This is an optimization exercise on Yosys and OpenROAD, whose aim is small area and a short achievable clock period, not a production implementation.
At most, simulation tests tie the RTL to the original design; equivalence was not proved.
Not every run is shown, and edits may drop behaviour that the tests do not exercise.
For runs 2 to 10, only the layout was checked, not whether the RTL still works.
Power and IR drop assume default switching activity.

$ cat flow/design.v
module ARMSIM(
	input CLOCK_50, rst, fu_EN,
	output[31:0] imem_addr,
	input[31:0] imem_data,
	output dmem_r_en, dmem_w_en,
	output[31:0] dmem_addr, dmem_wdata,
	input[31:0] dmem_rdata,
	output wb_en,
	output[3:0] wb_dest,
	output[31:0] wb_data
);
	wire clk = CLOCK_50;
	function cond_ok;
		input [3:0] c;
		input [3:0] f;  
		begin
			case (c)
				4'b0000: cond_ok = f[2];
				4'b0001: cond_ok = ~f[2];
				4'b0010: cond_ok = f[1];
				4'b0011: cond_ok = ~f[1];
				4'b0100: cond_ok = f[3];
				4'b0101: cond_ok = ~f[3];
				4'b0110: cond_ok = f[0];
				4'b0111: cond_ok = ~f[0];
				4'b1000: cond_ok = f[1] & ~f[2];
				4'b1001: cond_ok = ~f[1] & f[2];
				4'b1010: cond_ok = f[3] == f[0];
				4'b1011: cond_ok = f[3] != f[0];
				4'b1100: cond_ok = ~f[2] & (f[3] == f[0]);
				4'b1101: cond_ok = ~f[2] | (f[3] != f[0]);
				default: cond_ok = 1'b1;
			endcase
		end
	endfunction
	reg [31:0] pc;
	reg [31:0] f_ins;           
	reg [31:0] f_prev;          
	reg f_stall;                
	reg fu_r;                   
	reg [3:0] sr;               
	reg x_wb, x_mr, x_mw, x_br, x_s;    
	reg x_nh;                   
	reg [3:0] x_cond, x_dest;
	reg [31:0] x_a;             
	reg [31:0] x_bv;            
	reg [11:0] x_so;            
	reg [4:0] x_rot;            
	reg x_los;
	reg x_inv, x_cinc, x_cin1;
	reg x_sum, x_and, x_or, x_xor, x_mov;   
	reg x_fa_mem, x_fb_mem, x_fa_ld, x_fb_ld;
	reg m_wb, m_mr, m_mw, m_sel;
	reg [3:0] m_dest;
	reg [31:0] m_alu, m_st;
	reg w_wb;
	reg [3:0] w_dest;
	reg [31:0] w_val;
	reg [31:0] rf [0:15];
	reg [15:0] rv;              
	wire x_ok = cond_ok(x_cond, sr) & x_nh;
	wire e_wb = x_wb & x_ok;
	wire e_mr = x_mr & x_ok;
	wire e_mw = x_mw & x_ok;
	wire e_br = x_br & x_ok;
	wire e_s  = x_s & x_ok;
	wire [31:0] opa = x_fa_ld ? w_val : x_fa_mem ? m_alu : x_a;
	wire [31:0] opb = x_fb_ld ? w_val : x_fb_mem ? m_alu : x_bv;
	wire [63:0] rot2 = {opb, opb} >> x_rot;
	wire [4:0] sh_n = x_so[11:7];
	reg [31:0] keep;
	integer k;
	always @(*) begin
		for (k = 0; k < 32; k = k + 1)
			case (x_so[6:5])
				2'b00: keep[k] = (k >= sh_n);
				2'b11: keep[k] = 1'b1;
				default: keep[k] = (k + sh_n < 32);
			endcase
	end
	wire [31:0] shv = {(x_so[6:5] == 2'b11) ? opb[0] : rot2[31], rot2[30:0]} & keep;
	wire [31:0] val2 = x_los ? {20'b0, x_so} : shv;
	wire [31:0] b2 = x_inv ? ~val2 : val2;
	wire cin = x_cin1 | (x_cinc & sr[1]);
	wire [31:0] pg = opa ^ b2;
	wire [31:0] g0 = opa & b2;
	reg [31:0] gg, pp;
	reg [32:0] c;
	integer l, j;
	always @(*) begin
		gg = g0;
		pp = pg;
		for (l = 0; l < 5; l = l + 1)
			for (j = 0; j < 32; j = j + 1)
				if (j & (1 << l)) begin
					gg[j] = gg[j] | (pp[j] & gg[((j >> l) << l) - 1]);
					pp[j] = pp[j] & pp[((j >> l) << l) - 1];
				end
		c = {gg | (pp & {32{cin}}), cin};
	end
	wire [31:0] sum = pg ^ c[31:0];
	wire [31:0] lres = ({32{x_and}} & g0) | ({32{x_or}} & (g0 | pg))
	                 | ({32{x_xor}} & pg) | ({32{x_mov}} & b2);
	wire [31:0] alu = ({32{x_sum}} & sum) | lres;
	wire z_sum = &(~(pg ^ {opa[30:0] | b2[30:0], cin}));
	wire f_z = x_sum ? z_sum : (lres == 32'b0);
	wire f_c = x_sum & (c[32] ^ x_inv);
	wire f_v = x_sum & (c[32] ^ c[31]);
	wire [3:0] flags = {alu[31], f_z, f_c, f_v};
	wire [31:0] ins = f_stall ? f_prev : f_ins;
	wire [1:0] mode = ins[27:26];
	wire [3:0] op = ins[24:21];
	wire i_s = ins[20];
	wire i_imm = ins[25];
	wire [3:0] src1 = ins[19:16];
	wire is_ls = (op == 4'b0100) && (mode == 2'b01);
	wire [3:0] src2 = is_ls ? ins[15:12] : (!i_imm && !ins[4]) ? ins[3:0] : 4'b0;
	wire dp = (mode == 2'b00);
	reg d_wbop;
	always @(*) begin
		case (op)
			4'b1101, 4'b1111, 4'b0100, 4'b0101, 4'b0010, 4'b0110,
			4'b0000, 4'b1100, 4'b0001: d_wbop = 1'b1;
			default: d_wbop = 1'b0;
		endcase
	end
	wire d_wb = (dp & d_wbop) | (is_ls & i_s);
	wire d_mr = is_ls & i_s;
	wire d_mw = is_ls & ~i_s;
	wire d_br = (mode == 2'b10) && (op == 4'b0111);
	wire d_s  = dp & i_s;
	reg d_inv, d_cinc, d_cin1, d_sum, d_and, d_or, d_xor, d_mov;
	always @(*) begin
		{d_inv, d_cinc, d_cin1, d_sum, d_and, d_or, d_xor, d_mov} = 8'b0;
		if (dp) begin
			case (op)
				4'b1101: d_mov = 1'b1;                                 
				4'b1111: begin d_mov = 1'b1; d_inv = 1'b1; end         
				4'b0100: d_sum = 1'b1;                                 
				4'b0101: begin d_sum = 1'b1; d_cinc = 1'b1; end        
				4'b0010, 4'b1010: begin d_sum = 1'b1; d_inv = 1'b1; d_cin1 = 1'b1; end  
				4'b0110: begin d_sum = 1'b1; d_inv = 1'b1; d_cinc = 1'b1; end  
				4'b1100: d_or = 1'b1;                                  
				4'b0001: d_xor = 1'b1;                                 
				default: d_and = 1'b1;                                 
			endcase
		end else begin
			d_sum = 1'b1;  
		end
	end
	wire d_immdp = i_imm & ~is_ls & ~d_br;
	wire [63:0] rimm = {24'b0, ins[7:0], 24'b0, ins[7:0]} >> {ins[11:8], 1'b0};
	wire d_sh0 = d_br | d_immdp;      
	wire [11:0] d_so = (d_sh0 & ~is_ls) ? 12'b0 : ins[11:0];
	wire [4:0] d_rot = (d_so[6:5] == 2'b00) ? 5'd0 - d_so[11:7] :
	                   (d_so[6:5] == 2'b11) ? 5'd0 : d_so[11:7];
	wire [31:0] wbv_n = m_sel ? dmem_rdata : m_alu;
	wire use_b = ~d_sh0 | is_ls;
	wire fa_wb_n  = fu_r & ~d_br & m_wb & (m_dest == src1);
	wire fa_mem_n = fu_r & ~d_br & e_wb & (x_dest == src1) & ~fa_wb_n;
	wire fb_wb_n  = fu_r & use_b & m_wb & (m_dest == src2);
	wire fb_mem_n = fu_r & use_b & e_wb & (x_dest == src2) & ~fb_wb_n;
	wire [15:0] dec1 = 16'b1 << src1;
	wire [15:0] dec2 = 16'b1 << src2;
	wire a_rf = ~d_br & ~fa_wb_n;
	wire b_rf = use_b & ~fb_wb_n;
	reg [31:0] a_n, b_n;
	integer r;
	always @(*) begin
		a_n = ({32{d_br}} & pc)
		    | ({32{fa_wb_n & ~m_sel}} & m_alu)
		    | ({32{a_rf & ~|(dec1 & rv)}} & {28'b0, src1});
		b_n = ({32{d_br}} & {{8{ins[23]}}, ins[23:0]})
		    | ({32{d_immdp}} & rimm[31:0])
		    | ({32{fb_wb_n & ~m_sel}} & m_alu)
		    | ({32{b_rf & ~|(dec2 & rv)}} & {28'b0, src2});
		for (r = 0; r < 16; r = r + 1) begin
			a_n = a_n | ({32{a_rf & dec1[r] & rv[r]}} & rf[r]);
			b_n = b_n | ({32{b_rf & dec2[r] & rv[r]}} & rf[r]);
		end
	end
	wire d_ok_late = cond_ok(ins[31:28], e_s ? flags : sr);
	wire ex1 = (x_dest == src1), ex2 = (x_dest == src2);
	wire me1 = (m_dest == src1), me2 = (m_dest == src2);
	wire haz_early = fu_r ? (e_mr & (ex1 | ex2))
	                      : ((e_wb & (ex1 | (~i_imm & ex2))) | (m_wb & (me1 | (~i_imm & me2))));
	wire haz_k = ~fu_r & i_imm & d_mw & ((e_wb & ex2) | (m_wb & me2));
	wire hazard = haz_early | (haz_k & d_ok_late);
	always @(posedge clk) begin
		fu_r <= fu_EN;
		if (rst)
			pc <= 32'b0;
		else if (!hazard)
			pc <= e_br ? sum : pc + 32'd1;
		f_ins <= (rst || e_br) ? 32'b0 : imem_data;
		f_prev <= ins;
		f_stall <= ~rst & hazard;
		if (rst)
			sr <= 4'b0;
		else if (e_s)
			sr <= flags;
		if (rst || e_br)
			{x_wb, x_mr, x_mw, x_br, x_s} <= 5'b0;
		else
			{x_wb, x_mr, x_mw, x_br, x_s} <= {d_wb, d_mr, d_mw, d_br, d_s};
		x_nh <= ~hazard;
		x_cond <= ins[31:28];
		x_dest <= ins[15:12];
		x_a <= a_n;
		x_bv <= b_n;
		x_so <= d_so;
		x_rot <= d_rot;
		x_los <= is_ls;
		{x_inv, x_cinc, x_cin1} <= {d_inv, d_cinc, d_cin1};
		{x_sum, x_and, x_or, x_xor, x_mov} <= {d_sum, d_and, d_or, d_xor, d_mov};
		{x_fa_mem, x_fb_mem} <= {fa_mem_n, fb_mem_n};
		{x_fa_ld, x_fb_ld} <= {fa_wb_n & m_sel, fb_wb_n & m_sel};
		if (rst)
			{m_wb, m_mr, m_mw} <= 3'b0;
		else
			{m_wb, m_mr, m_mw} <= {e_wb, e_mr, e_mw};
		m_sel <= x_mr;
		m_dest <= x_dest;
		m_alu <= alu;
		m_st <= opb;
		if (rst)
			rv <= 16'b0;
		else if (m_wb)
			rv[m_dest] <= 1'b1;
		if (m_wb)
			rf[m_dest] <= wbv_n;
		w_wb <= rst ? 1'b0 : m_wb;
		w_dest <= m_dest;
		w_val <= wbv_n;
	end
	assign imem_addr = pc;
	assign dmem_r_en = m_mr;
	assign dmem_w_en = m_mw;
	assign dmem_addr = m_alu;
	assign dmem_wdata = m_st;
	assign wb_en = w_wb;
	assign wb_dest = w_dest;
	assign wb_data = w_val;
endmodule
$ cat flow/flow/run.sh
#!/bin/bash
# The standard layout (standard.sh, standard synthesis included),
# with plain buffers on the ports instead of the delay cells that
# buffer_ports picks by itself.
set -euo pipefail
export BUFFER_PORTS_ARGS="-buffer_cell sky130_fd_sc_hd__buf_2"
bash standard.sh > standard.log 2>&1
$ cat flow/standard.sh
#!/bin/bash
# synth_recipe.tcl (not shown) runs the flow's synth.tcl, then flattens the netlist and writes it again
# the make line also repeats each setting of config.mk as NAME=value (left out here)
make -C /OpenROAD-flow-scripts/flow DESIGN_CONFIG=/design/flow/config.mk WORK_HOME=/design/flow/orfs CLKGATE_MAP_FILE= SYNTH_SCRIPT=/design/flow/synth_recipe.tcl "${@:-finish}"
$ cat flow/config.mk
export PLATFORM = sky130hd
export DESIGN_NAME = ARMSIM
export DESIGN_NICKNAME = ARMSIM
export VERILOG_FILES = /design/flow/design.v
export SDC_FILE = /design/flow/constraint.sdc
export NUM_CORES = 4
export LEC_CHECK = 0
export ABC_AREA = 1
export CAP_MARGIN = 75
export CORE_MARGIN = 2
export CORE_UTILIZATION = 40
export SETUP_SLACK_MARGIN = 0.5
export SLEW_MARGIN = 75
$ cat flow/constraint.sdc
create_clock -name core_clock -period 25.0 [get_ports {CLOCK_50}]
set_input_delay 5.0000 -clock core_clock [delete_from_list [all_inputs] [get_ports {CLOCK_50}]]
set_output_delay 5.0000 -clock core_clock [all_outputs]
set_load 0.01 [all_outputs]
==> results.cfg, run 1 <==
[outcome]
run_status = complete, no violations

[yosys]
ys_warn_count = 1
async_flop_share_pct = 0
synth_commonest_cells = 1,303 x nand2_1, 512 x edfxtp_1, 500 x inv_1
synth_most_common_cell = nand2_1
syn_avg_cell_area_um2 = 8.419
synth_cells = 5112
ys_seq_area_share_pct = 50.94
synth_compound_area_share_pct = 13.81
synthTopCellsByArea = edfxtp_1 36%, dfxtp_1 15%, nand2_1 11%
synth-xor-area-share_pct = 1.241
synth_edf_count = 512
synth_top_family_by_area = simple AND/OR/NAND/NOR gates
synthSimpleGateAreaFrac_pct = 24.58
synth_cell_types = 65
netlist_area_um2 = 43040
ys_dominant_reg_cell = edfxtp_1
yosys.area_share.adder_pct = 2.256
synth_largest_area_cell = edfxtp_1
ys_ff_latch = 839
synthesis.nets = 5256
synth_top_area_share_pct = 35.73
synthMuxAreaShare_pct = 0

[global_route]
use_met1_pct = 47.03
grtUsageTotal_pct = 37.99
grt_pass1_vias = 38616
grt_pass1_wl_um = 296000
grt_max_degree = 58
busiest_layer = met2
grt.overflow.total = 0
gr-usage-met3_pct = 10.75
grt_antenna_before_repair = 30

[pwr]
peakVddDrop_v = 0.00005046
power_density_nw_per_um2 = 88.10
power.leakage_nw = 20.90

[sta]
hold_ws_ps = 353.0
hold_violations = 0
fin_tns_setup_ps = 0
timing.final.crit_share_pct = 26.35
min_period_ps = 6586
skew_ps = 36.56
max_freq_mhz = 151.8
rsz0062_at_grt = false
max-slew-margin-rel_pct = 68.07
setup_violations = 0
slew_violations = 0
max_slew.worst_pin.slew_ps = 473.9

[hold_path]
holdCritPathClass = reg2reg

[placed_design]
routabilityCongestion = 1.041
dp_hpwl_um = 158500
dpl.cell_count = 6661
place_area_um2 = 48340

[detailed_routing]
drc_errors = 0
postRouteAntennaNets = 0
first_pass_iters = 8
avgRoutedWirePerCell_um = 31.46
viasPerCell = 6.140
drtIter0Drc = 6408

[clocking]
numCtsBuffers = 92
clockRootBuffer = clkbuf_16
cts_tree = built
clockBufferDepth = 3
clk_pin_slew_ps = 60
insertion_delay_ps = 700
cts_setup_buffers = 0
cts.htree.levels = 3
clkSinkCount = 839
cts_resized = 0
hold_buffers = 0

[final_layout]
postLayoutCellArea_um2 = 51780
n_fill_cell = 10253
layout-drive-gt1-share_pct = 17.31
final_nets = 5503
fin_cells = 6849
area_growth_pct = 20.31
fin_util_pct = 48.44

[setup_path]
crit_required_ps = 20000
cp.arrival_ps = 1590
cp-end-kind = primary output
critPathKind = reg2out
startpoint_type = flop
crit_fanout = 5

[flow_run]
cap_violations = 0

[floorplanning]
die_y_um = 332.0
die_x_um = 332.0
num_rows = 120
core-area_um2 = 106900
die_area_um2 = 110200
start_util_pct = 40.26
[run 1: critical path, stage by stage (launching register included)]
cell and delay, ps:
dfxtp_1 400, buf_4 300, buf_2 190
[run 1: metal layers]
| metal | wire (um) | up-vias |
|---|---|---|
| met3 | 26360 | 676 |
| li1 | - | 18266 |
| met1 | 78380 | 20070 |
| met5 | 101 | - |
| met2 | 93410 | 3030 |
| met4 | 17200 | 14 |
[run 1: logic make-up (layout without fill, tap and decap cells)]
group | after synthesis | count (layout)
simple gates | 2435 | 2435
xor+xnor | 61 | 61
buf+inv | 785 | 1108
flops | 839 | 839
compound gates | 915 | 915
fa+ha+maj | 77 | 77
other cells | 0 | 11
[run 1: flip-flops by register name, indices dropped and copies added, names as in the netlist, 5 cells and up]
register / flops
rf: 512
m_st: 32
rv: 16
f_ins: 32
x_bv: 32
w_val: 32
x_rot: 5
pc: 32
x_so: 12
f_prev: 26
x_a: 32
m_alu: 32
[run 1: metrics by stage]
stage          setup slack [ps]  power (W)
3_3_place_gp              17220   0.003038
2_1_floorplan             18900   0.002403
4_1_cts                   18420   0.004495
6_report                  18410   0.004562
3_5_place_dp              18550   0.003114
5_1_grt                   18050   0.004678
[run 1: layout make-up]
cell class                 count  area [um^2]  area share [%]
timing repair buffer         393         3069           5.928
clock buffer                 114         2497           4.823
inverter                     545         2197           4.243
multi-input combinational   3488        19700           38.04
tap                         1403         1755           3.390
sequential                   839        21990           42.46
antenna                       11        27.53         0.05316
clock inverter                56        549.3           1.061
[run 1: report_power, final]
part / switching (W) / internal (W) / leakage, nW
sequential: 0.000164 / 0.00167 / 7.36
clock: 0.000597 / 0.000804 / 1.49
combinational: 0.000971 / 0.000357 / 12.1
[run 1: path summary, 6_finish.rpt]
check | from | to | slack [ps] | cells after the start
hold reg to reg | x_mr$_SDFF_PP0_ | m_sel$_DFF_P_ | 350 | 0
hold / removal | x_mr$_SDFF_PP0_ | m_sel$_DFF_P_ | 350 | 0
setup / recovery | m_alu[14]$_DFF_P_ | dmem_addr[14] | 18410 | 2
setup reg to reg | x_so[6]$_DFF_P_ | f_stall$_DFF_P_ | 18560 | 37
[run 1: cells in the final DEF (no fill, tap or decap), types with 22 or more instances in the layout]
master / instances
clkbuf_16: 94
dfxtp_2: 28
inv_1: 458
nand2_2: 31
clkinv_1: 26
a211oi_1: 34
nand4_1: 105
nor2_4: 22
inv_2: 43
buf_4: 60
or2_2: 48
clkinv_2: 22
o21ai_0: 162
o211ai_1: 51
nand3_1: 484
dfxtp_1: 291
buf_6: 31
nor2_1: 275
nor3_2: 25
o22ai_1: 73
and2_1: 40
ha_1: 73
nor3_1: 37
edfxtp_1: 512
o21ai_1: 50
o21ai_2: 30
xor2_1: 37
buf_2: 225
o2111ai_1: 58
a21oi_1: 186
nand2_1: 1265
buf_8: 27
a221oi_1: 97
nand2_4: 26
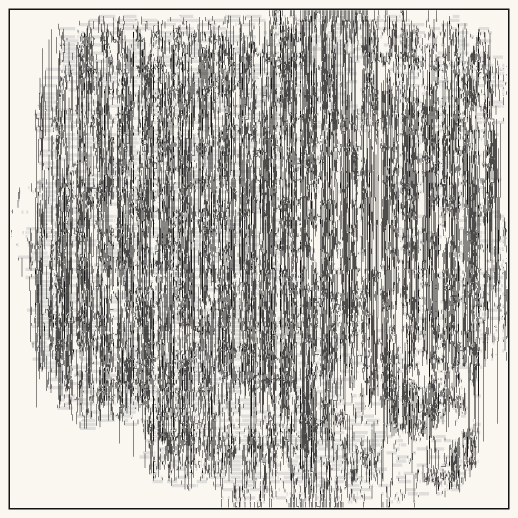
Run 1: met2 routing
(1.5 px per um) Cells faint in the background.
nets with wire on the layer	4,502
share of all routed wire	43%
main direction	vertical
wire length on this layer	93.4 mm
longest straight run	154 um
met2 Usage GRT: 57.60%
routed via count: 42,056
total wire length: 215,400 um

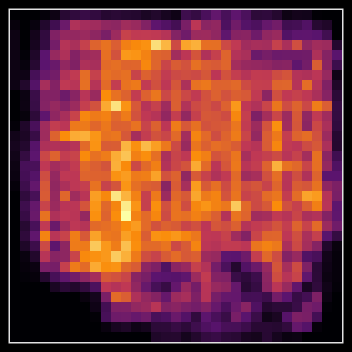
Run 1: wire density map
(1 px per um) 33 x 33 tiles, from black (low) to pale yellow (high), scaled to the fullest tile. Values are wire area over tile area, all layers added.
tiles over half the peak	43%
mean over tiles	0.35
nearly empty tiles	9.1%
fullest tile	0.85
densest ninth of the die	centre

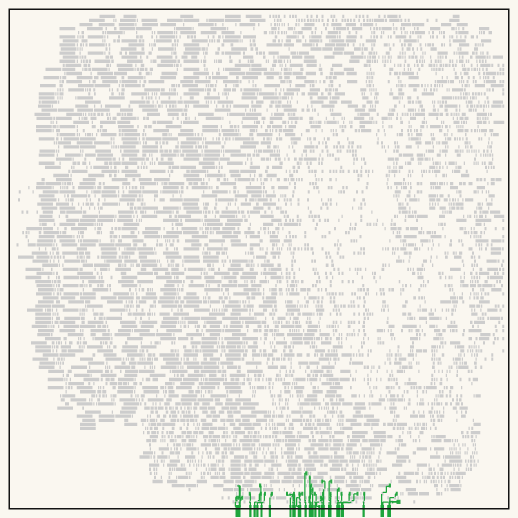
Run 1: I/O nets highlighted
(1.5 px per um)
colour	port	bits	direction	end cells	buffers	wire
green	imem_data	32	input	32	32	415 um
buffers added on ports: 201
Boundary Pins: 202

==> run 1 -> run 2 <==
--- a/flow/design.v
+++ b/flow/design.v
@@ -35,8 +35,6 @@
 	endfunction
 	reg [31:0] pc;
 	reg [31:0] f_ins;           
-	reg [31:0] f_prev;          
-	reg f_stall;                
 	reg fu_r;                   
 	reg [3:0] sr;               
 	reg x_wb, x_mr, x_mw, x_br, x_s;    
@@ -107,7 +105,7 @@
 	wire f_c = x_sum & (c[32] ^ x_inv);
 	wire f_v = x_sum & (c[32] ^ c[31]);
 	wire [3:0] flags = {alu[31], f_z, f_c, f_v};
-	wire [31:0] ins = f_stall ? f_prev : f_ins;
+	wire [31:0] ins = f_ins;
 	wire [1:0] mode = ins[27:26];
 	wire [3:0] op = ins[24:21];
 	wire i_s = ins[20];
@@ -188,13 +186,13 @@
 	wire hazard = haz_early | (haz_k & d_ok_late);
 	always @(posedge clk) begin
 		fu_r <= fu_EN;
-		if (rst)
+		if (rst) begin
 			pc <= 32'b0;
-		else if (!hazard)
+			f_ins <= 32'b0;
+		end else if (!hazard) begin
 			pc <= e_br ? sum : pc + 32'd1;
-		f_ins <= (rst || e_br) ? 32'b0 : imem_data;
-		f_prev <= ins;
-		f_stall <= ~rst & hazard;
+			f_ins <= e_br ? 32'b0 : imem_data;
+		end
 		if (rst)
 			sr <= 4'b0;
 		else if (e_s)
==> run 2 against run 1 <==
Effect of this change: register-to-register slack got worse by 270 ps; clock power decreased by 5%; via count decreased by 3.4%; non-clock buffer count decreased by 2; count of clock-buffer cells in the layout increased by 6; highest routed layer unchanged.
==> results.cfg, run 2 <==
[yosys]
ys_ff_latch = 815
netlist_area_um2 = 42190
synth_cells = 4900
synth_most_common_cell = nand2_1
synth_cell_types = 64
synth_largest_area_cell = edfxtp_1
async_flop_share_pct = 0
synthTopCellsByArea = edfxtp_1 36%, dfxtp_1 14%, nand2_1 10%
ys_seq_area_share_pct = 50.82
ys_warn_count = 1
synthesis.nets = 5046
synth_commonest_cells = 1,175 x nand2_1, 512 x edfxtp_1, 490 x nand3_1
syn_avg_cell_area_um2 = 8.610
synth_edf_count = 512
synth_top_area_share_pct = 36.44
ys_dominant_reg_cell = edfxtp_1

[floorplanning]
core-area_um2 = 105000
die_y_um = 328.8
num_rows = 119
ios = 202
start_util_pct = 40.19
die_x_um = 328.8
die_area_um2 = 108100

[clocking]
cts.htree.levels = 3
numCtsBuffers = 89
clk_pin_slew_ps = 60
cts_resized = 0
cts_setup_buffers = 0
insertion_delay_ps = 700
hold_buffers = 0
cts_tree = built
clockBufferDepth = 3
clkSinkCount = 815
clockRootBuffer = clkbuf_16

[pwr]
peakVddDrop_v = 0.00006305
power_density_nw_per_um2 = 80.48
power.leakage_nw = 19.97

[global_route]
grtUsageTotal_pct = 36.33
grt_max_degree = 58
grt.overflow.total = 0
grt_pass1_wl_um = 278700
grt_antenna_before_repair = 20
grt_pass1_vias = 37573

[placed_design]
place_area_um2 = 47410
io_buffers = 201
dp_hpwl_um = 150600
routabilityCongestion = 1.039
dp_slack_ps = 18450

[setup_path]
cp_slowest_stage_delay_ps = 360
critPathKind = reg2reg
cp-end-kind = flop
startpoint_type = flop
cp.arrival_ps = 7230
path_common_cell = nand2_1
slowest_stage = buf_4
r2r_setup_slack_ps = 18290
crit_required_ps = 25530
crit_fanout = 36

[final_layout]
n_fill_cell = 9960
final_nets = 5287
largest_reg_flops = 512
layout-drive-gt1-share_pct = 17.37
layout_commonest_cell = nand2_1
layout_common_cells = 1,135 x nand2_1, 512 x edfxtp_1, 490 x nand3_1
postLayoutCellArea_um2 = 50700
area_growth_pct = 20.18
top_register = rf

[outcome]
run_status = complete, no violations

[detailed_routing]
drtIter0Drc = 6296
viasPerCell = 6.143
postRouteAntennaNets = 0
vias = 40624
wirelength_um = 201600
avgRoutedWirePerCell_um = 30.49
drc_errors = 0
first_pass_iters = 8

[hold_path]
holdCritPathClass = reg2reg

[sta]
skew_ps = 43.98
max-slew-margin-rel_pct = 68.04
slew_violations = 0
rsz0062_at_grt = false
timing.final.crit_share_pct = 26.84
max_freq_mhz = 149.1
setup_violations = 0
min_period_ps = 6709
hold_violations = 0
fin_tns_setup_ps = 0
max_slew.worst_pin.slew_ps = 479.3
timing.final.ws_setup_ps = 18290

[flow_run]
cap_violations = 0
==> run 2: cell types whose count changed in the layout (fill, tap and decap cells not counted), moves of 17 or more <==
cell / previous run / this run
a211oi_2: 5 / 27
nor2_1: 275 / 230
a21oi_1: 186 / 143
nand2_1: 1265 / 1135
dfxtp_1: 291 / 263
a221oi_1: 97 / 114
a22oi_1: 6 / 28
==> run 2: per-layer routing <==
| layer | share of wire (%) | GRT usage (%) |
|---|---|---|
| met3 | 12 | 9.100 |
| met4 | 7.8 | 24.78 |
| met2 | 43 | 55.01 |
| met5 | 0.075 | 0 |
| met1 | 37 | 45.66 |
==> run 2: logic make-up after synthesis <==
family | after synthesis | share of synthesized area [%]
buf+inv | 754 | 6.951
simple gates | 2228 | 22.94
xor+xnor | 78 | 1.619
compound gates | 946 | 15.31
fa+ha+maj | 79 | 2.361
flops | 815 | 50.82
==> run 2: report_power, final <==
group          leakage (nW)  switching (W)  internal [W]
Clock                  1.42       0.000577      0.000757
Sequential             7.17       0.000131       0.00159
Combinational          11.4       0.000746      0.000276
==> run 2: final timing paths <==
kind,start,end,cells past startpoint
worst max-delay path,x_fb_mem$_DFF_P_,f_ins[18]$_SDFFE_PP0N_,40
worst min-delay path,f_ins[14]$_SDFFE_PP0N_,x_dest[2]$_DFF_P_,0
worst max register to register,x_fb_mem$_DFF_P_,f_ins[18]$_SDFFE_PP0N_,40
worst min register to register,f_ins[14]$_SDFFE_PP0N_,x_dest[2]$_DFF_P_,0
==> run 2: through the flow <==
stage | total power, W | hold slack, ps | instances
3_3_place_gp | 0.002652 | 349.1 | 6367
6_report | 0.004081 | 365.5 | 6613
2_1_floorplan | 0.002174 | 330.8 | 4900
4_1_cts | 0.004023 | 362.2 | 6595
3_5_place_dp | 0.002710 | 347.7 | 6428
5_1_grt | 0.004174 | 371.0 | 6608
==> run 2: worst max-delay path, delay by kind of cell, from the launching register on <==
| family | cells | cell delay (ps) |
|---|---|---|
| buffers and inverters | 6 | 1090 |
| flip-flops | 1 | 320 |
| AND/OR/NAND/NOR | 26 | 3590 |
| AO/OA/AOI/OAI | 7 | 1220 |
| adder cells (fa/ha/maj) | 1 | 210 |
==> run 2: final cells by class <==
cell class / count / area [um^2] / share of cell area, %
timing repair buffer: 391 / 3018 / 5.952
clock buffer: 120 / 2466 / 4.864
sequential: 815 / 21510 / 42.42
clock inverter: 47 / 431.7 / 0.8513
antenna: 5 / 12.51 / 0.02468
multi-input combinational: 3331 / 19530 / 38.52
tap: 1391 / 1740 / 3.433
inverter: 513 / 1994 / 3.933
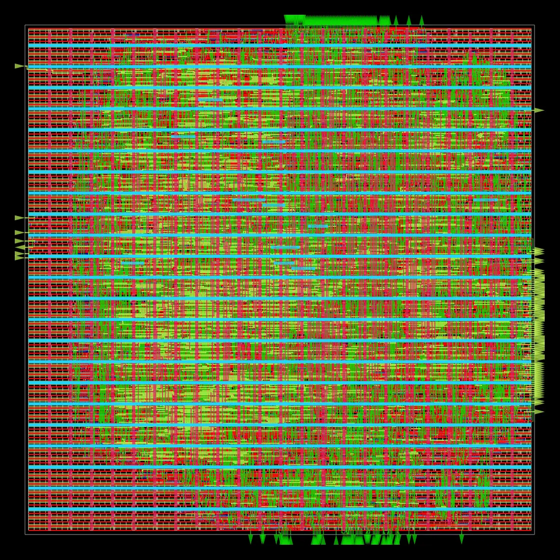
Run 2: top view of the die
final core occ: 48.30%
fin cells: 6,613

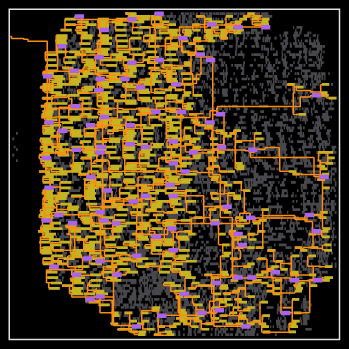
Run 2: clock network drawn from the DEF
(1 px per um)
[orange] clock wires | length: 10,800 um
[yellow] flip-flops | count: 815
[purple] cells driving clock nets | count: 89
routed clock nets	90

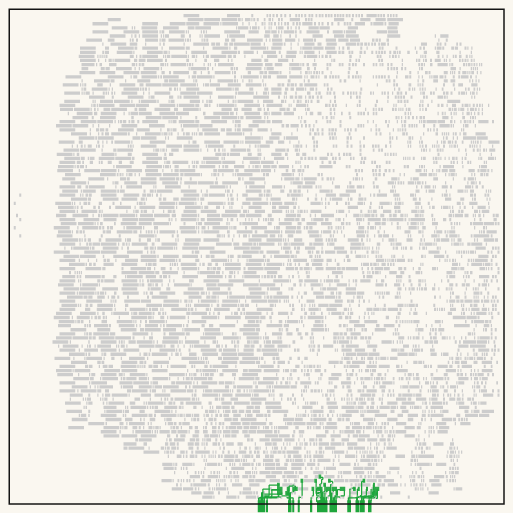
Run 2: I/O nets highlighted
(1.5 px per um)
colour	port	bits	direction	end cells	buffers	wire
green	imem_data	32	input	32	32	458 um

==> run 2 -> run 3 <==
==> flow/run.sh (new file) <==
#!/bin/bash
# synth_recipe.tcl (not shown) runs the flow's synth.tcl, then flattens the netlist and writes it again
# the make line also repeats each setting of config.mk as NAME=value (left out here)
make -C /OpenROAD-flow-scripts/flow DESIGN_CONFIG=/design/flow/config.mk WORK_HOME=/design/flow/orfs CLKGATE_MAP_FILE= SYNTH_SCRIPT=/design/flow/synth_recipe.tcl finish
removed: flow/flow/run.sh
removed: flow/standard.sh
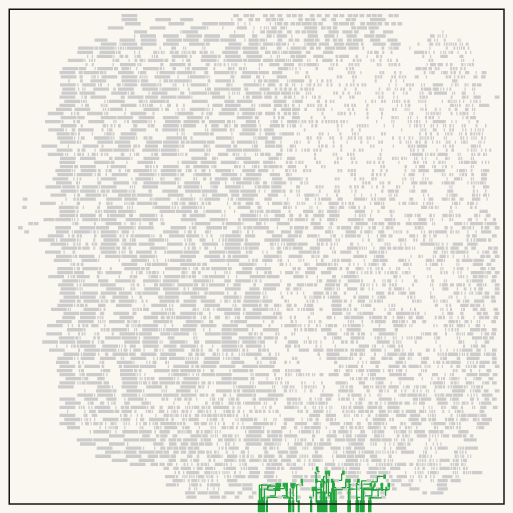
Run 3: I/O nets highlighted
(1.5 px per um)
colour	port	bits	direction	end cells	buffers	wire
green	imem_data	32	input	32	32	594 um

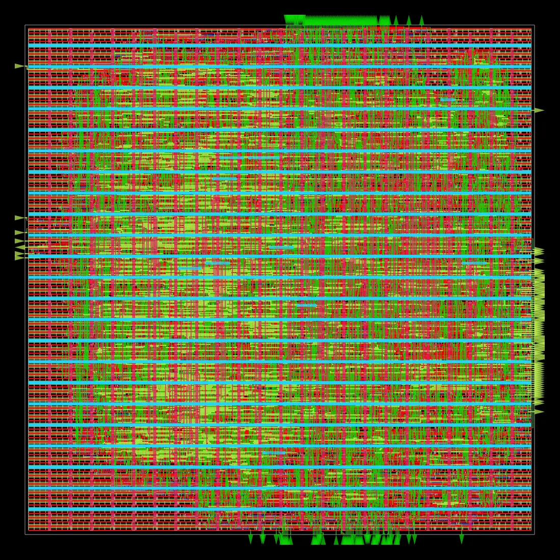
Run 3: top view of the die
die area: 108,100 um^2
total wire length: 202,500 um
final instance area: 51,840 um^2
final core occ: 49.38%
row count: 119

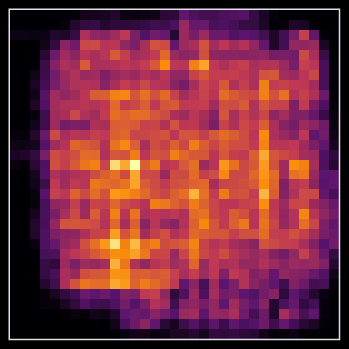
Run 3: wire density map
(1 px per um) 33 x 33 tiles, from black (low) to pale yellow (high), scaled to the fullest tile. Values are wire area over tile area, all layers added.
emptiest ninth of the die	south-west
tiles over half the peak	35%
mean over tiles	0.33
nearly empty tiles	13%
densest ninth of the die	centre
fullest tile	0.89
wire length per cell: 30.61 um
routed via count: 40,650
gr usage total: 36.57%

==> run 3 against run 2 <==
Effect of this change: hold slack lost 15 ps; utilization up 1.1 points; clock power is essentially flat; area after synthesis did not move; synthesized cell count unchanged; total power up 1.2%; global-route usage rose by 0.24 points; clock skew fell by 12 ps; combinational power up 4%; fmax is 2.4% lower; first-iteration DRC count decreased by 0.38%; register-to-register slack improved by 90 ps.
==> results.cfg, run 3 <==
[outcome]
run_status = complete, no violations

[final_layout]
layout-drive-gt1-share_pct = 13.66
top_register = rf
layout_commonest_cell = nand2_1
final_nets = 5290
largest_reg_flops = 512
n_fill_cell = 9885
area_growth_pct = 22.86
layout_common_cells = 1,133 x nand2_1, 512 x edfxtp_1, 489 x nand3_1
fin_cells = 6615

[floorplanning]
ios = 202
core-area_um2 = 105000
die_x_um = 328.8
start_util_pct = 40.19
die_y_um = 328.8

[yosys]
netlist_area_um2 = 42190
async_flop_share_pct = 0
synth_cell_types = 64
synth_commonest_cells = 1,175 x nand2_1, 512 x edfxtp_1, 490 x nand3_1
synth_top_area_share_pct = 36.44
synthTopCellsByArea = edfxtp_1 36%, dfxtp_1 14%, nand2_1 10%
synth_edf_count = 512
synth_most_common_cell = nand2_1
ys_dominant_reg_cell = edfxtp_1
synthesis.nets = 5046
ys_seq_area_share_pct = 50.82
ys_ff_latch = 815
ys_warn_count = 1
synth_cells = 4900
synth_largest_area_cell = edfxtp_1
syn_avg_cell_area_um2 = 8.610

[setup_path]
crit_family = buffers and inverters
slowest_stage = clkdlybuf4s50_1
crit_chain = clkdlybuf4s50_1
cp_slowest_stage_delay_ps = 610
cp-end-kind = primary output
worst-path-buf-inv = 1
critPathKind = reg2out
cp.arrival_ps = 1880
crit_fanout = 6
startpoint_type = flop
crit_required_ps = 20000

[sta]
fin_tns_setup_ps = 0
max-slew-margin-rel_pct = 71.77
rsz0062_at_grt = false
timing.final.crit_share_pct = 27.50
hold_ws_ps = 350.6
min_period_ps = 6875
skew_ps = 31.96
setup_violations = 0
max_slew.worst_pin.slew_ps = 423.4
timing.final.ws_setup_ps = 18120
hold_violations = 0
max_freq_mhz = 145.4
slew_violations = 0

[global_route]
grt_pass1_vias = 37663
grt_max_degree = 58
grt.overflow.total = 0
grt_antenna_before_repair = 18
grt_pass1_wl_um = 280800

[detailed_routing]
viasPerCell = 6.145
wl_met1_um = 74750
drtIter0Drc = 6272
drc_errors = 0
met3_length_um = 24220
postRouteAntennaNets = 0
top_layer = met5
first_pass_iters = 7
wl_met2_um = 88810

[placed_design]
io_buffers = 201
dpl.cell_count = 6426
dp_slack_ps = 18550
dp_hpwl_um = 152300
routabilityCongestion = 1.049

[pwr]
peakVddDrop_v = 0.00006597
power.leakage_nw = 19.78
power_density_nw_per_um2 = 79.70

[clocking]
clockBufferDepth = 3
cts.htree.levels = 3
hold_buffers = 0
numCtsBuffers = 89
clkSinkCount = 815
clockRootBuffer = clkbuf_16
cts_setup_buffers = 0
clk_pin_slew_ps = 60
cts_tree = built
cts_resized = 0
insertion_delay_ps = 700

[hold_path]
holdCritPathClass = reg2reg

[flow_run]
cap_violations = 0
## run 3: logic make-up after synthesis
logic type	Yosys count	share of synthesized area, %
AND/OR/NAND/NOR	2228	22.94
buffers and inverters	754	6.951
flip-flops	815	50.82
AO/OA/AOI/OAI	946	15.31
XOR/XNOR	78	1.619
adder cells (fa/ha/maj)	79	2.361
## run 3: through the flow
step                      util, %  total power (W)  instance area, um^2
after detailed placement    46.12         0.002763                48420
after global placement      43.77         0.002701                45950
after CTS                   48.94         0.004085                51380
after floorplan                 -         0.002174                42190
final                       49.38         0.004131                51840
after global routing        49.37         0.004241                51830
## run 3: power by group
part / total (W) / switching [W] / internal [W] / leakage (nW)
registers: 0.00173 / 0.000134 / 0.00159 / 7.17
logic: 0.00106 / 0.000740 / 0.000324 / 11.2
clock network: 0.00134 / 0.000575 / 0.000763 / 1.44
## run 3: worst paths after layout
path	startpoint	end	slack, ps	depth (start not counted)
max	m_alu[26]$_DFF_P_	dmem_addr[26]	18120	1
min	x_mr$_SDFF_PP0_	m_sel$_DFF_P_	350	0
max reg2reg	x_so[6]$_DFF_P_	f_ins[17]$_SDFFE_PP0N_	18380	36
min reg2reg	x_mr$_SDFF_PP0_	m_sel$_DFF_P_	350	0
## run 3: routing by layer
layer  global-route usage, %  vias to the layer above
met5                       0                        -
met4                   23.60                       20
met3                   10.55                      585
met2                   55.43                     2779
met1                   45.54                    19518
li1                        -                    17748
## run 3: layout make-up
type | count | area (um^2) | area share, %
inverter | 513 | 1987 | 3.833
multi-input combinational | 3331 | 19520 | 37.66
sequential | 815 | 21520 | 41.52
clock buffer | 127 | 2536 | 4.893
tap | 1391 | 1740 | 3.357
antenna | 4 | 10.01 | 0.01931
timing repair buffer | 394 | 4091 | 7.893
clock inverter | 40 | 424.2 | 0.8182
==> run 3 -> run 4 <==
--- a/flow/design.v
+++ b/flow/design.v
@@ -87,6 +87,7 @@
 	integer l, j;
 	always @(*) begin
 		gg = g0;
+		gg[0] = gg[0] | (pg[0] & cin);
 		pp = pg;
 		for (l = 0; l < 5; l = l + 1)
 			for (j = 0; j < 32; j = j + 1)
@@ -94,7 +95,7 @@
 					gg[j] = gg[j] | (pp[j] & gg[((j >> l) << l) - 1]);
 					pp[j] = pp[j] & pp[((j >> l) << l) - 1];
 				end
-		c = {gg | (pp & {32{cin}}), cin};
+		c = {gg, cin};
 	end
 	wire [31:0] sum = pg ^ c[31:0];
 	wire [31:0] lres = ({32{x_and}} & g0) | ({32{x_or}} & (g0 | pg))
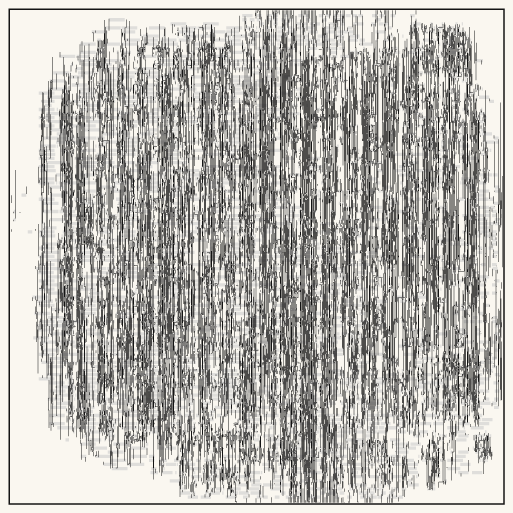
Run 4: met2 routing
(1.5 px per um) Cells faint in the background.
main direction	vertical
wire length on this layer	89.4 mm
longest straight run	128 um
met2 Usage GRT: 56.23%
total wire length: 204,200 um

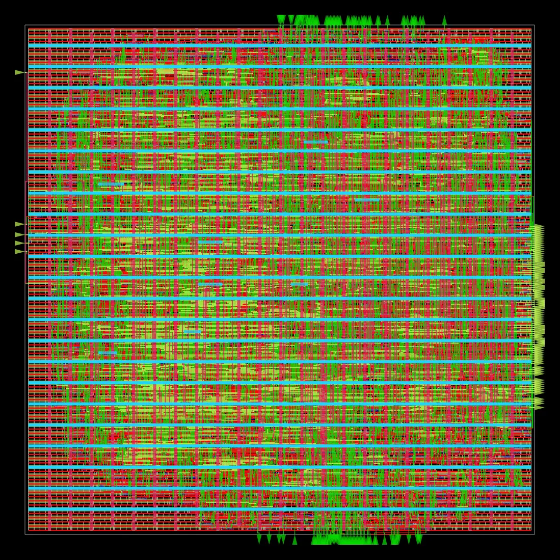
Run 4: top view of the die
final core occ: 49.12%
die width: 328.8 um
Die H: 328.8 um

==> run 4 against run 3 <==
Effect of this change: largest cell class unchanged; cell area down 0.54%; global-route usage up 0.31 points; critical path type unchanged; first-iteration DRC count down 0.41%; largest power group unchanged; highest routed layer unchanged.
==> results.cfg, run 4 <==
[outcome]
run_status = complete, no violations

[hold_path]
min_to = m_sel$_DFF_P_
hold_start = x_mr$_SDFF_PP0_
holdCritPathClass = reg2reg

[sta]
setup_violations = 0
max-slew-margin-rel_pct = 72.47
timing.final.ws_setup_ps = 18110
min_period_ps = 6889
timing.final.crit_share_pct = 27.56
fin_tns_setup_ps = 0
slew_violations = 0
hold_violations = 0

[detailed_routing]
drc_errors = 0
postRouteAntennaNets = 0
vias = 40463
first_pass_iters = 6
viasPerCell = 6.111

[yosys]
synth_largest_area_cell = edfxtp_1
synth_edf_count = 512
ys_seq_area_share_pct = 50.81
ys_warn_count = 1
synth_commonest_cells = 1,243 x nand2_1, 512 x edfxtp_1, 498 x nand3_1
async_flop_share_pct = 0
syn_avg_cell_area_um2 = 8.565
ys_ff_latch = 815
ys_dominant_reg_cell = edfxtp_1
synth_top_area_share_pct = 36.43
synth_cell_types = 62

[placed_design]
dp_slack_ps = 18240
dp_hpwl_um = 152900
place_area_um2 = 48120
io_buffers = 201
routabilityCongestion = 1.044

[clocking]
clockBufferDepth = 3
cts.htree.levels = 3
numCtsBuffers = 90
clk_pin_slew_ps = 60
clockRootBuffer = clkbuf_16
cts_setup_buffers = 0
cts_resized = 0
clkSinkCount = 815
hold_buffers = 0
insertion_delay_ps = 710

[floorplanning]
ios = 202
start_util_pct = 40.20
die_area_um2 = 108100
num_rows = 119

[setup_path]
cp.arrival_ps = 1890
critPathKind = reg2out
r2r_cells = 44
crit_required_ps = 20000
startpoint_type = flop
r2r_setup_slack_ps = 18120
cp-end-kind = primary output

[pwr]
peakVddDrop_v = 0.00005229
p_comb_share_pct = 26.2
p_int_w = 0.002720
power.leakage_nw = 19.88
power_density_nw_per_um2 = 82.46
p_seq_share_pct = 41.5
p_clk_share_pct = 32.4

[global_route]
grt_antenna_before_repair = 12
grt_max_degree = 60
grtUsageTotal_pct = 36.87

[final_layout]
fin_cells = 6621
postLayoutCellArea_um2 = 51560
layout_common_cells = 1,200 x nand2_1, 512 x edfxtp_1, 496 x nand3_1
area_growth_pct = 22.17
layout-drive-gt1-share_pct = 13.33
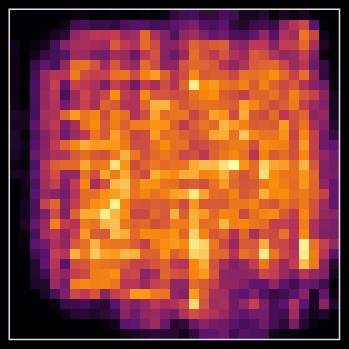
Run 4: wire density map
(1 px per um) 33 x 33 tiles, from black (low) to pale yellow (high), scaled to the fullest tile. Values are wire area over tile area, all layers added.
densest ninth of the die	centre
mean over tiles	0.33
fullest tile	0.73
tiles over half the peak	51%
nearly empty tiles	8.9%

==> run 4: cell types whose count changed after synthesis, sizes merged, moves of 8 or more <==
cell,previous run,this run
or4,7,15
o221ai,18,27
o22ai,76,63
a211oi,75,60
clkbuf,165,150
nand4,91,105
o21ai,239,217
nand2,1182,1251
o2111ai,75,63
buf,76,92
xor2,58,50
==> run 4: kinds of logic after synthesis <==
kind of cell | synth area share, %
DFF | 50.81
buffers and inverters | 7.015
xor gates and xnor gates | 1.370
adders and majority gates | 2.746
and+or+nand+nor | 23.85
AOI/OAI and AO/OA | 14.19
muxes | 0.02372
==> run 4: metal layers <==
metal | up-vias | part of all wire, % | GRT usage (%) | wire length, um
met3 | 545 | 11 | 9.130 | 23330
li1 | 17721 | - | - | -
met4 | 16 | 7.1 | 22.62 | 14510
met2 | 2716 | 44 | 56.23 | 89440
met5 | - | 0.048 | 0 | 98
met1 | 19465 | 38 | 47.08 | 76830
==> run 4: final cells by class <==
| class | count | area, um^2 |
|---|---|---|
| sequential | 815 | 21540 |
| clock buffer | 131 | 2589 |
| timing repair buffer | 376 | 3789 |
| inverter | 513 | 2022 |
| fill | 9915 | 53410 |
| antenna | 2 | 5.005 |
| clock inverter | 36 | 455.4 |
| multi-input combinational | 3357 | 19410 |
| tap | 1391 | 1740 |
==> run 4: worst max-delay path, stage by stage (launching register included) <==
cell and delay (ps):
dfxtp_1 320, buf_4 280, clkdlybuf4s50_1 600
==> run 4: power groups by stage <==
| stage | logic [W] | clock network [W] | registers [W] |
|---|---|---|---|
| 2_1_floorplan | 0.000503 | 0 | 0.00169 |
| 3_3_place_gp | 0.00101 | 0 | 0.00177 |
| 4_1_cts | 0.00108 | 0.00139 | 0.00175 |
| 6_report | 0.00111 | 0.00138 | 0.00176 |
| 3_5_place_dp | 0.00107 | 0 | 0.00178 |
| 5_1_grt | 0.00117 | 0.00143 | 0.00175 |
==> run 4: worst max path at each step <==
stage,start,end,slack (ps),depth (start not counted)
after floorplan,rst,f_ins[29]$_SDFFE_PP0N_,18870,6
after global placement,x_fb_ld$_DFF_P_,f_ins[11]$_SDFFE_PP0N_,17120,43
after detailed placement,x_fb_ld$_DFF_P_,pc[16]$_SDFFE_PP0N_,18240,44
after CTS,pc[6]$_SDFFE_PP0N_,imem_addr[6],18090,1
after global routing,x_fb_ld$_DFF_P_,pc[23]$_SDFFE_PP0N_,17490,44
final,m_alu[4]$_DFF_P_,dmem_addr[4],18110,2
==> run 4: metrics by stage <==
stage	hold WS, ps	total power (W)	utilization, %
floorplan	329.0	0.002197	-
global placement	339.6	0.002779	43.71
detailed placement	337.4	0.002846	45.85
CTS	354.5	0.004211	48.75
global route	353.6	0.004351	49.11
finish	353.3	0.004251	49.12
==> run 4 -> run 5 <==
--- a/flow/config.mk
+++ b/flow/config.mk
@@ -6,8 +6,8 @@
 export NUM_CORES = 4
 export LEC_CHECK = 0
 export ABC_AREA = 1
-export CAP_MARGIN = 75
+export CAP_MARGIN = 50
 export CORE_MARGIN = 2
 export CORE_UTILIZATION = 40
 export SETUP_SLACK_MARGIN = 0.5
-export SLEW_MARGIN = 75
+export SLEW_MARGIN = 50
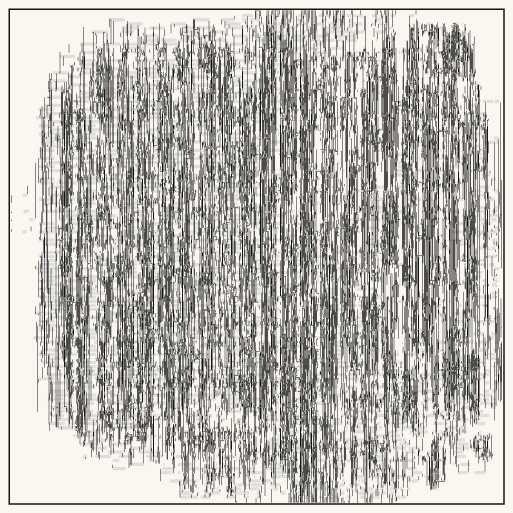
Run 5: met2 routing
(1.5 px per um) Cells faint in the background.
share of all routed wire	44%
nets with wire on the layer	4,260
longest straight run	140 um
main direction	vertical
routed via count: 40,298
total wire length: 202,600 um
met2 Usage GRT: 55.20%

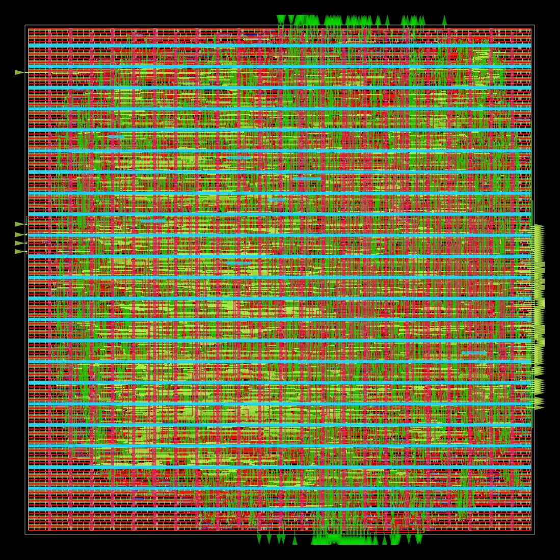
Run 5: top view of the die
final core occ: 46.69%
die area: 108,100 um^2
fin cells: 6,562

==> run 5 against run 4 <==
Effect of this change: sequential power about the same; largest power group unchanged; synthesized cell count unchanged; hold slack worse by 4.3 ps; highest routed layer unchanged; largest cell class unchanged; critical path type is now reg2reg; area after synthesis unchanged; non-clock buffer count fell by 60; via count is 0.41% lower; global-route usage down 0.33 points; fmax down 12%; critical endpoint is now pc[9]$_SDFFE_PP0N_.
==> results.cfg, run 5 <==
[outcome]
run_status = complete, no violations

[yosys]
synth_cell_types = 62
syn_avg_cell_area_um2 = 8.565
synth_commonest_cells = 1,243 x nand2_1, 512 x edfxtp_1, 498 x nand3_1
synthTopCellsByArea = edfxtp_1 36%, dfxtp_1 14%, nand2_1 11%
synth_edf_count = 512
synth_cells = 4927
synth_top_area_share_pct = 36.43
synth_largest_area_cell = edfxtp_1
ys_dominant_reg_cell = edfxtp_1
synthesis.nets = 5083
async_flop_share_pct = 0
netlist_area_um2 = 42200
ys_ff_latch = 815
ys_warn_count = 1
synth_most_common_cell = nand2_1
ys_seq_area_share_pct = 50.81

[sta]
min_period_ps = 7862
setup_violations = 0
max_freq_mhz = 127.2
hold_violations = 0
max_slew.worst_pin.slew_ps = 811.9
slew_violations = 0
fin_tns_setup_ps = 0
rsz0062_at_grt = false
timing.final.crit_share_pct = 31.45
max-slew-margin-rel_pct = 45.30
skew_ps = 40.38

[placed_design]
dp_hpwl_um = 150100
routabilityCongestion = 1.044
io_buffers = 201

[setup_path]
cp_slowest_stage_delay_ps = 660
cp.arrival_ps = 8450
path_common_cell = nand2_1
cp-end-kind = flop
crit_required_ps = 25580
crit_fanout = 59
startpoint_type = flop
slowest_stage = dfxtp_2
critPathKind = reg2reg

[floorplanning]
start_util_pct = 40.20
die_y_um = 328.8
die_x_um = 328.8
ios = 202
core-area_um2 = 105000
num_rows = 119

[detailed_routing]
viasPerCell = 6.141
drtIter0Drc = 6363
first_pass_iters = 7
avgRoutedWirePerCell_um = 30.88
drc_errors = 0
postRouteAntennaNets = 0

[clocking]
hold_buffers = 0
cts.htree.levels = 3
clockRootBuffer = clkbuf_16
clk_pin_slew_ps = 60
clkSinkCount = 815
cts_resized = 0
insertion_delay_ps = 700
cts_tree = built
clockBufferDepth = 3
numCtsBuffers = 90
cts_setup_buffers = 0

[global_route]
grt_max_degree = 60
grt.overflow.total = 0
grt_pass1_vias = 36926
grt_pass1_wl_um = 279300
grtUsageTotal_pct = 36.55
grt_antenna_before_repair = 16

[final_layout]
layout_common_cells = 1,234 x nand2_1, 512 x edfxtp_1, 498 x nand3_1
top_register = rf
area_growth_pct = 16.13
seqCellArea_um2 = 21450
layout-drive-gt1-share_pct = 7.201
multi_input_area_um2 = 18040
n_fill_cell = 10166
final_nets = 5249
layout_commonest_cell = nand2_1
largest_reg_flops = 512

[pwr]
power.leakage_nw = 19.14
peakVddDrop_v = 0.00004855

[flow_run]
cap_violations = 0

[hold_path]
holdCritPathClass = reg2reg
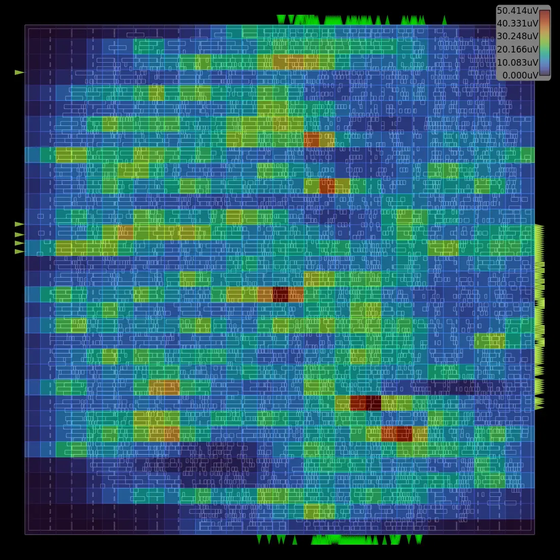
Run 5: IR drop map
pwr/cell area: 84.46 nW/um^2
Pint: 0.002668 W
switching pwr: 0.001471 W
Pwr Total: 0.004139 W

## run 5: cell type report
type	count	area share (%)
flip-flops and latches	815	43.77
multi-input cells	3357	36.81
repair buffers	316	5.959
clock buffers	125	5.193
inverters	513	3.944
well taps	1391	3.551
clock inverters	40	0.7480
diodes	5	0.02553
## run 5: critical path: cells and delay by family, from the launching register on
| kind | cells | cell delay [ps] |
|---|---|---|
| fa+ha+maj | 2 | 820 |
| flops | 1 | 660 |
| buf+inv | 5 | 1410 |
| simple gates | 33 | 4030 |
| compound gates | 4 | 760 |
## run 5: cells by family (layout without fill, tap and decap cells)
group                    after synthesis  after routing  share of synthesized area, %
flip-flops                           815            815                         50.81
AO/OA/AOI/OAI                        883            883                         14.19
buffers and inverters                755            994                         7.015
adder cells (fa/ha/maj)               89             89                         2.746
XOR/XNOR                              66             66                         1.370
other                                  0              5                             0
AND/OR/NAND/NOR                     2318           2318                         23.85
multiplexers                           1              1                       0.02372
## run 5: path summary, 6_finish.rpt
kind | endpoint | start | slack (ps) | depth (start not counted)
max | pc[9]$_SDFFE_PP0N_ | x_fb_ld$_DFF_P_ | 17140 | 44
min reg2reg | m_sel$_DFF_P_ | x_mr$_SDFF_PP0_ | 350 | 0
min | m_sel$_DFF_P_ | x_mr$_SDFF_PP0_ | 350 | 0
max reg2reg | pc[9]$_SDFFE_PP0N_ | x_fb_ld$_DFF_P_ | 17140 | 44
## run 5: power by group
group / internal (W) / total, W / switching (W)
sequential: 0.00160 / 0.00175 / 0.000155
clock: 0.000765 / 0.00134 / 0.000577
combinational: 0.000306 / 0.00105 / 0.000739
## run 5: per-stage QoR
step | area [um^2] | hold slack [ps] | setup WS (ps) | total power [W] | instances
6_report | 49010 | 349.0 | 17140 | 0.004139 | 6562
5_1_grt | 49000 | 355.1 | 16370 | 0.004242 | 6557
4_1_cts | 48900 | 345.9 | 17520 | 0.004099 | 6554
3_5_place_dp | 45990 | 337.5 | 17540 | 0.002779 | 6389
3_3_place_gp | 45880 | 339.6 | 17120 | 0.002779 | 6387
2_1_floorplan | 42200 | 329.0 | 18870 | 0.002197 | 4927
## run 5: metal layers
layer	wire length (um)	global-route usage (%)	share of wire, %
met1	76420	47.27	38
met2	88210	55.20	44
met3	23370	8.177	12
met4	14540	23.43	7.2
met5	88	0	0.043
==> run 5 -> run 6 <==
--- a/flow/design.v
+++ b/flow/design.v
@@ -35,6 +35,8 @@
 	endfunction
 	reg [31:0] pc;
 	reg [31:0] f_ins;           
+	reg [31:0] f_prev;          
+	reg f_stall;                
 	reg fu_r;                   
 	reg [3:0] sr;               
 	reg x_wb, x_mr, x_mw, x_br, x_s;    
@@ -44,6 +46,7 @@
 	reg [31:0] x_bv;            
 	reg [11:0] x_so;            
 	reg [4:0] x_rot;            
+	reg x_lsl, x_t11;           
 	reg x_los;
 	reg x_inv, x_cinc, x_cin1;
 	reg x_sum, x_and, x_or, x_xor, x_mov;   
@@ -70,13 +73,9 @@
 	integer k;
 	always @(*) begin
 		for (k = 0; k < 32; k = k + 1)
-			case (x_so[6:5])
-				2'b00: keep[k] = (k >= sh_n);
-				2'b11: keep[k] = 1'b1;
-				default: keep[k] = (k + sh_n < 32);
-			endcase
-	end
-	wire [31:0] shv = {(x_so[6:5] == 2'b11) ? opb[0] : rot2[31], rot2[30:0]} & keep;
+			keep[k] = x_t11 | (x_lsl ? (k >= sh_n) : (k + sh_n < 32));
+	end
+	wire [31:0] shv = {x_t11 ? opb[0] : rot2[31], rot2[30:0]} & keep;
 	wire [31:0] val2 = x_los ? {20'b0, x_so} : shv;
 	wire [31:0] b2 = x_inv ? ~val2 : val2;
 	wire cin = x_cin1 | (x_cinc & sr[1]);
@@ -87,7 +86,6 @@
 	integer l, j;
 	always @(*) begin
 		gg = g0;
-		gg[0] = gg[0] | (pg[0] & cin);
 		pp = pg;
 		for (l = 0; l < 5; l = l + 1)
 			for (j = 0; j < 32; j = j + 1)
@@ -95,7 +93,7 @@
 					gg[j] = gg[j] | (pp[j] & gg[((j >> l) << l) - 1]);
 					pp[j] = pp[j] & pp[((j >> l) << l) - 1];
 				end
-		c = {gg, cin};
+		c = {gg | (pp & {32{cin}}), cin};
 	end
 	wire [31:0] sum = pg ^ c[31:0];
 	wire [31:0] lres = ({32{x_and}} & g0) | ({32{x_or}} & (g0 | pg))
@@ -106,7 +104,7 @@
 	wire f_c = x_sum & (c[32] ^ x_inv);
 	wire f_v = x_sum & (c[32] ^ c[31]);
 	wire [3:0] flags = {alu[31], f_z, f_c, f_v};
-	wire [31:0] ins = f_ins;
+	wire [31:0] ins = f_stall ? f_prev : f_ins;
 	wire [1:0] mode = ins[27:26];
 	wire [3:0] op = ins[24:21];
 	wire i_s = ins[20];
@@ -187,13 +185,13 @@
 	wire hazard = haz_early | (haz_k & d_ok_late);
 	always @(posedge clk) begin
 		fu_r <= fu_EN;
-		if (rst) begin
+		if (rst)
 			pc <= 32'b0;
-			f_ins <= 32'b0;
-		end else if (!hazard) begin
+		else if (!hazard)
 			pc <= e_br ? sum : pc + 32'd1;
-			f_ins <= e_br ? 32'b0 : imem_data;
-		end
+		f_ins <= (rst || e_br) ? 32'b0 : imem_data;
+		f_prev <= ins;
+		f_stall <= ~rst & hazard;
 		if (rst)
 			sr <= 4'b0;
 		else if (e_s)
@@ -209,6 +207,8 @@
 		x_bv <= b_n;
 		x_so <= d_so;
 		x_rot <= d_rot;
+		x_lsl <= (d_so[6:5] == 2'b00);
+		x_t11 <= (d_so[6:5] == 2'b11);
 		x_los <= is_ls;
 		{x_inv, x_cinc, x_cin1} <= {d_inv, d_cinc, d_cin1};
 		{x_sum, x_and, x_or, x_xor, x_mov} <= {d_sum, d_and, d_or, d_xor, d_mov};
==> flow/flow/run.sh (new file) <==
#!/bin/bash
# The standard layout with two changes after the standard synthesis:
# the ports get plain buffers (buf_2), and the delay cells are kept out of
# the buffering that placement and repair do (they are slow buffers).
set -euo pipefail
bash standard.sh synth > synth.log 2>&1
export BUFFER_PORTS_ARGS="-buffer_cell sky130_fd_sc_hd__buf_2"
export DONT_USE_CELLS="sky130_fd_sc_hd__clkdlybuf4s15_1 sky130_fd_sc_hd__clkdlybuf4s15_2 sky130_fd_sc_hd__clkdlybuf4s18_1 sky130_fd_sc_hd__clkdlybuf4s18_2 sky130_fd_sc_hd__clkdlybuf4s25_1 sky130_fd_sc_hd__clkdlybuf4s25_2 sky130_fd_sc_hd__clkdlybuf4s50_1 sky130_fd_sc_hd__clkdlybuf4s50_2 sky130_fd_sc_hd__dlygate4sd1_1 sky130_fd_sc_hd__dlygate4sd2_1 sky130_fd_sc_hd__dlygate4sd3_1 sky130_fd_sc_hd__dlymetal6s2s_1 sky130_fd_sc_hd__dlymetal6s4s_1 sky130_fd_sc_hd__dlymetal6s6s_1"
bash standard.sh > layout.log 2>&1
==> flow/standard.sh (new file) <==
#!/bin/bash
# synth_recipe.tcl (not shown) runs the flow's synth.tcl, then flattens the netlist and writes it again
# the make line also repeats each setting of config.mk as NAME=value (left out here)
make -C /OpenROAD-flow-scripts/flow DESIGN_CONFIG=/design/flow/config.mk WORK_HOME=/design/flow/orfs CLKGATE_MAP_FILE= SYNTH_SCRIPT=/design/flow/synth_recipe.tcl "${@:-finish}"
--- a/flow/config.mk
+++ b/flow/config.mk
@@ -6,8 +6,8 @@
 export NUM_CORES = 4
 export LEC_CHECK = 0
 export ABC_AREA = 1
-export CAP_MARGIN = 50
+export CAP_MARGIN = 75
 export CORE_MARGIN = 2
 export CORE_UTILIZATION = 40
 export SETUP_SLACK_MARGIN = 0.5
-export SLEW_MARGIN = 50
+export SLEW_MARGIN = 75
removed: flow/run.sh
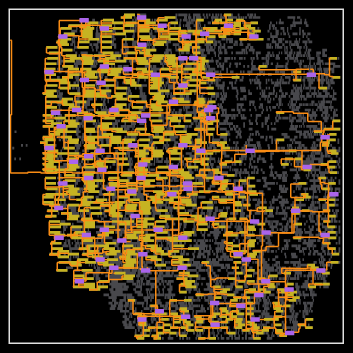
Run 6: clock network drawn from the DEF
(1 px per um)
[orange] clock wires | length: 10,900 um
[purple] cells driving clock nets | count: 89
[yellow] flip-flops | count: 841
routed clock nets	90

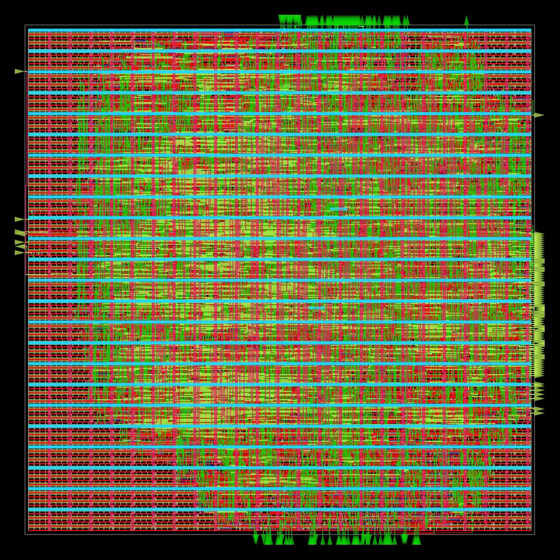
Run 6: top view of the die
Die H: 332.5 um
final instance area: 51,510 um^2
die width: 332.5 um

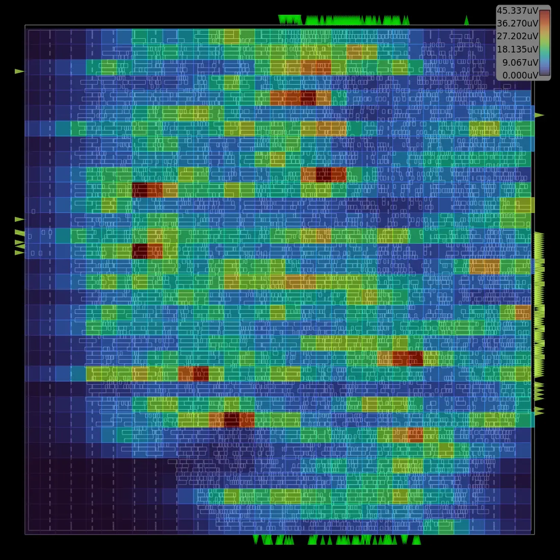
Run 6: IR drop map
pwr/cell area: 75.93 nW/um^2
Pint: 0.002607 W
switching pwr: 0.001304 W
Pwr Total: 0.003912 W

==> run 6 against run 5 <==
Effect of this change: synthesized cell count up 3.5%; fmax up 17%; non-clock buffer count up 51; via count up 3.4%; wire length up 0.20%; utilization up 1.4 points; sequential power about the same; hold slack about the same; area after synthesis up 2.3%; count of clock-buffer cells in the layout down 9; largest cell class unchanged; still clean on timing, DRC and antenna.
==> results.cfg, run 6 <==
[pwr]
p_clk_share_pct = 35.5
p_sw_share_pct = 33.34
p_comb_share_pct = 19.9
power.leakage_nw = 20.89
p_seq_share_pct = 44.5

[sta]
hold_ws_ps = 348.7
max-slew-margin-rel_pct = 71.45
max_slew.worst_pin.slew_ps = 425.4
slew_violations = 0
max_freq_mhz = 148.8
hold_violations = 0
fin_tns_setup_ps = 0
setup_violations = 0
skew_ps = 54.36
rsz0062_at_grt = false

[clocking]
cts_tree = built
clockRootBuffer = clkbuf_16
clk_pin_slew_ps = 60
cts.htree.levels = 3
numCtsBuffers = 89
cts_resized = 0
hold_buffers = 0
clockBufferDepth = 3
clkSinkCount = 841
cts_setup_buffers = 0
insertion_delay_ps = 730

[detailed_routing]
wirelength_um = 203000
first_pass_iters = 7
drc_errors = 0
vias = 41663
drtIter0Drc = 6701
viasPerCell = 6.124
avgRoutedWirePerCell_um = 29.84

[floorplanning]
start_util_pct = 40.33
ios = 202
core-area_um2 = 107100
num_rows = 120

[yosys]
syn_avg_cell_area_um2 = 8.464
netlist_area_um2 = 43180
synth_commonest_cells = 1,234 x nand2_1, 523 x inv_1, 512 x edfxtp_1
ys_ff_latch = 841
synth_cell_types = 69
synth_top_area_share_pct = 35.61
ys_dominant_reg_cell = edfxtp_1
ys_warn_count = 1
synth_most_common_cell = nand2_1
synth_cells = 5101
async_flop_share_pct = 0
synthesis.nets = 5247
synth_edf_count = 512
synthTopCellsByArea = edfxtp_1 36%, dfxtp_1 15%, nand2_1 11%

[global_route]
grt_max_degree = 48
grt_pass1_vias = 38563
grt_antenna_before_repair = 18
grt_pass1_wl_um = 283000
grtUsageTotal_pct = 35.73

[placed_design]
routabilityCongestion = 1.028
io_buffers = 201
dp_hpwl_um = 148000

[flow_run]
cap_violations = 0

[setup_path]
slowest_stage = dfxtp_4
crit_fanout = 43
crit_family = simple AND/OR/NAND/NOR gates
cp-end-kind = flop
crit_required_ps = 25650
cp.arrival_ps = 7380
r2r_setup_slack_ps = 18280
worst-path-buf-inv = 6
critPathKind = reg2reg
path_common_cell = nand2_1
cp_slowest_stage_delay_ps = 550

[final_layout]
final_nets = 5467
fin_util_pct = 48.12
multi_input_area_um2 = 19530
area_growth_pct = 19.31
layout_common_cells = 1,200 x nand2_1, 512 x edfxtp_1, 495 x inv_1
n_fill_cell = 10201
top_register = rf
layout_commonest_cell = nand2_1
layout-drive-gt1-share_pct = 17.02
largest_reg_flops = 512
seqCellArea_um2 = 22040

[outcome]
run_status = complete, no violations

[hold_path]
holdCritPathClass = reg2reg
==> run 6: routing by layer <==
| layer | wire length (um) | vias to the layer above | global-route usage [%] |
|---|---|---|---|
| met1 | 73410 | 19620 | 44.22 |
| met3 | 26080 | 769 | 9.911 |
| li1 | - | 18115 | - |
| met2 | 85720 | 3155 | 53.02 |
| met5 | 17 | - | 0 |
| met4 | 17810 | 4 | 26.96 |
==> run 6: area by class of cell <==
type                            instances  share of cell area, %
Sequential cell                       841                  42.78
Inverter                              564                  4.367
Timing Repair Buffer                  367                  5.647
Antenna cell                            6                0.02915
Tap cell                             1403                  3.408
Clock inverter                         48                  1.083
Clock buffer                          116                  4.780
Multi-Input combinational cell       3458                  37.90
==> run 6: kinds of logic after synthesis <==
family                   Yosys count  share of synthesized area, %
AO/OA/AOI/OAI                    881                         13.40
XOR/XNOR                          73                         1.498
adder cells (fa/ha/maj)           79                         2.307
buffers and inverters            802                         7.491
flip-flops                       841                         50.86
multiplexers                       2                       0.04637
AND/OR/NAND/NOR                 2423                         24.39
==> run 6: path summary, 6_finish.rpt <==
| path | from | to | depth (start not counted) |
|---|---|---|---|
| setup / recovery | x_fb_ld$_DFF_P_ | pc[18]$_SDFFE_PP0N_ | 39 |
| hold / removal | x_mr$_SDFF_PP0_ | m_sel$_DFF_P_ | 0 |
| setup reg to reg | x_fb_ld$_DFF_P_ | pc[18]$_SDFFE_PP0N_ | 39 |
| hold reg to reg | x_mr$_SDFF_PP0_ | m_sel$_DFF_P_ | 0 |
==> run 6: power by group through the flow <==
stage | Combinational [W] | Sequential, W | Clock, W
5_1_grt | 0.000823 | 0.00174 | 0.00144
3_5_place_dp | 0.000745 | 0.00176 | 0
3_3_place_gp | 0.000698 | 0.00176 | 0
6_report | 0.000779 | 0.00174 | 0.00139
2_1_floorplan | 0.000396 | 0.00170 | 0
4_1_cts | 0.000749 | 0.00173 | 0.00139
==> run 6: per-stage QoR <==
stage | setup slack (ps) | instances | area, um^2
CTS | 18490 | 6787 | 51170
finish | 18280 | 6803 | 51510
floorplan | 19040 | 5101 | 43180
detailed placement | 18520 | 6623 | 48150
global route | 17790 | 6797 | 51500
global placement | 17730 | 6560 | 45660
==> run 6 -> run 7 <==
--- a/flow/config.mk
+++ b/flow/config.mk
@@ -5,7 +5,6 @@
 export SDC_FILE = /design/flow/constraint.sdc
 export NUM_CORES = 4
 export LEC_CHECK = 0
-export ABC_AREA = 1
 export CAP_MARGIN = 75
 export CORE_MARGIN = 2
 export CORE_UTILIZATION = 40
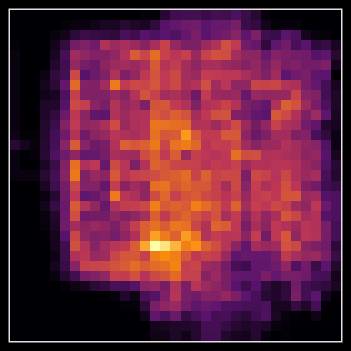
Run 7: wire density map
(1 px per um) 33 x 33 tiles, from black (low) to pale yellow (high), scaled to the fullest tile. Values are wire area over tile area, all layers added.
mean over tiles	0.34
emptiest ninth of the die	south-west
densest ninth of the die	centre
tiles over half the peak	22%

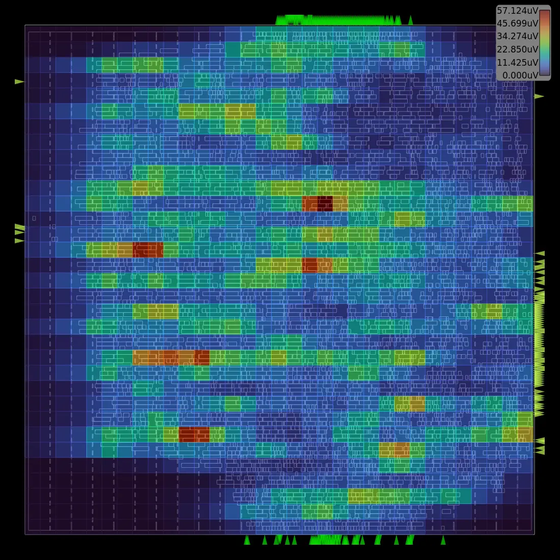
Run 7: IR drop map
pwr/cell area: 72.58 nW/um^2
Pint: 0.002627 W

==> run 7 against run 6 <==
Effect of this change: still clean; clock power about the same; utilization up 1.5 points; via count down 7.0%; critical path type unchanged; critical endpoint is now pc[16]$_SDFFE_PP0N_.
==> results.cfg, run 7 <==
[yosys]
synth_edf_count = 512
async_flop_share_pct = 0
synth_cells = 3839
synth_commonest_cells = 512 x edfxtp_1, 329 x dfxtp_1, 264 x nand2_1
ys_dominant_reg_cell = edfxtp_1
ys_warn_count = 1
syn_avg_cell_area_um2 = 11.14
synthTopCellsByArea = edfxtp_1 36%, dfxtp_1 15%, a22oi_1 4.5%
ys_seq_area_share_pct = 51.37
ys_ff_latch = 841
synth_cell_types = 90
synth_top_area_share_pct = 35.96
synth_largest_area_cell = edfxtp_1
synth_most_common_cell = edfxtp_1
synthesis.nets = 3985
netlist_area_um2 = 42750

[detailed_routing]
postRouteAntennaNets = 0
first_pass_iters = 14
wirelength_um = 204300
vias = 38755
avgRoutedWirePerCell_um = 36.78
drc_errors = 0
viasPerCell = 6.977
drtIter0Drc = 7837

[clocking]
insertion_delay_ps = 710
hold_buffers = 0
clkSinkCount = 841
cts_tree = built
cts_setup_buffers = 0
clockBufferDepth = 3
cts_resized = 0
cts.htree.levels = 3
clk_pin_slew_ps = 60
numCtsBuffers = 87
clockRootBuffer = clkbuf_16

[global_route]
grt_pass1_wl_um = 280100
grt_max_degree = 65
grt_pass1_vias = 36074
grt.overflow.total = 0
grt_antenna_before_repair = 26
grtUsageTotal_pct = 36.30

[final_layout]
final_nets = 4222
largest_reg_flops = 512
area_growth_pct = 22.70
layout_common_cells = 512 x edfxtp_1, 258 x nand2_1, 253 x a22oi_1
layout_commonest_cell = edfxtp_1
layout-drive-gt1-share_pct = 25.85
n_fill_cell = 9301
top_register = rf

[sta]
rsz0062_at_grt = false
skew_ps = 67.23
hold_violations = 0
max-slew-margin-rel_pct = 69.16
timing.final.ws_setup_ps = 16810
hold_ws_ps = 357.1
max_freq_mhz = 122.1
fin_tns_setup_ps = 0
setup_violations = 0
max_slew.worst_pin.slew_ps = 462.6
slew_violations = 0
timing.final.crit_share_pct = 32.76
min_period_ps = 8190

[setup_path]
startpoint_type = flop
crit_fanout = 28
r2r_cells = 33
slowest_stage = clkdlybuf4s50_1
cp-end-kind = flop
cp.arrival_ps = 8750
crit_required_ps = 25560
critPathKind = reg2reg
cp_slowest_stage_delay_ps = 570

[floorplanning]
ios = 202
die_y_um = 330.9
num_rows = 119
core-area_um2 = 105700
start_util_pct = 40.44
die_area_um2 = 109500
die_x_um = 330.9

[hold_path]
whs_path_depth = 0
holdCritPathClass = reg2reg

[pwr]
power.switching_w = 0.001181
p_sw_share_pct = 31.01
p_seq_share_pct = 44.8
peakVddDrop_v = 0.00005614
p_comb_share_pct = 18.8
power.leakage_nw = 19.09
p_clk_share_pct = 36.3

[flow_run]
cap_violations = 0

[placed_design]
io_buffers = 201
routabilityCongestion = 1.008
dp_hpwl_um = 147000
dp_slack_ps = 16850

[outcome]
run_status = complete, no violations
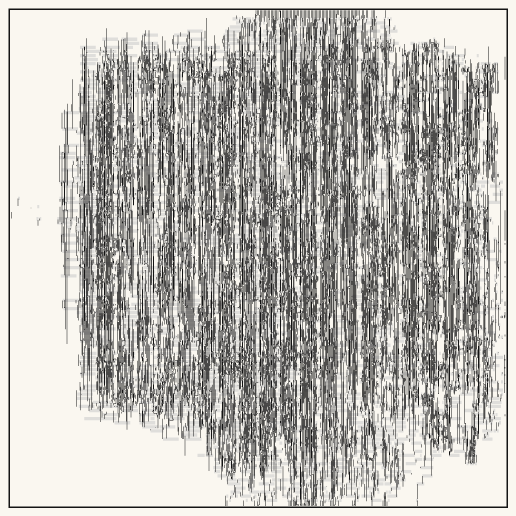
Run 7: met2 routing
(1.5 px per um) Cells faint in the background.
wire length on this layer	86.9 mm
share of all routed wire	43%
longest straight run	119 um

==> run 7: cell count changes in the layout (fill, tap and decap cells not counted), sizes merged, moves of 134 or more <==
cell / before / now
nor2: 358 / 211
nand3: 492 / 99
nand2: 1259 / 264
a222oi: 0 / 134
a22oi: 1 / 255
inv: 563 / 144
mux2i: 2 / 137
==> run 7: kinds of logic after synthesis <==
kind of cell / Yosys count / share of synthesized area (%)
buffers and inverters: 449 / 4.071
AOI/OAI and AO/OA: 1108 / 19.39
muxes: 306 / 9.713
adders and majority gates: 79 / 2.330
xor gates and xnor gates: 109 / 2.233
DFF: 841 / 51.37
and+or+nand+nor: 947 / 10.89
==> run 7: final cells by class <==
type                    count  area, um^2  area share [%]
inverters                 145       568.0           1.083
repair buffers            452        4398           8.384
flip-flops and latches    841       22150           42.23
well taps                1391        1740           3.318
multi-input cells        2549       20500           39.09
diodes                     13       32.53         0.06201
clock inverters            44       521.8          0.9946
clock buffers             120        2541           4.844
==> run 7: path summary, 6_finish.rpt <==
kind | start | end | slack (ps)
max | x_fb_mem$_DFF_P_ | pc[16]$_SDFFE_PP0N_ | 16810
min | x_mr$_SDFF_PP0_ | m_sel$_DFF_P_ | 360
min reg2reg | x_mr$_SDFF_PP0_ | m_sel$_DFF_P_ | 360
max reg2reg | x_fb_mem$_DFF_P_ | pc[16]$_SDFFE_PP0N_ | 16810
==> run 7: metal layers <==
| metal | global-route usage [%] | routed length, um | vias up |
|---|---|---|---|
| met3 | 13.88 | 30230 | 874 |
| met5 | 0 | 166 | - |
| met1 | 43.95 | 70490 | 18857 |
| met2 | 53.91 | 86900 | 3401 |
| li1 | - | - | 15597 |
| met4 | 23.78 | 16530 | 26 |
==> run 7: per-stage QoR <==
step | power, W | util (%) | instance area [um^2] | cells
2_1_floorplan | 0.002014 | - | 42750 | 3839
6_report | 0.003807 | 49.62 | 52460 | 5555
4_1_cts | 0.003760 | 49.15 | 51960 | 5527
3_3_place_gp | 0.002340 | 42.72 | 45160 | 5225
5_1_grt | 0.003885 | 49.59 | 52430 | 5542
3_5_place_dp | 0.002399 | 46.25 | 48900 | 5363
==> run 7: power by group through the flow <==
stage                     sequential, W  combinational (W)  clock [W]
after global routing            0.00170           0.000742    0.00145
after global placement          0.00172           0.000619          0
after CTS                       0.00169           0.000679    0.00139
final                           0.00171           0.000718    0.00138
after detailed placement        0.00172           0.000676          0
after floorplan                 0.00166           0.000358          0
==> run 7: worst max-delay path: cells and delay by family, from the launching register on <==
kind	cells	cell delay, ps
buffers and inverters	10	2370
DFF	1	330
AOI/OAI and AO/OA	13	2940
and+or+nand+nor	3	440
adders and majority gates	1	400
muxes	5	1290
xor gates and xnor gates	1	250
Run 7, top view of the die:
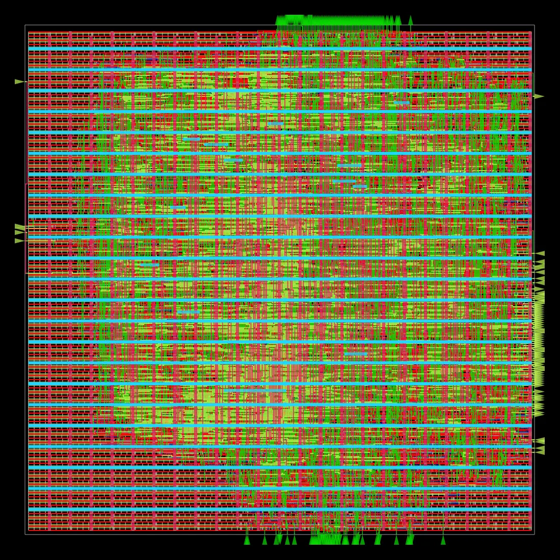

==> run 7 -> run 8 <==
--- a/flow/config.mk
+++ b/flow/config.mk
@@ -5,8 +5,10 @@
 export SDC_FILE = /design/flow/constraint.sdc
 export NUM_CORES = 4
 export LEC_CHECK = 0
+export ABC_AREA = 1
 export CAP_MARGIN = 75
 export CORE_MARGIN = 2
 export CORE_UTILIZATION = 40
+export CTS_BUF_LIST = sky130_fd_sc_hd__clkbuf_8
 export SETUP_SLACK_MARGIN = 0.5
 export SLEW_MARGIN = 75
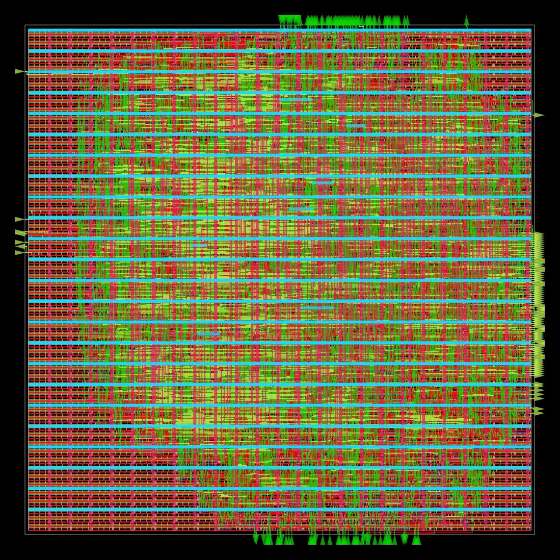
Run 8: top view of the die
final instance area: 51,490 um^2
total wire length: 203,600 um
fin cells: 6,905
die area: 110,600 um^2
row count: 120

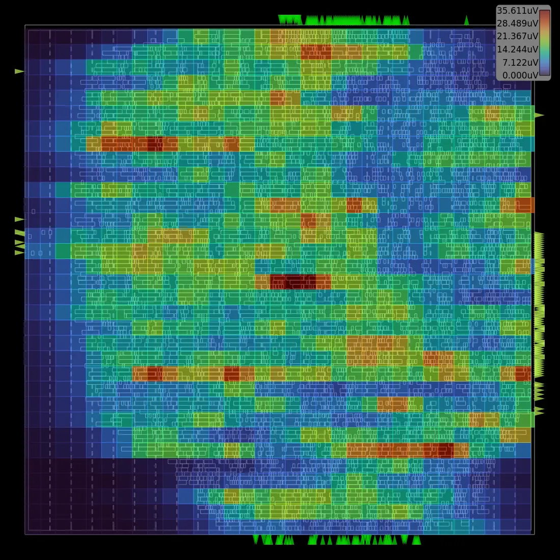
Run 8: IR drop map
pwr/cell area: 74.35 nW/um^2
Pwr Total: 0.003829 W
Pint: 0.002518 W

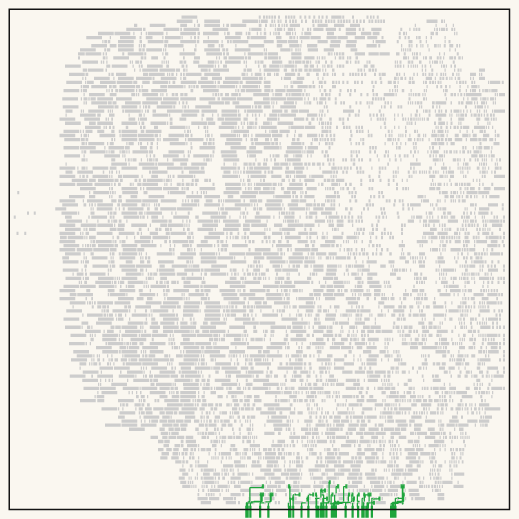
Run 8: I/O nets highlighted
(1.5 px per um)
colour	port	bits	direction	end cells	buffers	wire
green	imem_data	32	input	32	32	419 um

==> run 8 against run 7 <==
Effect of this change: sequential cell count did not move; cell count rose by 24%; clock skew fell by 3.1 ps; total power rose by 0.56%; register-to-register slack improved by 1500 ps; die area rose by 0.98%; combinational power rose by 8.5%; wire length fell by 0.34%; sequential power barely moved; sequential share of layout area rose by 0.57 points; critical endpoint is now dmem_addr[30]; highest routed layer unchanged.
==> results.cfg, run 8 <==
[final_layout]
area_growth_pct = 19.26
top_register = rf
layout_common_cells = 1,201 x nand2_1, 538 x inv_1, 512 x edfxtp_1
final_nets = 5523
layout-drive-gt1-share_pct = 17.80
layout_commonest_cell = nand2_1
multi_input_area_um2 = 19540
n_fill_cell = 10305

[hold_path]
whs_path_depth = 0
min_to = m_dest[0]$_DFF_P_
holdCritPathClass = reg2reg

[detailed_routing]
vias = 41833
postRouteAntennaNets = 0
drc_errors = 0
drtIter0Drc = 6609
viasPerCell = 6.058
first_pass_iters = 6

[yosys]
synth_largest_area_cell = edfxtp_1
synth_cell_types = 69
ys_ff_latch = 841
netlist_area_um2 = 43180
synthesis.nets = 5247
synth_edf_count = 512
ys_warn_count = 1
ys_dominant_reg_cell = edfxtp_1
synthTopCellsByArea = edfxtp_1 36%, dfxtp_1 15%, nand2_1 11%
ys_seq_area_share_pct = 50.86
synth_most_common_cell = nand2_1

[floorplanning]
core-area_um2 = 107100
die_y_um = 332.5
die_x_um = 332.5
ios = 202

[sta]
slew_violations = 0
min_period_ps = 6692
rsz0062_at_grt = false
max-slew-margin-rel_pct = 65.65
hold_violations = 0
timing.final.crit_share_pct = 26.77
max_freq_mhz = 149.4
max_slew.worst_pin.slew_ps = 515.3
setup_violations = 0
fin_tns_setup_ps = 0

[pwr]
p_sw_share_pct = 34.24
p_clk_share_pct = 34.1
p_seq_share_pct = 45.5
p_comb_share_pct = 20.3
peakVddDrop_v = 0.00005718
power.leakage_nw = 21.09
power.switching_w = 0.001311

[clocking]
cts.htree.levels = 4
clockBufferDepth = 3
cts_resized = 0
clockRootBuffer = clkbuf_8
clkSinkCount = 841
hold_buffers = 0
clk_pin_slew_ps = 70
cts_tree = built
numCtsBuffers = 144
cts_setup_buffers = 0
insertion_delay_ps = 890

[placed_design]
dp_hpwl_um = 148000
place_area_um2 = 48150

[flow_run]
cap_violations = 0

[setup_path]
r2r_setup_slack_ps = 18310
r2r_cells = 39
crit_family = flip-flops
r2r-start = x_fb_mem$_DFF_P_
worst-path-buf-inv = 1
crit_required_ps = 20000
critPathKind = reg2out
crit_chain = buf_2
startpoint_type = flop
r2r-end = pc[23]$_SDFFE_PP0N_
cp_slowest_stage_delay_ps = 570
crit_fanout = 6

[global_route]
grt.overflow.total = 0
grt_pass1_vias = 39039
grt_pass1_wl_um = 284200
grtUsageTotal_pct = 35.96
grt_max_degree = 48

[outcome]
run_status = complete, no violations
## run 8: cell count changes after synthesis, sizes merged, moves of 78 or more
cell,change
mux2,-91
inv,+413
nand3,+393
o21ai,+105
nand2,+995
clkbuf,-128
mux4,-78
a222oi,-134
mux2i,-135
a22oi,-254
and3,-89
nor2,+147
## run 8: stage by stage
step	util [%]	cells	total power [W]	setup slack [ps]	hold WS (ps)
after floorplan	-	5101	0.002092	19040	330.8
after global placement	42.65	6560	0.002457	17730	342.9
after detailed placement	44.98	6623	0.002506	18520	341.7
after CTS	47.75	6886	0.003788	18310	354.4
after global routing	48.08	6898	0.003928	17790	364.5
final	48.10	6905	0.003829	18310	356.1
## run 8: worst max path at each step
stage,startpoint,endpoint,slack (ps),cells past startpoint
finish,m_alu[30]$_DFF_P_,dmem_addr[30],18310,1
global route,x_fb_mem$_DFF_P_,pc[21]$_SDFFE_PP0N_,17790,43
CTS,m_alu[30]$_DFF_P_,dmem_addr[30],18310,1
detailed placement,x_fb_mem$_DFF_P_,pc[23]$_SDFFE_PP0N_,18520,39
global placement,x_fb_ld$_DFF_P_,pc[13]$_SDFFE_PP0N_,17730,29
floorplan,rst,f_ins[10]$_SDFF_PP0_,19040,5
## run 8: final cells by class
| cell class | instances | share of cell area (%) |
|---|---|---|
| multi-input cells | 3458 | 37.94 |
| clock inverters | 96 | 1.290 |
| inverters | 564 | 4.366 |
| well taps | 1403 | 3.409 |
| repair buffers | 368 | 5.698 |
| flip-flops and latches | 841 | 42.80 |
| clock buffers | 167 | 4.464 |
| diodes | 8 | 0.03888 |
## run 8: power by group through the flow
stage	Combinational (W)	Clock, W	Sequential, W
after floorplan	0.000396	0	0.00170
after global placement	0.000698	0	0.00176
after detailed placement	0.000745	0	0.00176
after CTS	0.000749	0.00131	0.00173
after global routing	0.000823	0.00137	0.00174
final	0.000779	0.00131	0.00174
## run 8: cell families (layout without fill, tap and decap cells)
group	Yosys count	after routing	share of synthesized area (%)
and+or+nand+nor	2423	2423	24.39
adders and majority gates	79	79	2.307
muxes	2	2	0.04637
other	0	8	0
AOI/OAI and AO/OA	881	881	13.40
buffers and inverters	802	1195	7.491
DFF	841	841	50.86
xor gates and xnor gates	73	73	1.498
## run 8: per-layer routing
layer / share of wire [%] / track usage [%] / vias up
met2: 42 / 53.37 / 3074
met5: 0.047 / 0 / -
met4: 8.9 / 27.48 / 14
met1: 36 / 44.19 / 19681
li1: - / - / 18271
met3: 12 / 10.26 / 793
Run 8, wire density map:
(1 px per um) 33 x 33 tiles, from black (low) to pale yellow (high), scaled to the fullest tile. Values are wire area over tile area, all layers added.
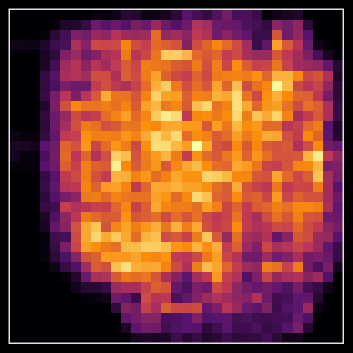

==> run 8 -> run 9 <==
--- a/flow/design.v
+++ b/flow/design.v
@@ -50,7 +50,7 @@
 	reg x_los;
 	reg x_inv, x_cinc, x_cin1;
 	reg x_sum, x_and, x_or, x_xor, x_mov;   
-	reg x_fa_mem, x_fb_mem, x_fa_ld, x_fb_ld;
+	reg x_fa_mem, x_fb_mem, x_fa_wb, x_fb_wb;
 	reg m_wb, m_mr, m_mw, m_sel;
 	reg [3:0] m_dest;
 	reg [31:0] m_alu, m_st;
@@ -65,8 +65,8 @@
 	wire e_mw = x_mw & x_ok;
 	wire e_br = x_br & x_ok;
 	wire e_s  = x_s & x_ok;
-	wire [31:0] opa = x_fa_ld ? w_val : x_fa_mem ? m_alu : x_a;
-	wire [31:0] opb = x_fb_ld ? w_val : x_fb_mem ? m_alu : x_bv;
+	wire [31:0] opa = x_fa_wb ? w_val : x_fa_mem ? m_alu : x_a;
+	wire [31:0] opb = x_fb_wb ? w_val : x_fb_mem ? m_alu : x_bv;
 	wire [63:0] rot2 = {opb, opb} >> x_rot;
 	wire [4:0] sh_n = x_so[11:7];
 	reg [31:0] keep;
@@ -159,17 +159,15 @@
 	wire fb_mem_n = fu_r & use_b & e_wb & (x_dest == src2) & ~fb_wb_n;
 	wire [15:0] dec1 = 16'b1 << src1;
 	wire [15:0] dec2 = 16'b1 << src2;
-	wire a_rf = ~d_br & ~fa_wb_n;
-	wire b_rf = use_b & ~fb_wb_n;
+	wire a_rf = ~d_br;
+	wire b_rf = use_b;
 	reg [31:0] a_n, b_n;
 	integer r;
 	always @(*) begin
 		a_n = ({32{d_br}} & pc)
-		    | ({32{fa_wb_n & ~m_sel}} & m_alu)
 		    | ({32{a_rf & ~|(dec1 & rv)}} & {28'b0, src1});
 		b_n = ({32{d_br}} & {{8{ins[23]}}, ins[23:0]})
 		    | ({32{d_immdp}} & rimm[31:0])
-		    | ({32{fb_wb_n & ~m_sel}} & m_alu)
 		    | ({32{b_rf & ~|(dec2 & rv)}} & {28'b0, src2});
 		for (r = 0; r < 16; r = r + 1) begin
 			a_n = a_n | ({32{a_rf & dec1[r] & rv[r]}} & rf[r]);
@@ -213,7 +211,7 @@
 		{x_inv, x_cinc, x_cin1} <= {d_inv, d_cinc, d_cin1};
 		{x_sum, x_and, x_or, x_xor, x_mov} <= {d_sum, d_and, d_or, d_xor, d_mov};
 		{x_fa_mem, x_fb_mem} <= {fa_mem_n, fb_mem_n};
-		{x_fa_ld, x_fb_ld} <= {fa_wb_n & m_sel, fb_wb_n & m_sel};
+		{x_fa_wb, x_fb_wb} <= {fa_wb_n, fb_wb_n};
 		if (rst)
 			{m_wb, m_mr, m_mw} <= 3'b0;
 		else
--- a/flow/config.mk
+++ b/flow/config.mk
@@ -9,6 +9,5 @@
 export CAP_MARGIN = 75
 export CORE_MARGIN = 2
 export CORE_UTILIZATION = 40
-export CTS_BUF_LIST = sky130_fd_sc_hd__clkbuf_8
 export SETUP_SLACK_MARGIN = 0.5
 export SLEW_MARGIN = 75
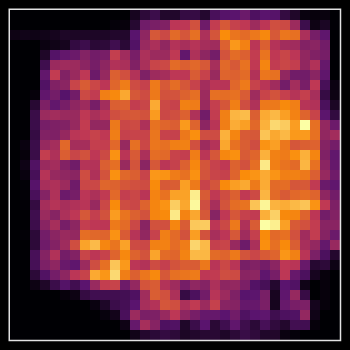
Run 9: wire density map
(1 px per um) 33 x 33 tiles, from black (low) to pale yellow (high), scaled to the fullest tile. Values are wire area over tile area, all layers added.
fullest tile	0.77
tiles over half the peak	43%
nearly empty tiles	14%
mean over tiles	0.32

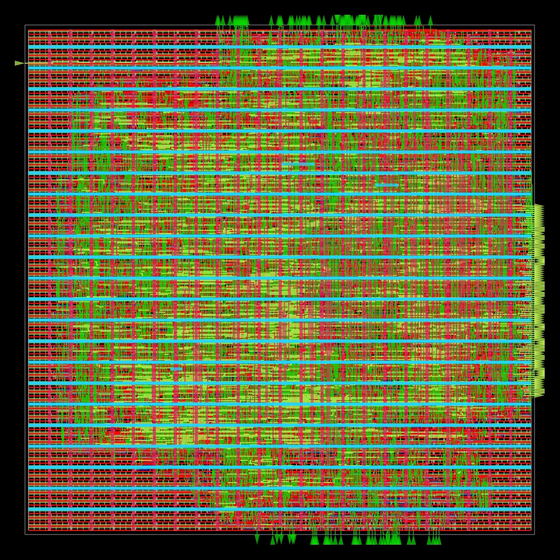
Run 9: top view of the die
die area: 108,700 um^2
fin cells: 6,684

==> run 9 against run 8 <==
Effect of this change: area after synthesis shrank 1.7%; setup slack better by 66 ps; register-to-register slack gained 70 ps; cell count is 3.2% lower; synthesized cell count decreased by 2.6%; clock power is 6% higher; combinational power grew 5.8%; critical path depth grew 36; critical endpoint is now pc[1]$_SDFFE_PP0N_.
==> results.cfg, run 9 <==
[sta]
hold_violations = 0
min_period_ps = 6627
setup_violations = 0
timing.final.ws_setup_ps = 18370
timing.final.crit_share_pct = 26.51
max-slew-margin-rel_pct = 71.50
rsz0062_at_grt = false
hold_ws_ps = 367.1
slew_violations = 0
max_slew.worst_pin.slew_ps = 424.9
skew_ps = 41.65
max_freq_mhz = 150.9
fin_tns_setup_ps = 0

[yosys]
synth_most_common_cell = nand2_1
synth_largest_area_cell = edfxtp_1
synth_cell_types = 56
synth_edf_count = 512
synth_commonest_cells = 1,170 x nand2_1, 522 x inv_1, 512 x edfxtp_1
ys_dominant_reg_cell = edfxtp_1
synth_top_area_share_pct = 36.23
synthTopCellsByArea = edfxtp_1 36%, dfxtp_1 16%, nand2_1 10%
ys_seq_area_share_pct = 51.75
synthesis.nets = 5113
syn_avg_cell_area_um2 = 8.544
ys_ff_latch = 841
netlist_area_um2 = 42440
synth_cells = 4967
async_flop_share_pct = 0
ys_warn_count = 1

[setup_path]
cp_slowest_stage_delay_ps = 420
cp-end-kind = flop
r2r_setup_slack_ps = 18370
startpoint_type = flop
r2r_cells = 37
slowest_stage = or2_1
crit_required_ps = 25630
critPathKind = reg2reg
cp.arrival_ps = 7250
path_common_cell = nand2_1
r2r-end = pc[1]$_SDFFE_PP0N_
r2r-start = x_fb_wb$_DFF_P_
crit_fanout = 42

[clocking]
clockRootBuffer = clkbuf_16
insertion_delay_ps = 700
cts.htree.levels = 3
hold_buffers = 0
numCtsBuffers = 92
clk_pin_slew_ps = 60
cts_tree = built
cts_setup_buffers = 0
clockBufferDepth = 3
cts_resized = 0
clkSinkCount = 841

[global_route]
grt_pass1_wl_um = 273900
grt.overflow.total = 0
grt_max_degree = 52
grtUsageTotal_pct = 35.35
grt_pass1_vias = 36883
grt_antenna_before_repair = 11

[placed_design]
dp_slack_ps = 18660
dp_hpwl_um = 144500
place_area_um2 = 47670
dpl.cell_count = 6490
routabilityCongestion = 1.074
io_buffers = 201

[pwr]
peakVddDrop_v = 0.00007110
power_density_nw_per_um2 = 76.57
power.leakage_nw = 20.55

[floorplanning]
die_x_um = 329.7
die_y_um = 329.7
num_rows = 119
core-area_um2 = 105300
start_util_pct = 40.31
ios = 202

[hold_path]
min_to = m_dest[0]$_DFF_P_
holdCritPathClass = reg2reg
whs_path_depth = 0
hold_start = x_dest[0]$_DFF_P_

[outcome]
run_status = complete, no violations

[detailed_routing]
drtIter0Drc = 6190
viasPerCell = 6.045
postRouteAntennaNets = 0
first_pass_iters = 6
drc_errors = 0
avgRoutedWirePerCell_um = 29.37

[final_layout]
layout_commonest_cell = nand2_1
largest_reg_flops = 512
layout_common_cells = 1,148 x nand2_1, 512 x edfxtp_1, 504 x nand3_1
n_fill_cell = 9938
postLayoutCellArea_um2 = 51280
layout-drive-gt1-share_pct = 17.15
final_nets = 5360
area_growth_pct = 20.83
top_register = rf

[flow_run]
cap_violations = 0
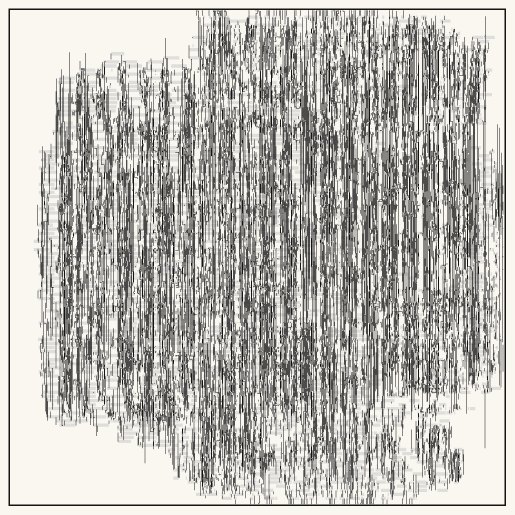
Run 9: met2 routing
(1.5 px per um) Cells faint in the background.
longest straight run	204 um
main direction	vertical
nets with wire on the layer	4,392
share of all routed wire	44%
total wire length: 196,300 um
routed via count: 40,404
met2 Usage GRT: 54.03%

run 9: cell types whose count changed in the layout (fill, tap and decap cells not counted), moves of 29 or more:
cell and change:
o22ai_1 -43, nand2_1 -53, buf_4 +29, inv_1 -40
clkbuf_8 -153, clkbuf_16 +96
run 9: cells by family after synthesis:
kind of cell / count (synthesis) / synth area share [%]
AOI/OAI and AO/OA: 867 / 13.61
xor gates and xnor gates: 70 / 1.462
adders and majority gates: 79 / 2.347
buffers and inverters: 796 / 7.232
DFF: 841 / 51.75
muxes: 4 / 0.1061
and+or+nand+nor: 2310 / 23.49
run 9: final cells by class:
type | instances | area [um^2] | area share (%)
repair buffers | 404 | 3196 | 6.232
multi-input cells | 3330 | 19150 | 37.34
clock buffers | 121 | 2616 | 5.102
well taps | 1391 | 1740 | 3.394
flip-flops and latches | 841 | 22020 | 42.93
diodes | 3 | 7.507 | 0.01464
clock inverters | 49 | 444.2 | 0.8662
inverters | 545 | 2112 | 4.119
run 9: per-stage QoR:
stage	utilization [%]	power, W
after global routing	48.71	0.004023
after global placement	42.98	0.002460
after detailed placement	45.28	0.002516
after floorplan	-	0.002065
final	48.71	0.003926
after CTS	48.19	0.003889
run 9: critical path, delay by kind of cell (launching register included):
kind                     cells  cell delay [ps]
XOR/XNOR                     1              230
AND/OR/NAND/NOR             27             3980
adder cells (fa/ha/maj)      1              320
flip-flops                   1              330
AO/OA/AOI/OAI                2              430
buffers and inverters        6             1180
run 9: worst max-delay path by stage:
stage | cells after the start | to | startpoint | slack, ps
final | 37 | pc[1]$_SDFFE_PP0N_ | x_fb_wb$_DFF_P_ | 18370
after detailed placement | 38 | pc[1]$_SDFFE_PP0N_ | x_rot[0]$_DFF_P_ | 18660
after global routing | 36 | pc[30]$_SDFFE_PP0N_ | x_fb_wb$_DFF_P_ | 18040
after global placement | 37 | pc[30]$_SDFFE_PP0N_ | x_rot[0]$_DFF_P_ | 18180
after floorplan | 5 | x_br$_SDFF_PP0_ | rst | 18900
after CTS | 1 | dmem_addr[26] | m_alu[26]$_DFF_P_ | 18530
run 9: routing by layer:
metal	share of wire (%)	GRT usage [%]	vias up	wire length, um
met5	0.019	0	-	37
met4	6.9	21.15	6	13570
met3	12	8.936	484	23790
met2	44	54.03	2716	85700
met1	37	45.19	19450	73210
li1	-	-	17748	-
run 9: report_power, final:
group	leakage, nW	switching [W]	total [W]	internal [W]
clock network	1.49	0.000593	0.00139	0.000800
registers	7.37	0.000100	0.00171	0.00161
logic	11.7	0.000597	0.000824	0.000227
==> run 9 -> run 10 <==
--- a/flow/config.mk
+++ b/flow/config.mk
@@ -6,8 +6,8 @@
 export NUM_CORES = 4
 export LEC_CHECK = 0
 export ABC_AREA = 1
-export CAP_MARGIN = 75
+export CAP_MARGIN = 60
 export CORE_MARGIN = 2
 export CORE_UTILIZATION = 40
 export SETUP_SLACK_MARGIN = 0.5
-export SLEW_MARGIN = 75
+export SLEW_MARGIN = 60
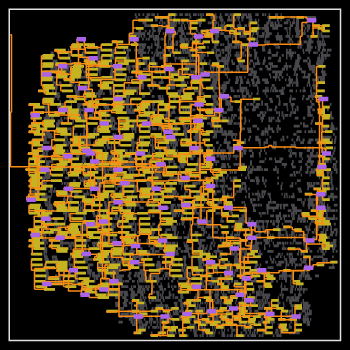
Run 10: clock network drawn from the DEF
(1 px per um)
[orange] clock wires | length: 10,900 um
[purple] cells driving clock nets | count: 93
[yellow] flip-flops | count: 841
routed clock nets	94
clock power share: 37.1%
skew final: 56.92 ps
Clk. pwr: 0.00147 W
clock latency (worst-skew pair): 720 ps

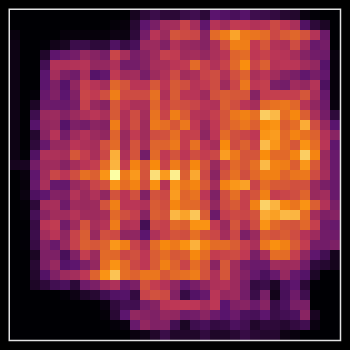
Run 10: wire density map
(1 px per um) 33 x 33 tiles, from black (low) to pale yellow (high), scaled to the fullest tile. Values are wire area over tile area, all layers added.
tiles over half the peak	37%
mean over tiles	0.32
nearly empty tiles	14%
fullest tile	0.82

==> run 10 against run 9 <==
Effect of this change: combinational power shrank 5.5%; sequential cell count is the same; fmax shrank 4.5%; first-iteration DRC count shrank 5.2%; critical path depth is the same; cell area shrank 4.3%; cell count shrank 1.0%; clock skew grew 15 ps; utilization shrank 2.1 points; still clean on timing, DRC and antenna; largest power group unchanged; non-clock buffer count shrank 71; count of clock-buffer cells in the layout shrank 13; largest cell class unchanged.
==> results.cfg, run 10 <==
[outcome]
run_status = complete, no violations

[clocking]
clkSinkCount = 841
clockBufferDepth = 3
clk_pin_slew_ps = 60
cts_tree = built
cts_resized = 0
cts.htree.levels = 3
numCtsBuffers = 93
cts_setup_buffers = 0
clockRootBuffer = clkbuf_16
hold_buffers = 0

[final_layout]
area_growth_pct = 15.67
final_nets = 5290
top_register = rf
layout_commonest_cell = nand2_1
layout-drive-gt1-share_pct = 12.55
largest_reg_flops = 512
seqCellArea_um2 = 21980
n_fill_cell = 10170
fin_util_pct = 46.63
multi_input_area_um2 = 17970
layout_common_cells = 1,163 x nand2_1, 513 x inv_1, 512 x edfxtp_1

[sta]
max_slew.worst_pin.slew_ps = 650.2
max_freq_mhz = 144.0
timing.final.crit_share_pct = 27.77
timing.final.ws_setup_ps = 18060
rsz0062_at_grt = false
hold_ws_ps = 379.2
slew_violations = 0
max-slew-margin-rel_pct = 56.37
hold_violations = 0
setup_violations = 0
min_period_ps = 6942
fin_tns_setup_ps = 0

[floorplanning]
die_area_um2 = 108700
core-area_um2 = 105300
die_y_um = 329.7
num_rows = 119
die_x_um = 329.7
ios = 202
start_util_pct = 40.31

[setup_path]
crit_fanout = 33
r2r_setup_slack_ps = 18060
cp.arrival_ps = 7580
crit_family = simple AND/OR/NAND/NOR gates
slowest_stage = nand4_1
cp_slowest_stage_delay_ps = 480
worst-path-buf-inv = 8
crit_required_ps = 25640
path_common_cell = nand2_1
startpoint_type = flop
cp-end-kind = flop
critPathKind = reg2reg

[global_route]
grt_pass1_vias = 36256
grt_pass1_wl_um = 270300
grtUsageTotal_pct = 35.03
grt_max_degree = 62
grt.overflow.total = 0
grt_antenna_before_repair = 14

[yosys]
synthTopCellsByArea = edfxtp_1 36%, dfxtp_1 16%, nand2_1 10%
async_flop_share_pct = 0
ys_warn_count = 1
ys_dominant_reg_cell = edfxtp_1
synth_commonest_cells = 1,170 x nand2_1, 522 x inv_1, 512 x edfxtp_1
synth_cells = 4967
ys_ff_latch = 841
synth_largest_area_cell = edfxtp_1
synthesis.nets = 5113
synth_edf_count = 512
synth_top_area_share_pct = 36.23
netlist_area_um2 = 42440
synth_cell_types = 56
synth_most_common_cell = nand2_1
ys_seq_area_share_pct = 51.75
syn_avg_cell_area_um2 = 8.544

[detailed_routing]
first_pass_iters = 6
viasPerCell = 6.005
drc_errors = 0
drtIter0Drc = 5866
avgRoutedWirePerCell_um = 29.42
vias = 39726
postRouteAntennaNets = 0

[hold_path]
holdCritPathClass = reg2reg

[pwr]
power_density_nw_per_um2 = 80.51
power.leakage_nw = 19.78
power.total_w = 0.003952
peakVddDrop_v = 0.00007001

[placed_design]
routabilityCongestion = 1.074
io_buffers = 201
dp_slack_ps = 18260
dp_hpwl_um = 140900

[flow_run]
cap_violations = 0
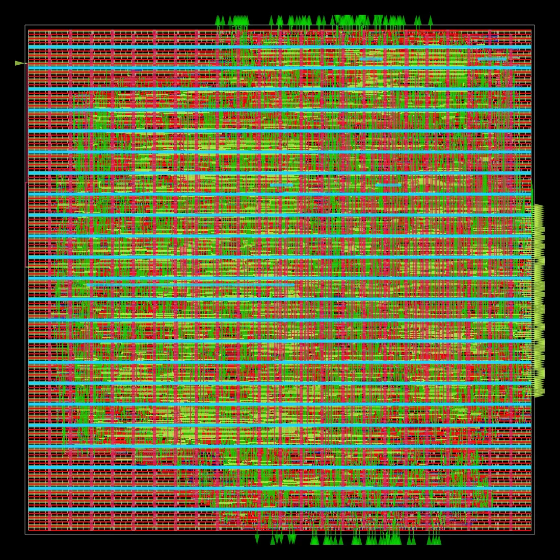
Run 10: top view of the die
total wire length: 194,600 um
final instance area: 49,090 um^2

-- run 10: cell counts after synthesis --
Identical to the previous run, type by type.
-- run 10: worst register-to-register path: cells and delay by family (launching register included) --
kind,cells,cell delay (ps)
adders and majority gates,1,320
AOI/OAI and AO/OA,2,360
DFF,1,300
and+or+nand+nor,25,3940
xor gates and xnor gates,1,210
buffers and inverters,8,1770
-- run 10: report_power, final --
group | switching [W] | internal (W)
clock | 0.000611 | 0.000855
sequential | 0.000101 | 0.00161
combinational | 0.000577 | 0.000202
total | 0.00129 | 0.00266
-- run 10: layout make-up --
class / instances / share of cell area [%]
diodes: 3 / 0.01529
clock inverters: 64 / 1.675
flip-flops and latches: 841 / 44.77
repair buffers: 333 / 4.269
multi-input cells: 3330 / 36.60
clock buffers: 108 / 4.917
inverters: 545 / 4.203
well taps: 1391 / 3.545
-- run 10: cell families after synthesis --
group                    Yosys count  share of synthesized area (%)
AO/OA/AOI/OAI                    867                          13.61
XOR/XNOR                          70                          1.462
adder cells (fa/ha/maj)           79                          2.347
buffers and inverters            796                          7.232
flip-flops                       841                          51.75
multiplexers                       4                         0.1061
AND/OR/NAND/NOR                 2310                          23.49
-- run 10: metrics by stage --
step / instances / instance area (um^2)
2_1_floorplan: 4967 / 42440
3_3_place_gp: 6424 / 45240
3_5_place_dp: 6435 / 45720
4_1_cts: 6607 / 48960
5_1_grt: 6612 / 49080
6_report: 6615 / 49090
-- run 10: final timing paths --
| path | startpoint | to | cells past startpoint |
|---|---|---|---|
| hold reg to reg | x_dest[0]$_DFF_P_ | m_dest[0]$_DFF_P_ | 0 |
| setup / recovery | x_rot[0]$_DFF_P_ | pc[1]$_SDFFE_PP0N_ | 37 |
| hold / removal | x_dest[0]$_DFF_P_ | m_dest[0]$_DFF_P_ | 0 |
| setup reg to reg | x_rot[0]$_DFF_P_ | pc[1]$_SDFFE_PP0N_ | 37 |
-- run 10: metal layers --
layer	global-route usage [%]	vias up	part of all wire, %
li1	-	17600	-
met1	45.30	19096	38
met2	52.64	2577	43
met3	8.684	443	12
met4	21.66	10	7.0
met5	0.9130	-	0.097
==> run 10 -> run 11 <==
--- a/flow/design.v
+++ b/flow/design.v
@@ -174,19 +174,21 @@
 			b_n = b_n | ({32{b_rf & dec2[r] & rv[r]}} & rf[r]);
 		end
 	end
-	wire d_ok_late = cond_ok(ins[31:28], e_s ? flags : sr);
 	wire ex1 = (x_dest == src1), ex2 = (x_dest == src2);
 	wire me1 = (m_dest == src1), me2 = (m_dest == src2);
 	wire haz_early = fu_r ? (e_mr & (ex1 | ex2))
 	                      : ((e_wb & (ex1 | (~i_imm & ex2))) | (m_wb & (me1 | (~i_imm & me2))));
 	wire haz_k = ~fu_r & i_imm & d_mw & ((e_wb & ex2) | (m_wb & me2));
-	wire hazard = haz_early | (haz_k & d_ok_late);
+	wire haz_e = haz_early | (haz_k & ~e_s & cond_ok(ins[31:28], sr));
+	wire haz_l = haz_k & e_s & cond_ok(ins[31:28], flags);
+	wire hazard = haz_e | haz_l;
+	wire [31:0] pc_h = haz_e ? pc : e_br ? sum : pc + 32'd1;
 	always @(posedge clk) begin
 		fu_r <= fu_EN;
 		if (rst)
 			pc <= 32'b0;
-		else if (!hazard)
-			pc <= e_br ? sum : pc + 32'd1;
+		else
+			pc <= haz_l ? pc : pc_h;
 		f_ins <= (rst || e_br) ? 32'b0 : imem_data;
 		f_prev <= ins;
 		f_stall <= ~rst & hazard;
--- a/flow/config.mk
+++ b/flow/config.mk
@@ -6,8 +6,8 @@
 export NUM_CORES = 4
 export LEC_CHECK = 0
 export ABC_AREA = 1
-export CAP_MARGIN = 60
+export CAP_MARGIN = 75
 export CORE_MARGIN = 2
 export CORE_UTILIZATION = 40
 export SETUP_SLACK_MARGIN = 0.5
-export SLEW_MARGIN = 60
+export SLEW_MARGIN = 75
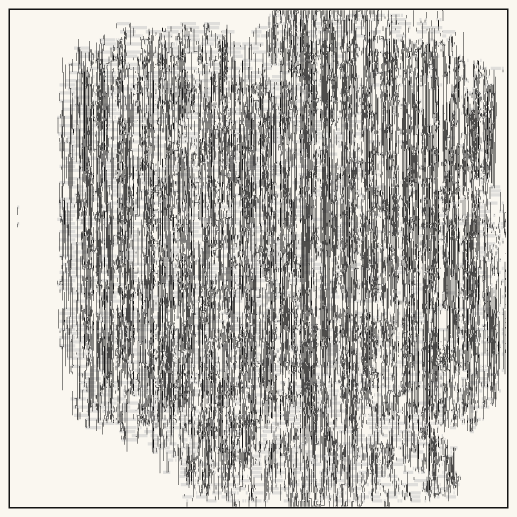
Run 11: met2 routing
(1.5 px per um) Cells faint in the background.
share of all routed wire	44%
main direction	vertical
nets with wire on the layer	4,400

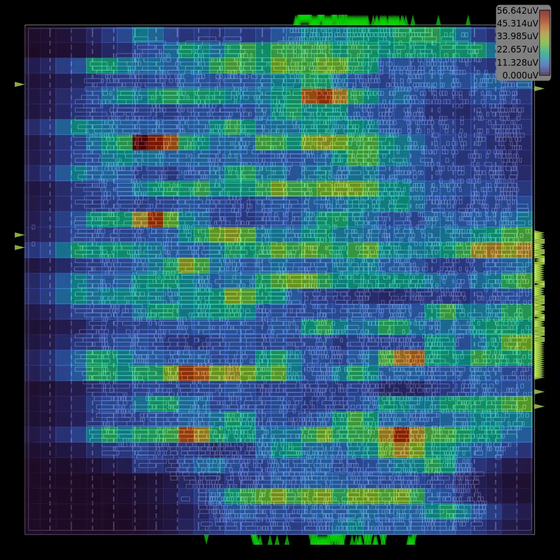
Run 11: IR drop map
Pwr Total: 0.004220 W
pwr/cell area: 81.75 nW/um^2
Pint: 0.002759 W
switching pwr: 0.001461 W

==> run 11 against run 10 <==
Effect of this change: still clean on timing, DRC and antenna; count of clock-buffer cells in the layout increased by 18; hold slack got worse by 19 ps; non-clock buffer count increased by 72; clock skew decreased by 23 ps; wire length increased by 0.31%; total power increased by 6.8%; fmax increased by 7.4%; combinational power increased by 37%; die area increased by 1.0%; cell area increased by 5.2%; critical path type is now reg2out.
==> results.cfg, run 11 <==
[final_layout]
layout_commonest_cell = nand2_1
layout_common_cells = 1,103 x nand2_1, 543 x inv_1, 512 x edfxtp_1
area_growth_pct = 20.41
final_nets = 5427
layout-drive-gt1-share_pct = 16.82
largest_reg_flops = 512
fin_util_pct = 48.36
top_register = rf

[yosys]
ys_warn_count = 1
synth_edf_count = 512
synthesis.nets = 5177
netlist_area_um2 = 42870
synth_cells = 5031
synthTopCellsByArea = edfxtp_1 36%, dfxtp_1 15%, nand2_1 9.9%
synth_most_common_cell = nand2_1
ys_seq_area_share_pct = 51.22
async_flop_share_pct = 0
synth_cell_types = 66
ys_dominant_reg_cell = edfxtp_1
syn_avg_cell_area_um2 = 8.522
synth_largest_area_cell = edfxtp_1

[global_route]
grt.overflow.total = 0
grt_antenna_before_repair = 16
grt_pass1_wl_um = 272500
grt_pass1_vias = 37699
grtUsageTotal_pct = 34.41
grt_max_degree = 66

[placed_design]
io_buffers = 201
dp_slack_ps = 18640
routabilityCongestion = 0.9999
dp_hpwl_um = 144400

[hold_path]
holdCritPathClass = reg2reg

[detailed_routing]
avgRoutedWirePerCell_um = 28.86
wirelength_um = 195200
first_pass_iters = 6
drtIter0Drc = 5944
met3_length_um = 22310
wl_met2_um = 85700
drc_errors = 0
wl_met1_um = 72800
viasPerCell = 6.018
top_layer = met5
vias = 40707
postRouteAntennaNets = 0

[sta]
rsz0062_at_grt = false
timing.final.ws_setup_ps = 18540
max_freq_mhz = 154.7
fin_tns_setup_ps = 0
timing.final.crit_share_pct = 25.86
skew_ps = 34.12
hold_violations = 0
slew_violations = 0
setup_violations = 0
max_slew.worst_pin.slew_ps = 423.7
min_period_ps = 6465

[setup_path]
crit_chain = buf_2
crit_family = flip-flops
crit_fanout = 3
cp.arrival_ps = 1470
cp_slowest_stage_delay_ps = 550
startpoint_type = flop
critPathKind = reg2out
crit_required_ps = 20000
slowest_stage = dfxtp_1
cp-end-kind = primary output

[floorplanning]
start_util_pct = 40.16
die_area_um2 = 109800
ios = 202
core-area_um2 = 106800
die_x_um = 331.4
die_y_um = 331.4
num_rows = 120

[pwr]
peakVddDrop_v = 0.00005364
power.leakage_nw = 20.88

[flow_run]
cap_violations = 0

[clocking]
cts_tree = built
clk_pin_slew_ps = 70
clockRootBuffer = clkbuf_16
cts_resized = 0
cts.htree.levels = 3
insertion_delay_ps = 700
hold_buffers = 0
clockBufferDepth = 3
numCtsBuffers = 91
clkSinkCount = 841
cts_setup_buffers = 0

[outcome]
run_status = complete, no violations
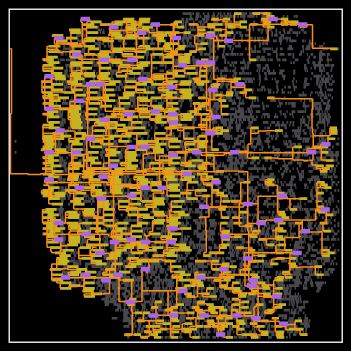
Run 11: clock network drawn from the DEF
(1 px per um)
[orange] clock wires | length: 10,900 um
[yellow] flip-flops | count: 841
[purple] cells driving clock nets | count: 91
routed clock nets	92

run 11: where the power goes:
group          switching, W  internal [W]  total, W
Clock              0.000591      0.000811   0.00140
Sequential        0.0000995       0.00165   0.00175
Combinational      0.000771      0.000300   0.00107
Total               0.00146       0.00276   0.00422
run 11: layout make-up:
type / count / area [um^2]
Multi-Input combinational cell: 3333 / 19290
Tap cell: 1403 / 1755
Clock inverter: 43 / 436.7
Antenna cell: 4 / 10.01
Fill cell: 10085 / 55130
Clock buffer: 126 / 2634
Inverter: 609 / 2377
Timing Repair Buffer: 405 / 3113
Sequential cell: 841 / 22010
run 11: layer usage:
| metal | up-vias | global-route usage, % |
|---|---|---|
| met1 | 19507 | 43.44 |
| met4 | 16 | 21.84 |
| met2 | 2642 | 53.59 |
| met5 | - | 0 |
| met3 | 561 | 7.524 |
| li1 | 17981 | - |
run 11: path summary, 6_finish.rpt:
path	start	end	slack [ps]	cells after the start
setup / recovery	m_alu[12]$_DFF_P_	dmem_addr[12]	18540	1
hold / removal	x_dest[1]$_DFF_P_	m_dest[1]$_DFF_P_	360	0
setup reg to reg	x_fb_mem$_DFF_P_	pc[29]$_SDFFE_PP0P_	18570	37
hold reg to reg	x_dest[1]$_DFF_P_	m_dest[1]$_DFF_P_	360	0
run 11: cells by family after synthesis:
| group | Yosys count | share of synthesized area [%] |
|---|---|---|
| compound gates | 918 | 13.89 |
| simple gates | 2252 | 23.06 |
| xor+xnor | 82 | 1.675 |
| flops | 841 | 51.22 |
| buf+inv | 857 | 7.781 |
| mux | 2 | 0.04670 |
| fa+ha+maj | 79 | 2.323 |
run 11: through the flow:
stage | hold slack (ps) | cell area, um^2 | total power (W) | cells
2_1_floorplan | 329.0 | 42870 | 0.002254 | 5031
3_3_place_gp | 361.1 | 45670 | 0.002729 | 6508
3_5_place_dp | 359.3 | 48140 | 0.002799 | 6582
4_1_cts | 354.6 | 51210 | 0.004181 | 6751
5_1_grt | 364.7 | 51610 | 0.004335 | 6760
6_report | 360.5 | 51620 | 0.004220 | 6764
==> run 11 -> run 12 <==
--- a/flow/config.mk
+++ b/flow/config.mk
@@ -8,6 +8,6 @@
 export ABC_AREA = 1
 export CAP_MARGIN = 75
 export CORE_MARGIN = 2
-export CORE_UTILIZATION = 40
+export CORE_UTILIZATION = 50
 export SETUP_SLACK_MARGIN = 0.5
 export SLEW_MARGIN = 75
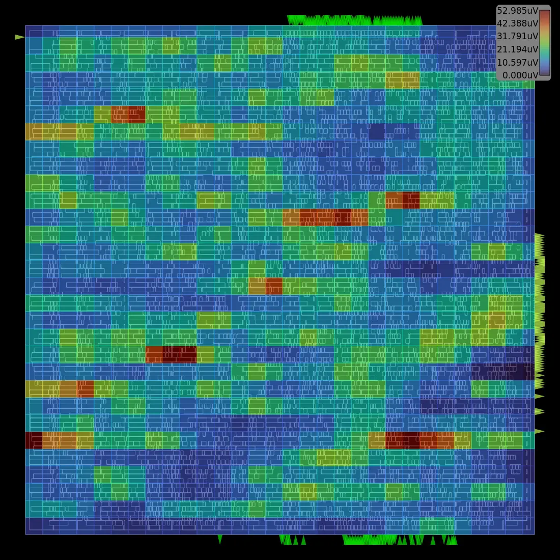
Run 12: IR drop map
pwr/cell area: 82.80 nW/um^2
switching pwr: 0.001461 W

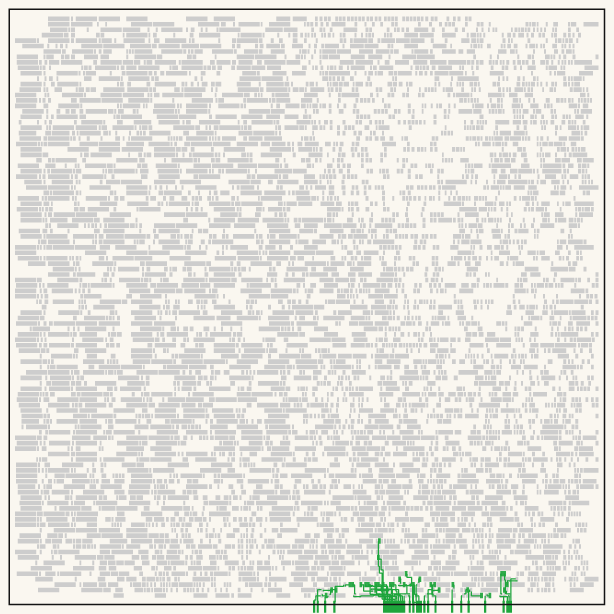
Run 12: I/O nets highlighted
(2 px per um)
colour	port	bits	direction	end cells	buffers	wire
green	imem_data	32	input	32	32	534 um

==> run 12 against run 11 <==
Effect of this change: sequential cell count unchanged; fmax is 0.11% higher; global-route usage increased by 7.2 points; critical endpoint is now dmem_addr[17]; largest cell class unchanged.
==> results.cfg, run 12 <==
[outcome]
run_status = complete, no violations

[setup_path]
r2r-start = x_fb_wb$_DFF_P_
startpoint = m_alu[17]$_DFF_P_
cp.arrival_ps = 1460
crit_path_end = dmem_addr[17]
r2r_cells = 36
r2r-end = pc[29]$_SDFFE_PP0P_
crit_fanout = 3
cp.depth = 1
crit_family = flip-flops
cp_slowest_stage_delay_ps = 570
cp-end-kind = primary output
worst-path-buf-inv = 1
critPathKind = reg2out

[detailed_routing]
first_pass_iters = 8
wirelength_um = 188500
postRouteAntennaNets = 0
viasPerCell = 6.236
vias = 40555
drc_errors = 0

[yosys]
async_flop_share_pct = 0
synth_cell_types = 66
synthesis.nets = 5177
ys_seq_area_share_pct = 51.22
synthSimpleGateAreaFrac_pct = 23.06
syn_avg_cell_area_um2 = 8.522
synth_cells = 5031
ys_dominant_reg_cell = edfxtp_1
yosys.area_share.adder_pct = 2.323
synth_largest_area_cell = edfxtp_1
synth_edf_count = 512
synthTopCellsByArea = edfxtp_1 36%, dfxtp_1 15%, nand2_1 9.9%
synth_top_area_share_pct = 35.86
synth-xor-area-share_pct = 1.675
ys_warn_count = 1
netlist_area_um2 = 42870
ys_ff_latch = 841
synth_top_family_by_area = simple AND/OR/NAND/NOR gates
synth_compound_area_share_pct = 13.89
synth_commonest_cells = 1,127 x nand2_1, 576 x inv_1, 512 x edfxtp_1
synthMuxAreaShare_pct = 0.04669
synth_most_common_cell = nand2_1

[final_layout]
largest_reg_flops = 512
layout_commonest_cell = nand2_1
top_register = rf
n_fill_cell = 7384
area_growth_pct = 19.76
layout-drive-gt1-share_pct = 16.68

[sta]
timing.final.ws_setup_ps = 18540
slew_violations = 0
max_freq_mhz = 154.8
skew_ps = 44.74
setup_violations = 0
min_period_ps = 6458
max-slew-margin-rel_pct = 71.89
fin_tns_setup_ps = 0
hold_violations = 0

[clocking]
clk_pin_slew_ps = 70
cts.htree.levels = 3
clockRootBuffer = clkbuf_16
cts_setup_buffers = 0
insertion_delay_ps = 710
clockBufferDepth = 3
hold_buffers = 0
numCtsBuffers = 92
cts_resized = 0
clkSinkCount = 841

[global_route]
grt_pass1_vias = 36513
grt_pass1_wl_um = 265200
grt_max_degree = 66
grtUsageTotal_pct = 41.64
grt_antenna_before_repair = 16
grt.overflow.total = 0

[placed_design]
dp_hpwl_um = 139100
dp_slack_ps = 18820
routabilityCongestion = 1.042
io_buffers = 201

[floorplanning]
ios = 202
die_x_um = 296.8
die_y_um = 296.8
die_area_um2 = 88100
num_rows = 107
start_util_pct = 50.43

[pwr]
peakVddDrop_v = 0.00007697

[flow_run]
cap_violations = 0
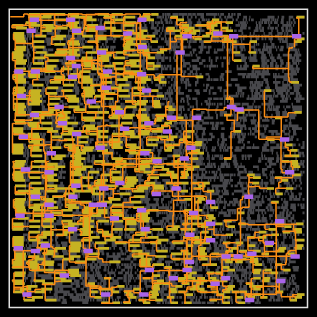
Run 12: clock network drawn from the DEF
(1 px per um)
[yellow] flip-flops | count: 841
[orange] clock wires | length: 10,600 um
[purple] cells driving clock nets | count: 92
routed clock nets	93
flops lie	widely spread

## run 12: kinds of logic after synthesis
group / Yosys count
flops: 841
xor+xnor: 82
buf+inv: 857
compound gates: 918
fa+ha+maj: 79
simple gates: 2252
mux: 2
## run 12: metal layers
layer	track usage, %	wire [um]	up-vias
met1	55.46	70980	19323
met4	24.26	12850	14
li1	-	-	17971
met3	8.902	22420	511
met2	62.75	82120	2736
met5	0	84	-
## run 12: final cells by class
cell class	instances	area (um^2)	area share (%)
flip-flops and latches	841	22010	42.87
multi-input cells	3333	19260	37.51
repair buffers	397	3025	5.892
clock buffers	111	2491	4.852
inverters	609	2384	4.642
well taps	1144	1431	2.788
clock inverters	63	730.7	1.423
diodes	5	12.51	0.02437
## run 12: through the flow
stage          power, W  cells  cell area [um^2]  hold WS (ps)  util (%)
6_report       0.004251   6503             51340         359.3     60.40
3_5_place_dp   0.002775   6310             47590         351.3     55.98
4_1_cts        0.004202   6484             50810         359.1     59.77
3_3_place_gp   0.002708   6251             45320         340.2     53.32
5_1_grt        0.004363   6498             51330         369.6     60.38
2_1_floorplan  0.002254   5031             42870         329.0         -
## run 12: worst min path at each step
stage	startpoint	depth (start not counted)	endpoint	slack, ps
after floorplan	m_dest[2]$_DFF_P_	0	w_dest[2]$_DFF_P_	330
after global placement	x_mr$_SDFF_PP0_	0	m_sel$_DFF_P_	340
after detailed placement	x_mr$_SDFF_PP0_	0	m_sel$_DFF_P_	350
after CTS	x_mr$_SDFF_PP0_	0	m_sel$_DFF_P_	360
after global routing	x_mr$_SDFF_PP0_	0	m_sel$_DFF_P_	370
final	x_mr$_SDFF_PP0_	0	m_sel$_DFF_P_	360
## run 12: where the power goes
group          leakage (nW)  internal, W  switching (W)
combinational          12.0     0.000299       0.000744
sequential             7.38      0.00165       0.000114
clock                  1.57     0.000842       0.000604
total                  20.9      0.00279        0.00146
Run 12, met2 routing:
(1.5 px per um) Cells faint in the background.
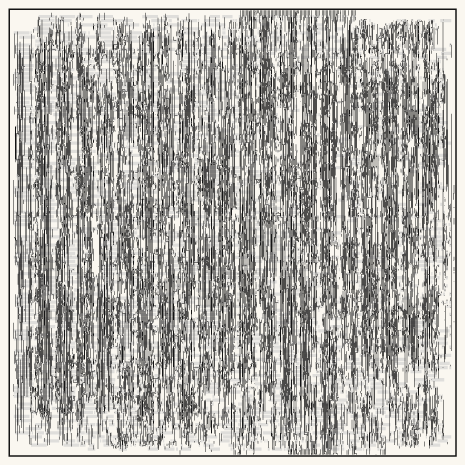

==> run 12 -> run 13 <==
--- a/flow/config.mk
+++ b/flow/config.mk
@@ -9,5 +9,7 @@
 export CAP_MARGIN = 75
 export CORE_MARGIN = 2
 export CORE_UTILIZATION = 50
+export CTS_CLUSTER_DIAMETER = 80
+export CTS_CLUSTER_SIZE = 24
 export SETUP_SLACK_MARGIN = 0.5
 export SLEW_MARGIN = 75
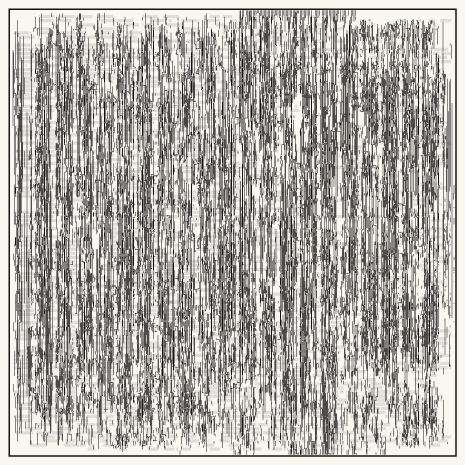
Run 13: met2 routing
(1.5 px per um) Cells faint in the background.
longest straight run	159 um
nets with wire on the layer	4,360
total wire length: 187,600 um
met2 Usage GRT: 62.52%
routed via count: 40,138

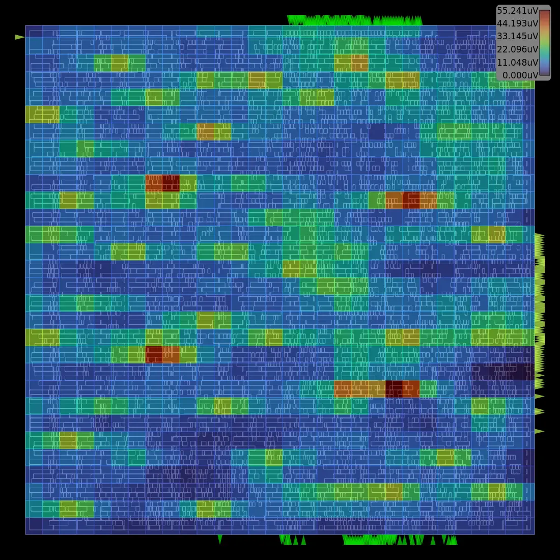
Run 13: IR drop map
Pint: 0.002359 W
pwr/cell area: 75.19 nW/um^2
Pwr Total: 0.003741 W

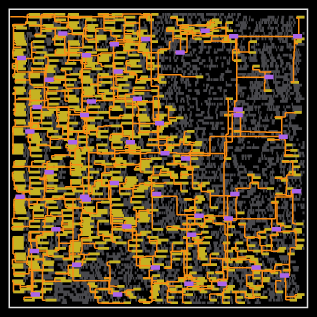
Run 13: clock network drawn from the DEF
(1 px per um)
[yellow] flip-flops | count: 841
[orange] clock wires | length: 9,870 um
[purple] cells driving clock nets | count: 48
flops lie	widely spread
routed clock nets	49

==> run 13 against run 12 <==
Effect of this change: utilization is 1.9 points lower; first-iteration DRC count is 1.7% lower; synthesized cell count stayed put; fmax is 0.51% higher; combinational power hardly changed; largest cell class unchanged.
==> results.cfg, run 13 <==
[hold_path]
holdCritPathClass = reg2reg

[clocking]
cts_tree = built
clk_pin_slew_ps = 100
clockBufferDepth = 3
insertion_delay_ps = 700
cts_resized = 0
cts.htree.levels = 2
hold_buffers = 0
cts_setup_buffers = 0
clkSinkCount = 841
clockRootBuffer = clkbuf_16
numCtsBuffers = 48

[final_layout]
postLayoutCellArea_um2 = 49750
layout_commonest_cell = nand2_1
top_register = rf
layout-drive-gt1-share_pct = 15.44
area_growth_pct = 16.05
layout_common_cells = 1,111 x nand2_1, 542 x inv_1, 512 x edfxtp_1
final_nets = 5373
largest_reg_flops = 512

[setup_path]
cp_slowest_stage_delay_ps = 520
slowest_stage = dfxtp_1
crit_chain = buf_2
crit_family = flip-flops
crit_required_ps = 20000
cp.arrival_ps = 1420
startpoint_type = flop
critPathKind = reg2out
worst-path-buf-inv = 1
cp-end-kind = primary output
crit_fanout = 6

[floorplanning]
start_util_pct = 50.43
core-area_um2 = 85010
die_area_um2 = 88100
ios = 202
die_y_um = 296.8
num_rows = 107
die_x_um = 296.8

[yosys]
synth_cells = 5031
synth_most_common_cell = nand2_1
ys_warn_count = 1
synth_edf_count = 512
netlist_area_um2 = 42870
synthTopCellsByArea = edfxtp_1 36%, dfxtp_1 15%, nand2_1 9.9%
synthesis.nets = 5177
async_flop_share_pct = 0
ys_ff_latch = 841
synth_cell_types = 66
synth_top_area_share_pct = 35.86
ys_dominant_reg_cell = edfxtp_1
ys_seq_area_share_pct = 51.22
synth_largest_area_cell = edfxtp_1
syn_avg_cell_area_um2 = 8.522

[sta]
max-slew-margin-rel_pct = 72.10
setup_violations = 0
timing.final.ws_setup_ps = 18580
timing.final.crit_share_pct = 25.70
max_slew.worst_pin.slew_ps = 415.7
skew_ps = 52.87
hold_violations = 0
max_freq_mhz = 155.6
fin_tns_setup_ps = 0
rsz0062_at_grt = false
slew_violations = 0
min_period_ps = 6425

[detailed_routing]
drtIter0Drc = 5963
viasPerCell = 6.255
postRouteAntennaNets = 0
avgRoutedWirePerCell_um = 29.24
drc_errors = 0
first_pass_iters = 6

[placed_design]
routabilityCongestion = 1.042
io_buffers = 201
dp_slack_ps = 18820
dp_hpwl_um = 139100
place_area_um2 = 47590

[global_route]
grt.overflow.total = 0
grt_pass1_wl_um = 263800
grtUsageTotal_pct = 41.39
grt_max_degree = 66
grt_antenna_before_repair = 17
grt_pass1_vias = 36088

[flow_run]
cap_violations = 0

[outcome]
run_status = complete, no violations

[pwr]
peakVddDrop_v = 0.00007353
run 13: final timing paths:
check,startpoint,to,slack (ps),cells after the start
worst max-delay path,pc[8]$_SDFFE_PP0P_,imem_addr[8],18580,1
worst min-delay path,x_mr$_SDFF_PP0_,m_sel$_DFF_P_,360,0
worst max register to register,x_fb_wb$_DFF_P_,pc[27]$_SDFFE_PP0P_,18940,36
worst min register to register,x_mr$_SDFF_PP0_,m_sel$_DFF_P_,360,0
run 13: routing by layer:
metal / global-route usage [%] / share of wire, % / vias to the layer above
li1: - / - / 17827
met1: 55.31 / 38 / 19135
met2: 62.52 / 43 / 2644
met3: 8.844 / 12 / 514
met4: 23.36 / 6.9 / 18
met5: 0 / 0.068 / -
run 13: report_power, final:
group	switching, W	leakage [nW]	internal (W)	total [W]
sequential	0.000113	7.38	0.00165	0.00176
combinational	0.000746	12.0	0.000299	0.00105
clock	0.000524	0.792	0.000413	0.000937
total	0.00138	20.1	0.00236	0.00374
run 13: cell type report:
| cell class | count | area, um^2 |
|---|---|---|
| clock buffer | 69 | 1321 |
| antenna | 7 | 17.52 |
| fill | 7497 | 35260 |
| sequential | 841 | 22010 |
| multi-input combinational | 3333 | 19280 |
| timing repair buffer | 394 | 2978 |
| tap | 1144 | 1431 |
| inverter | 609 | 2384 |
| clock inverter | 20 | 330.3 |
run 13: through the flow:
| step | hold slack, ps | util (%) | cells | power (W) |
|---|---|---|---|---|
| after CTS | 364.9 | 57.92 | 6399 | 0.003685 |
| after global placement | 340.2 | 53.32 | 6251 | 0.002708 |
| after floorplan | 329.0 | - | 5031 | 0.002254 |
| final | 361.8 | 58.53 | 6417 | 0.003741 |
| after detailed placement | 351.3 | 55.98 | 6310 | 0.002775 |
| after global routing | 375.8 | 58.50 | 6410 | 0.003848 |
run 13: kinds of logic after synthesis:
kind of cell / count (synthesis) / share of synthesized area [%]
simple gates: 2252 / 23.06
compound gates: 918 / 13.89
buf+inv: 857 / 7.781
flops: 841 / 51.22
xor+xnor: 82 / 1.675
fa+ha+maj: 79 / 2.323
mux: 2 / 0.04670

[static timing again, ports no longer ideal]
The flow's constraints put no driver on any port. The routed layouts listed below were extracted and timed again, unchanged, in two steps.
Step 1, drivers: a clkbuf_16 drives CLOCK_50 and a buf_2 each remaining input, both assumed.
Step 2 adds t to the input delays and takes it off the output delays; t is the mean of the earliest and latest rising clock arrival at the registers after step 1. Input paths then give back, and output paths get back, about the clock's delay inside the block.
Slacks: ideal ports / drivers / drivers and shift; pairs: ideal ports / drivers.
run	t, ns	slack for setup (ns)	hold slack, ns	slew at the worst register clock pin (ns)
run 1	0.760	18.414 / 18.333 / 18.563	0.353 / 0.353 / 0.353	0.07 / 0.07
run 2	0.756	18.291 / 18.291 / 18.291	0.365 / 0.365 / 0.365	0.07 / 0.07
run 3	0.770	18.124 / 18.042 / 18.381	0.351 / 0.351 / 0.351	0.07 / 0.07
run 4	0.762	18.111 / 18.043 / 18.118	0.353 / 0.353 / 0.353	0.07 / 0.07
run 5	0.752	17.138 / 17.138 / 17.138	0.349 / 0.349 / 0.349	0.07 / 0.07
run 6	0.770	18.279 / 18.279 / 18.279	0.349 / 0.349 / 0.349	0.07 / 0.07
run 7	0.744	16.810 / 16.810 / 16.810	0.357 / 0.357 / 0.357	0.07 / 0.07
run 8	0.944	18.308 / 18.229 / 18.310	0.356 / 0.356 / 0.356	0.07 / 0.07
run 9	0.750	18.373 / 18.373 / 18.373	0.367 / 0.367 / 0.367	0.07 / 0.07
run 10	0.756	18.058 / 18.058 / 18.058	0.379 / 0.379 / 0.379	0.07 / 0.07
run 11	0.750	18.535 / 18.466 / 18.572	0.360 / 0.360 / 0.360	0.07 / 0.07
run 12	0.760	18.542 / 18.466 / 18.911	0.359 / 0.359 / 0.359	0.07 / 0.07
run 13	0.740	18.575 / 18.503 / 18.930	0.362 / 0.362 / 0.362	0.11 / 0.11
After both steps setup and hold are still met in every run listed.
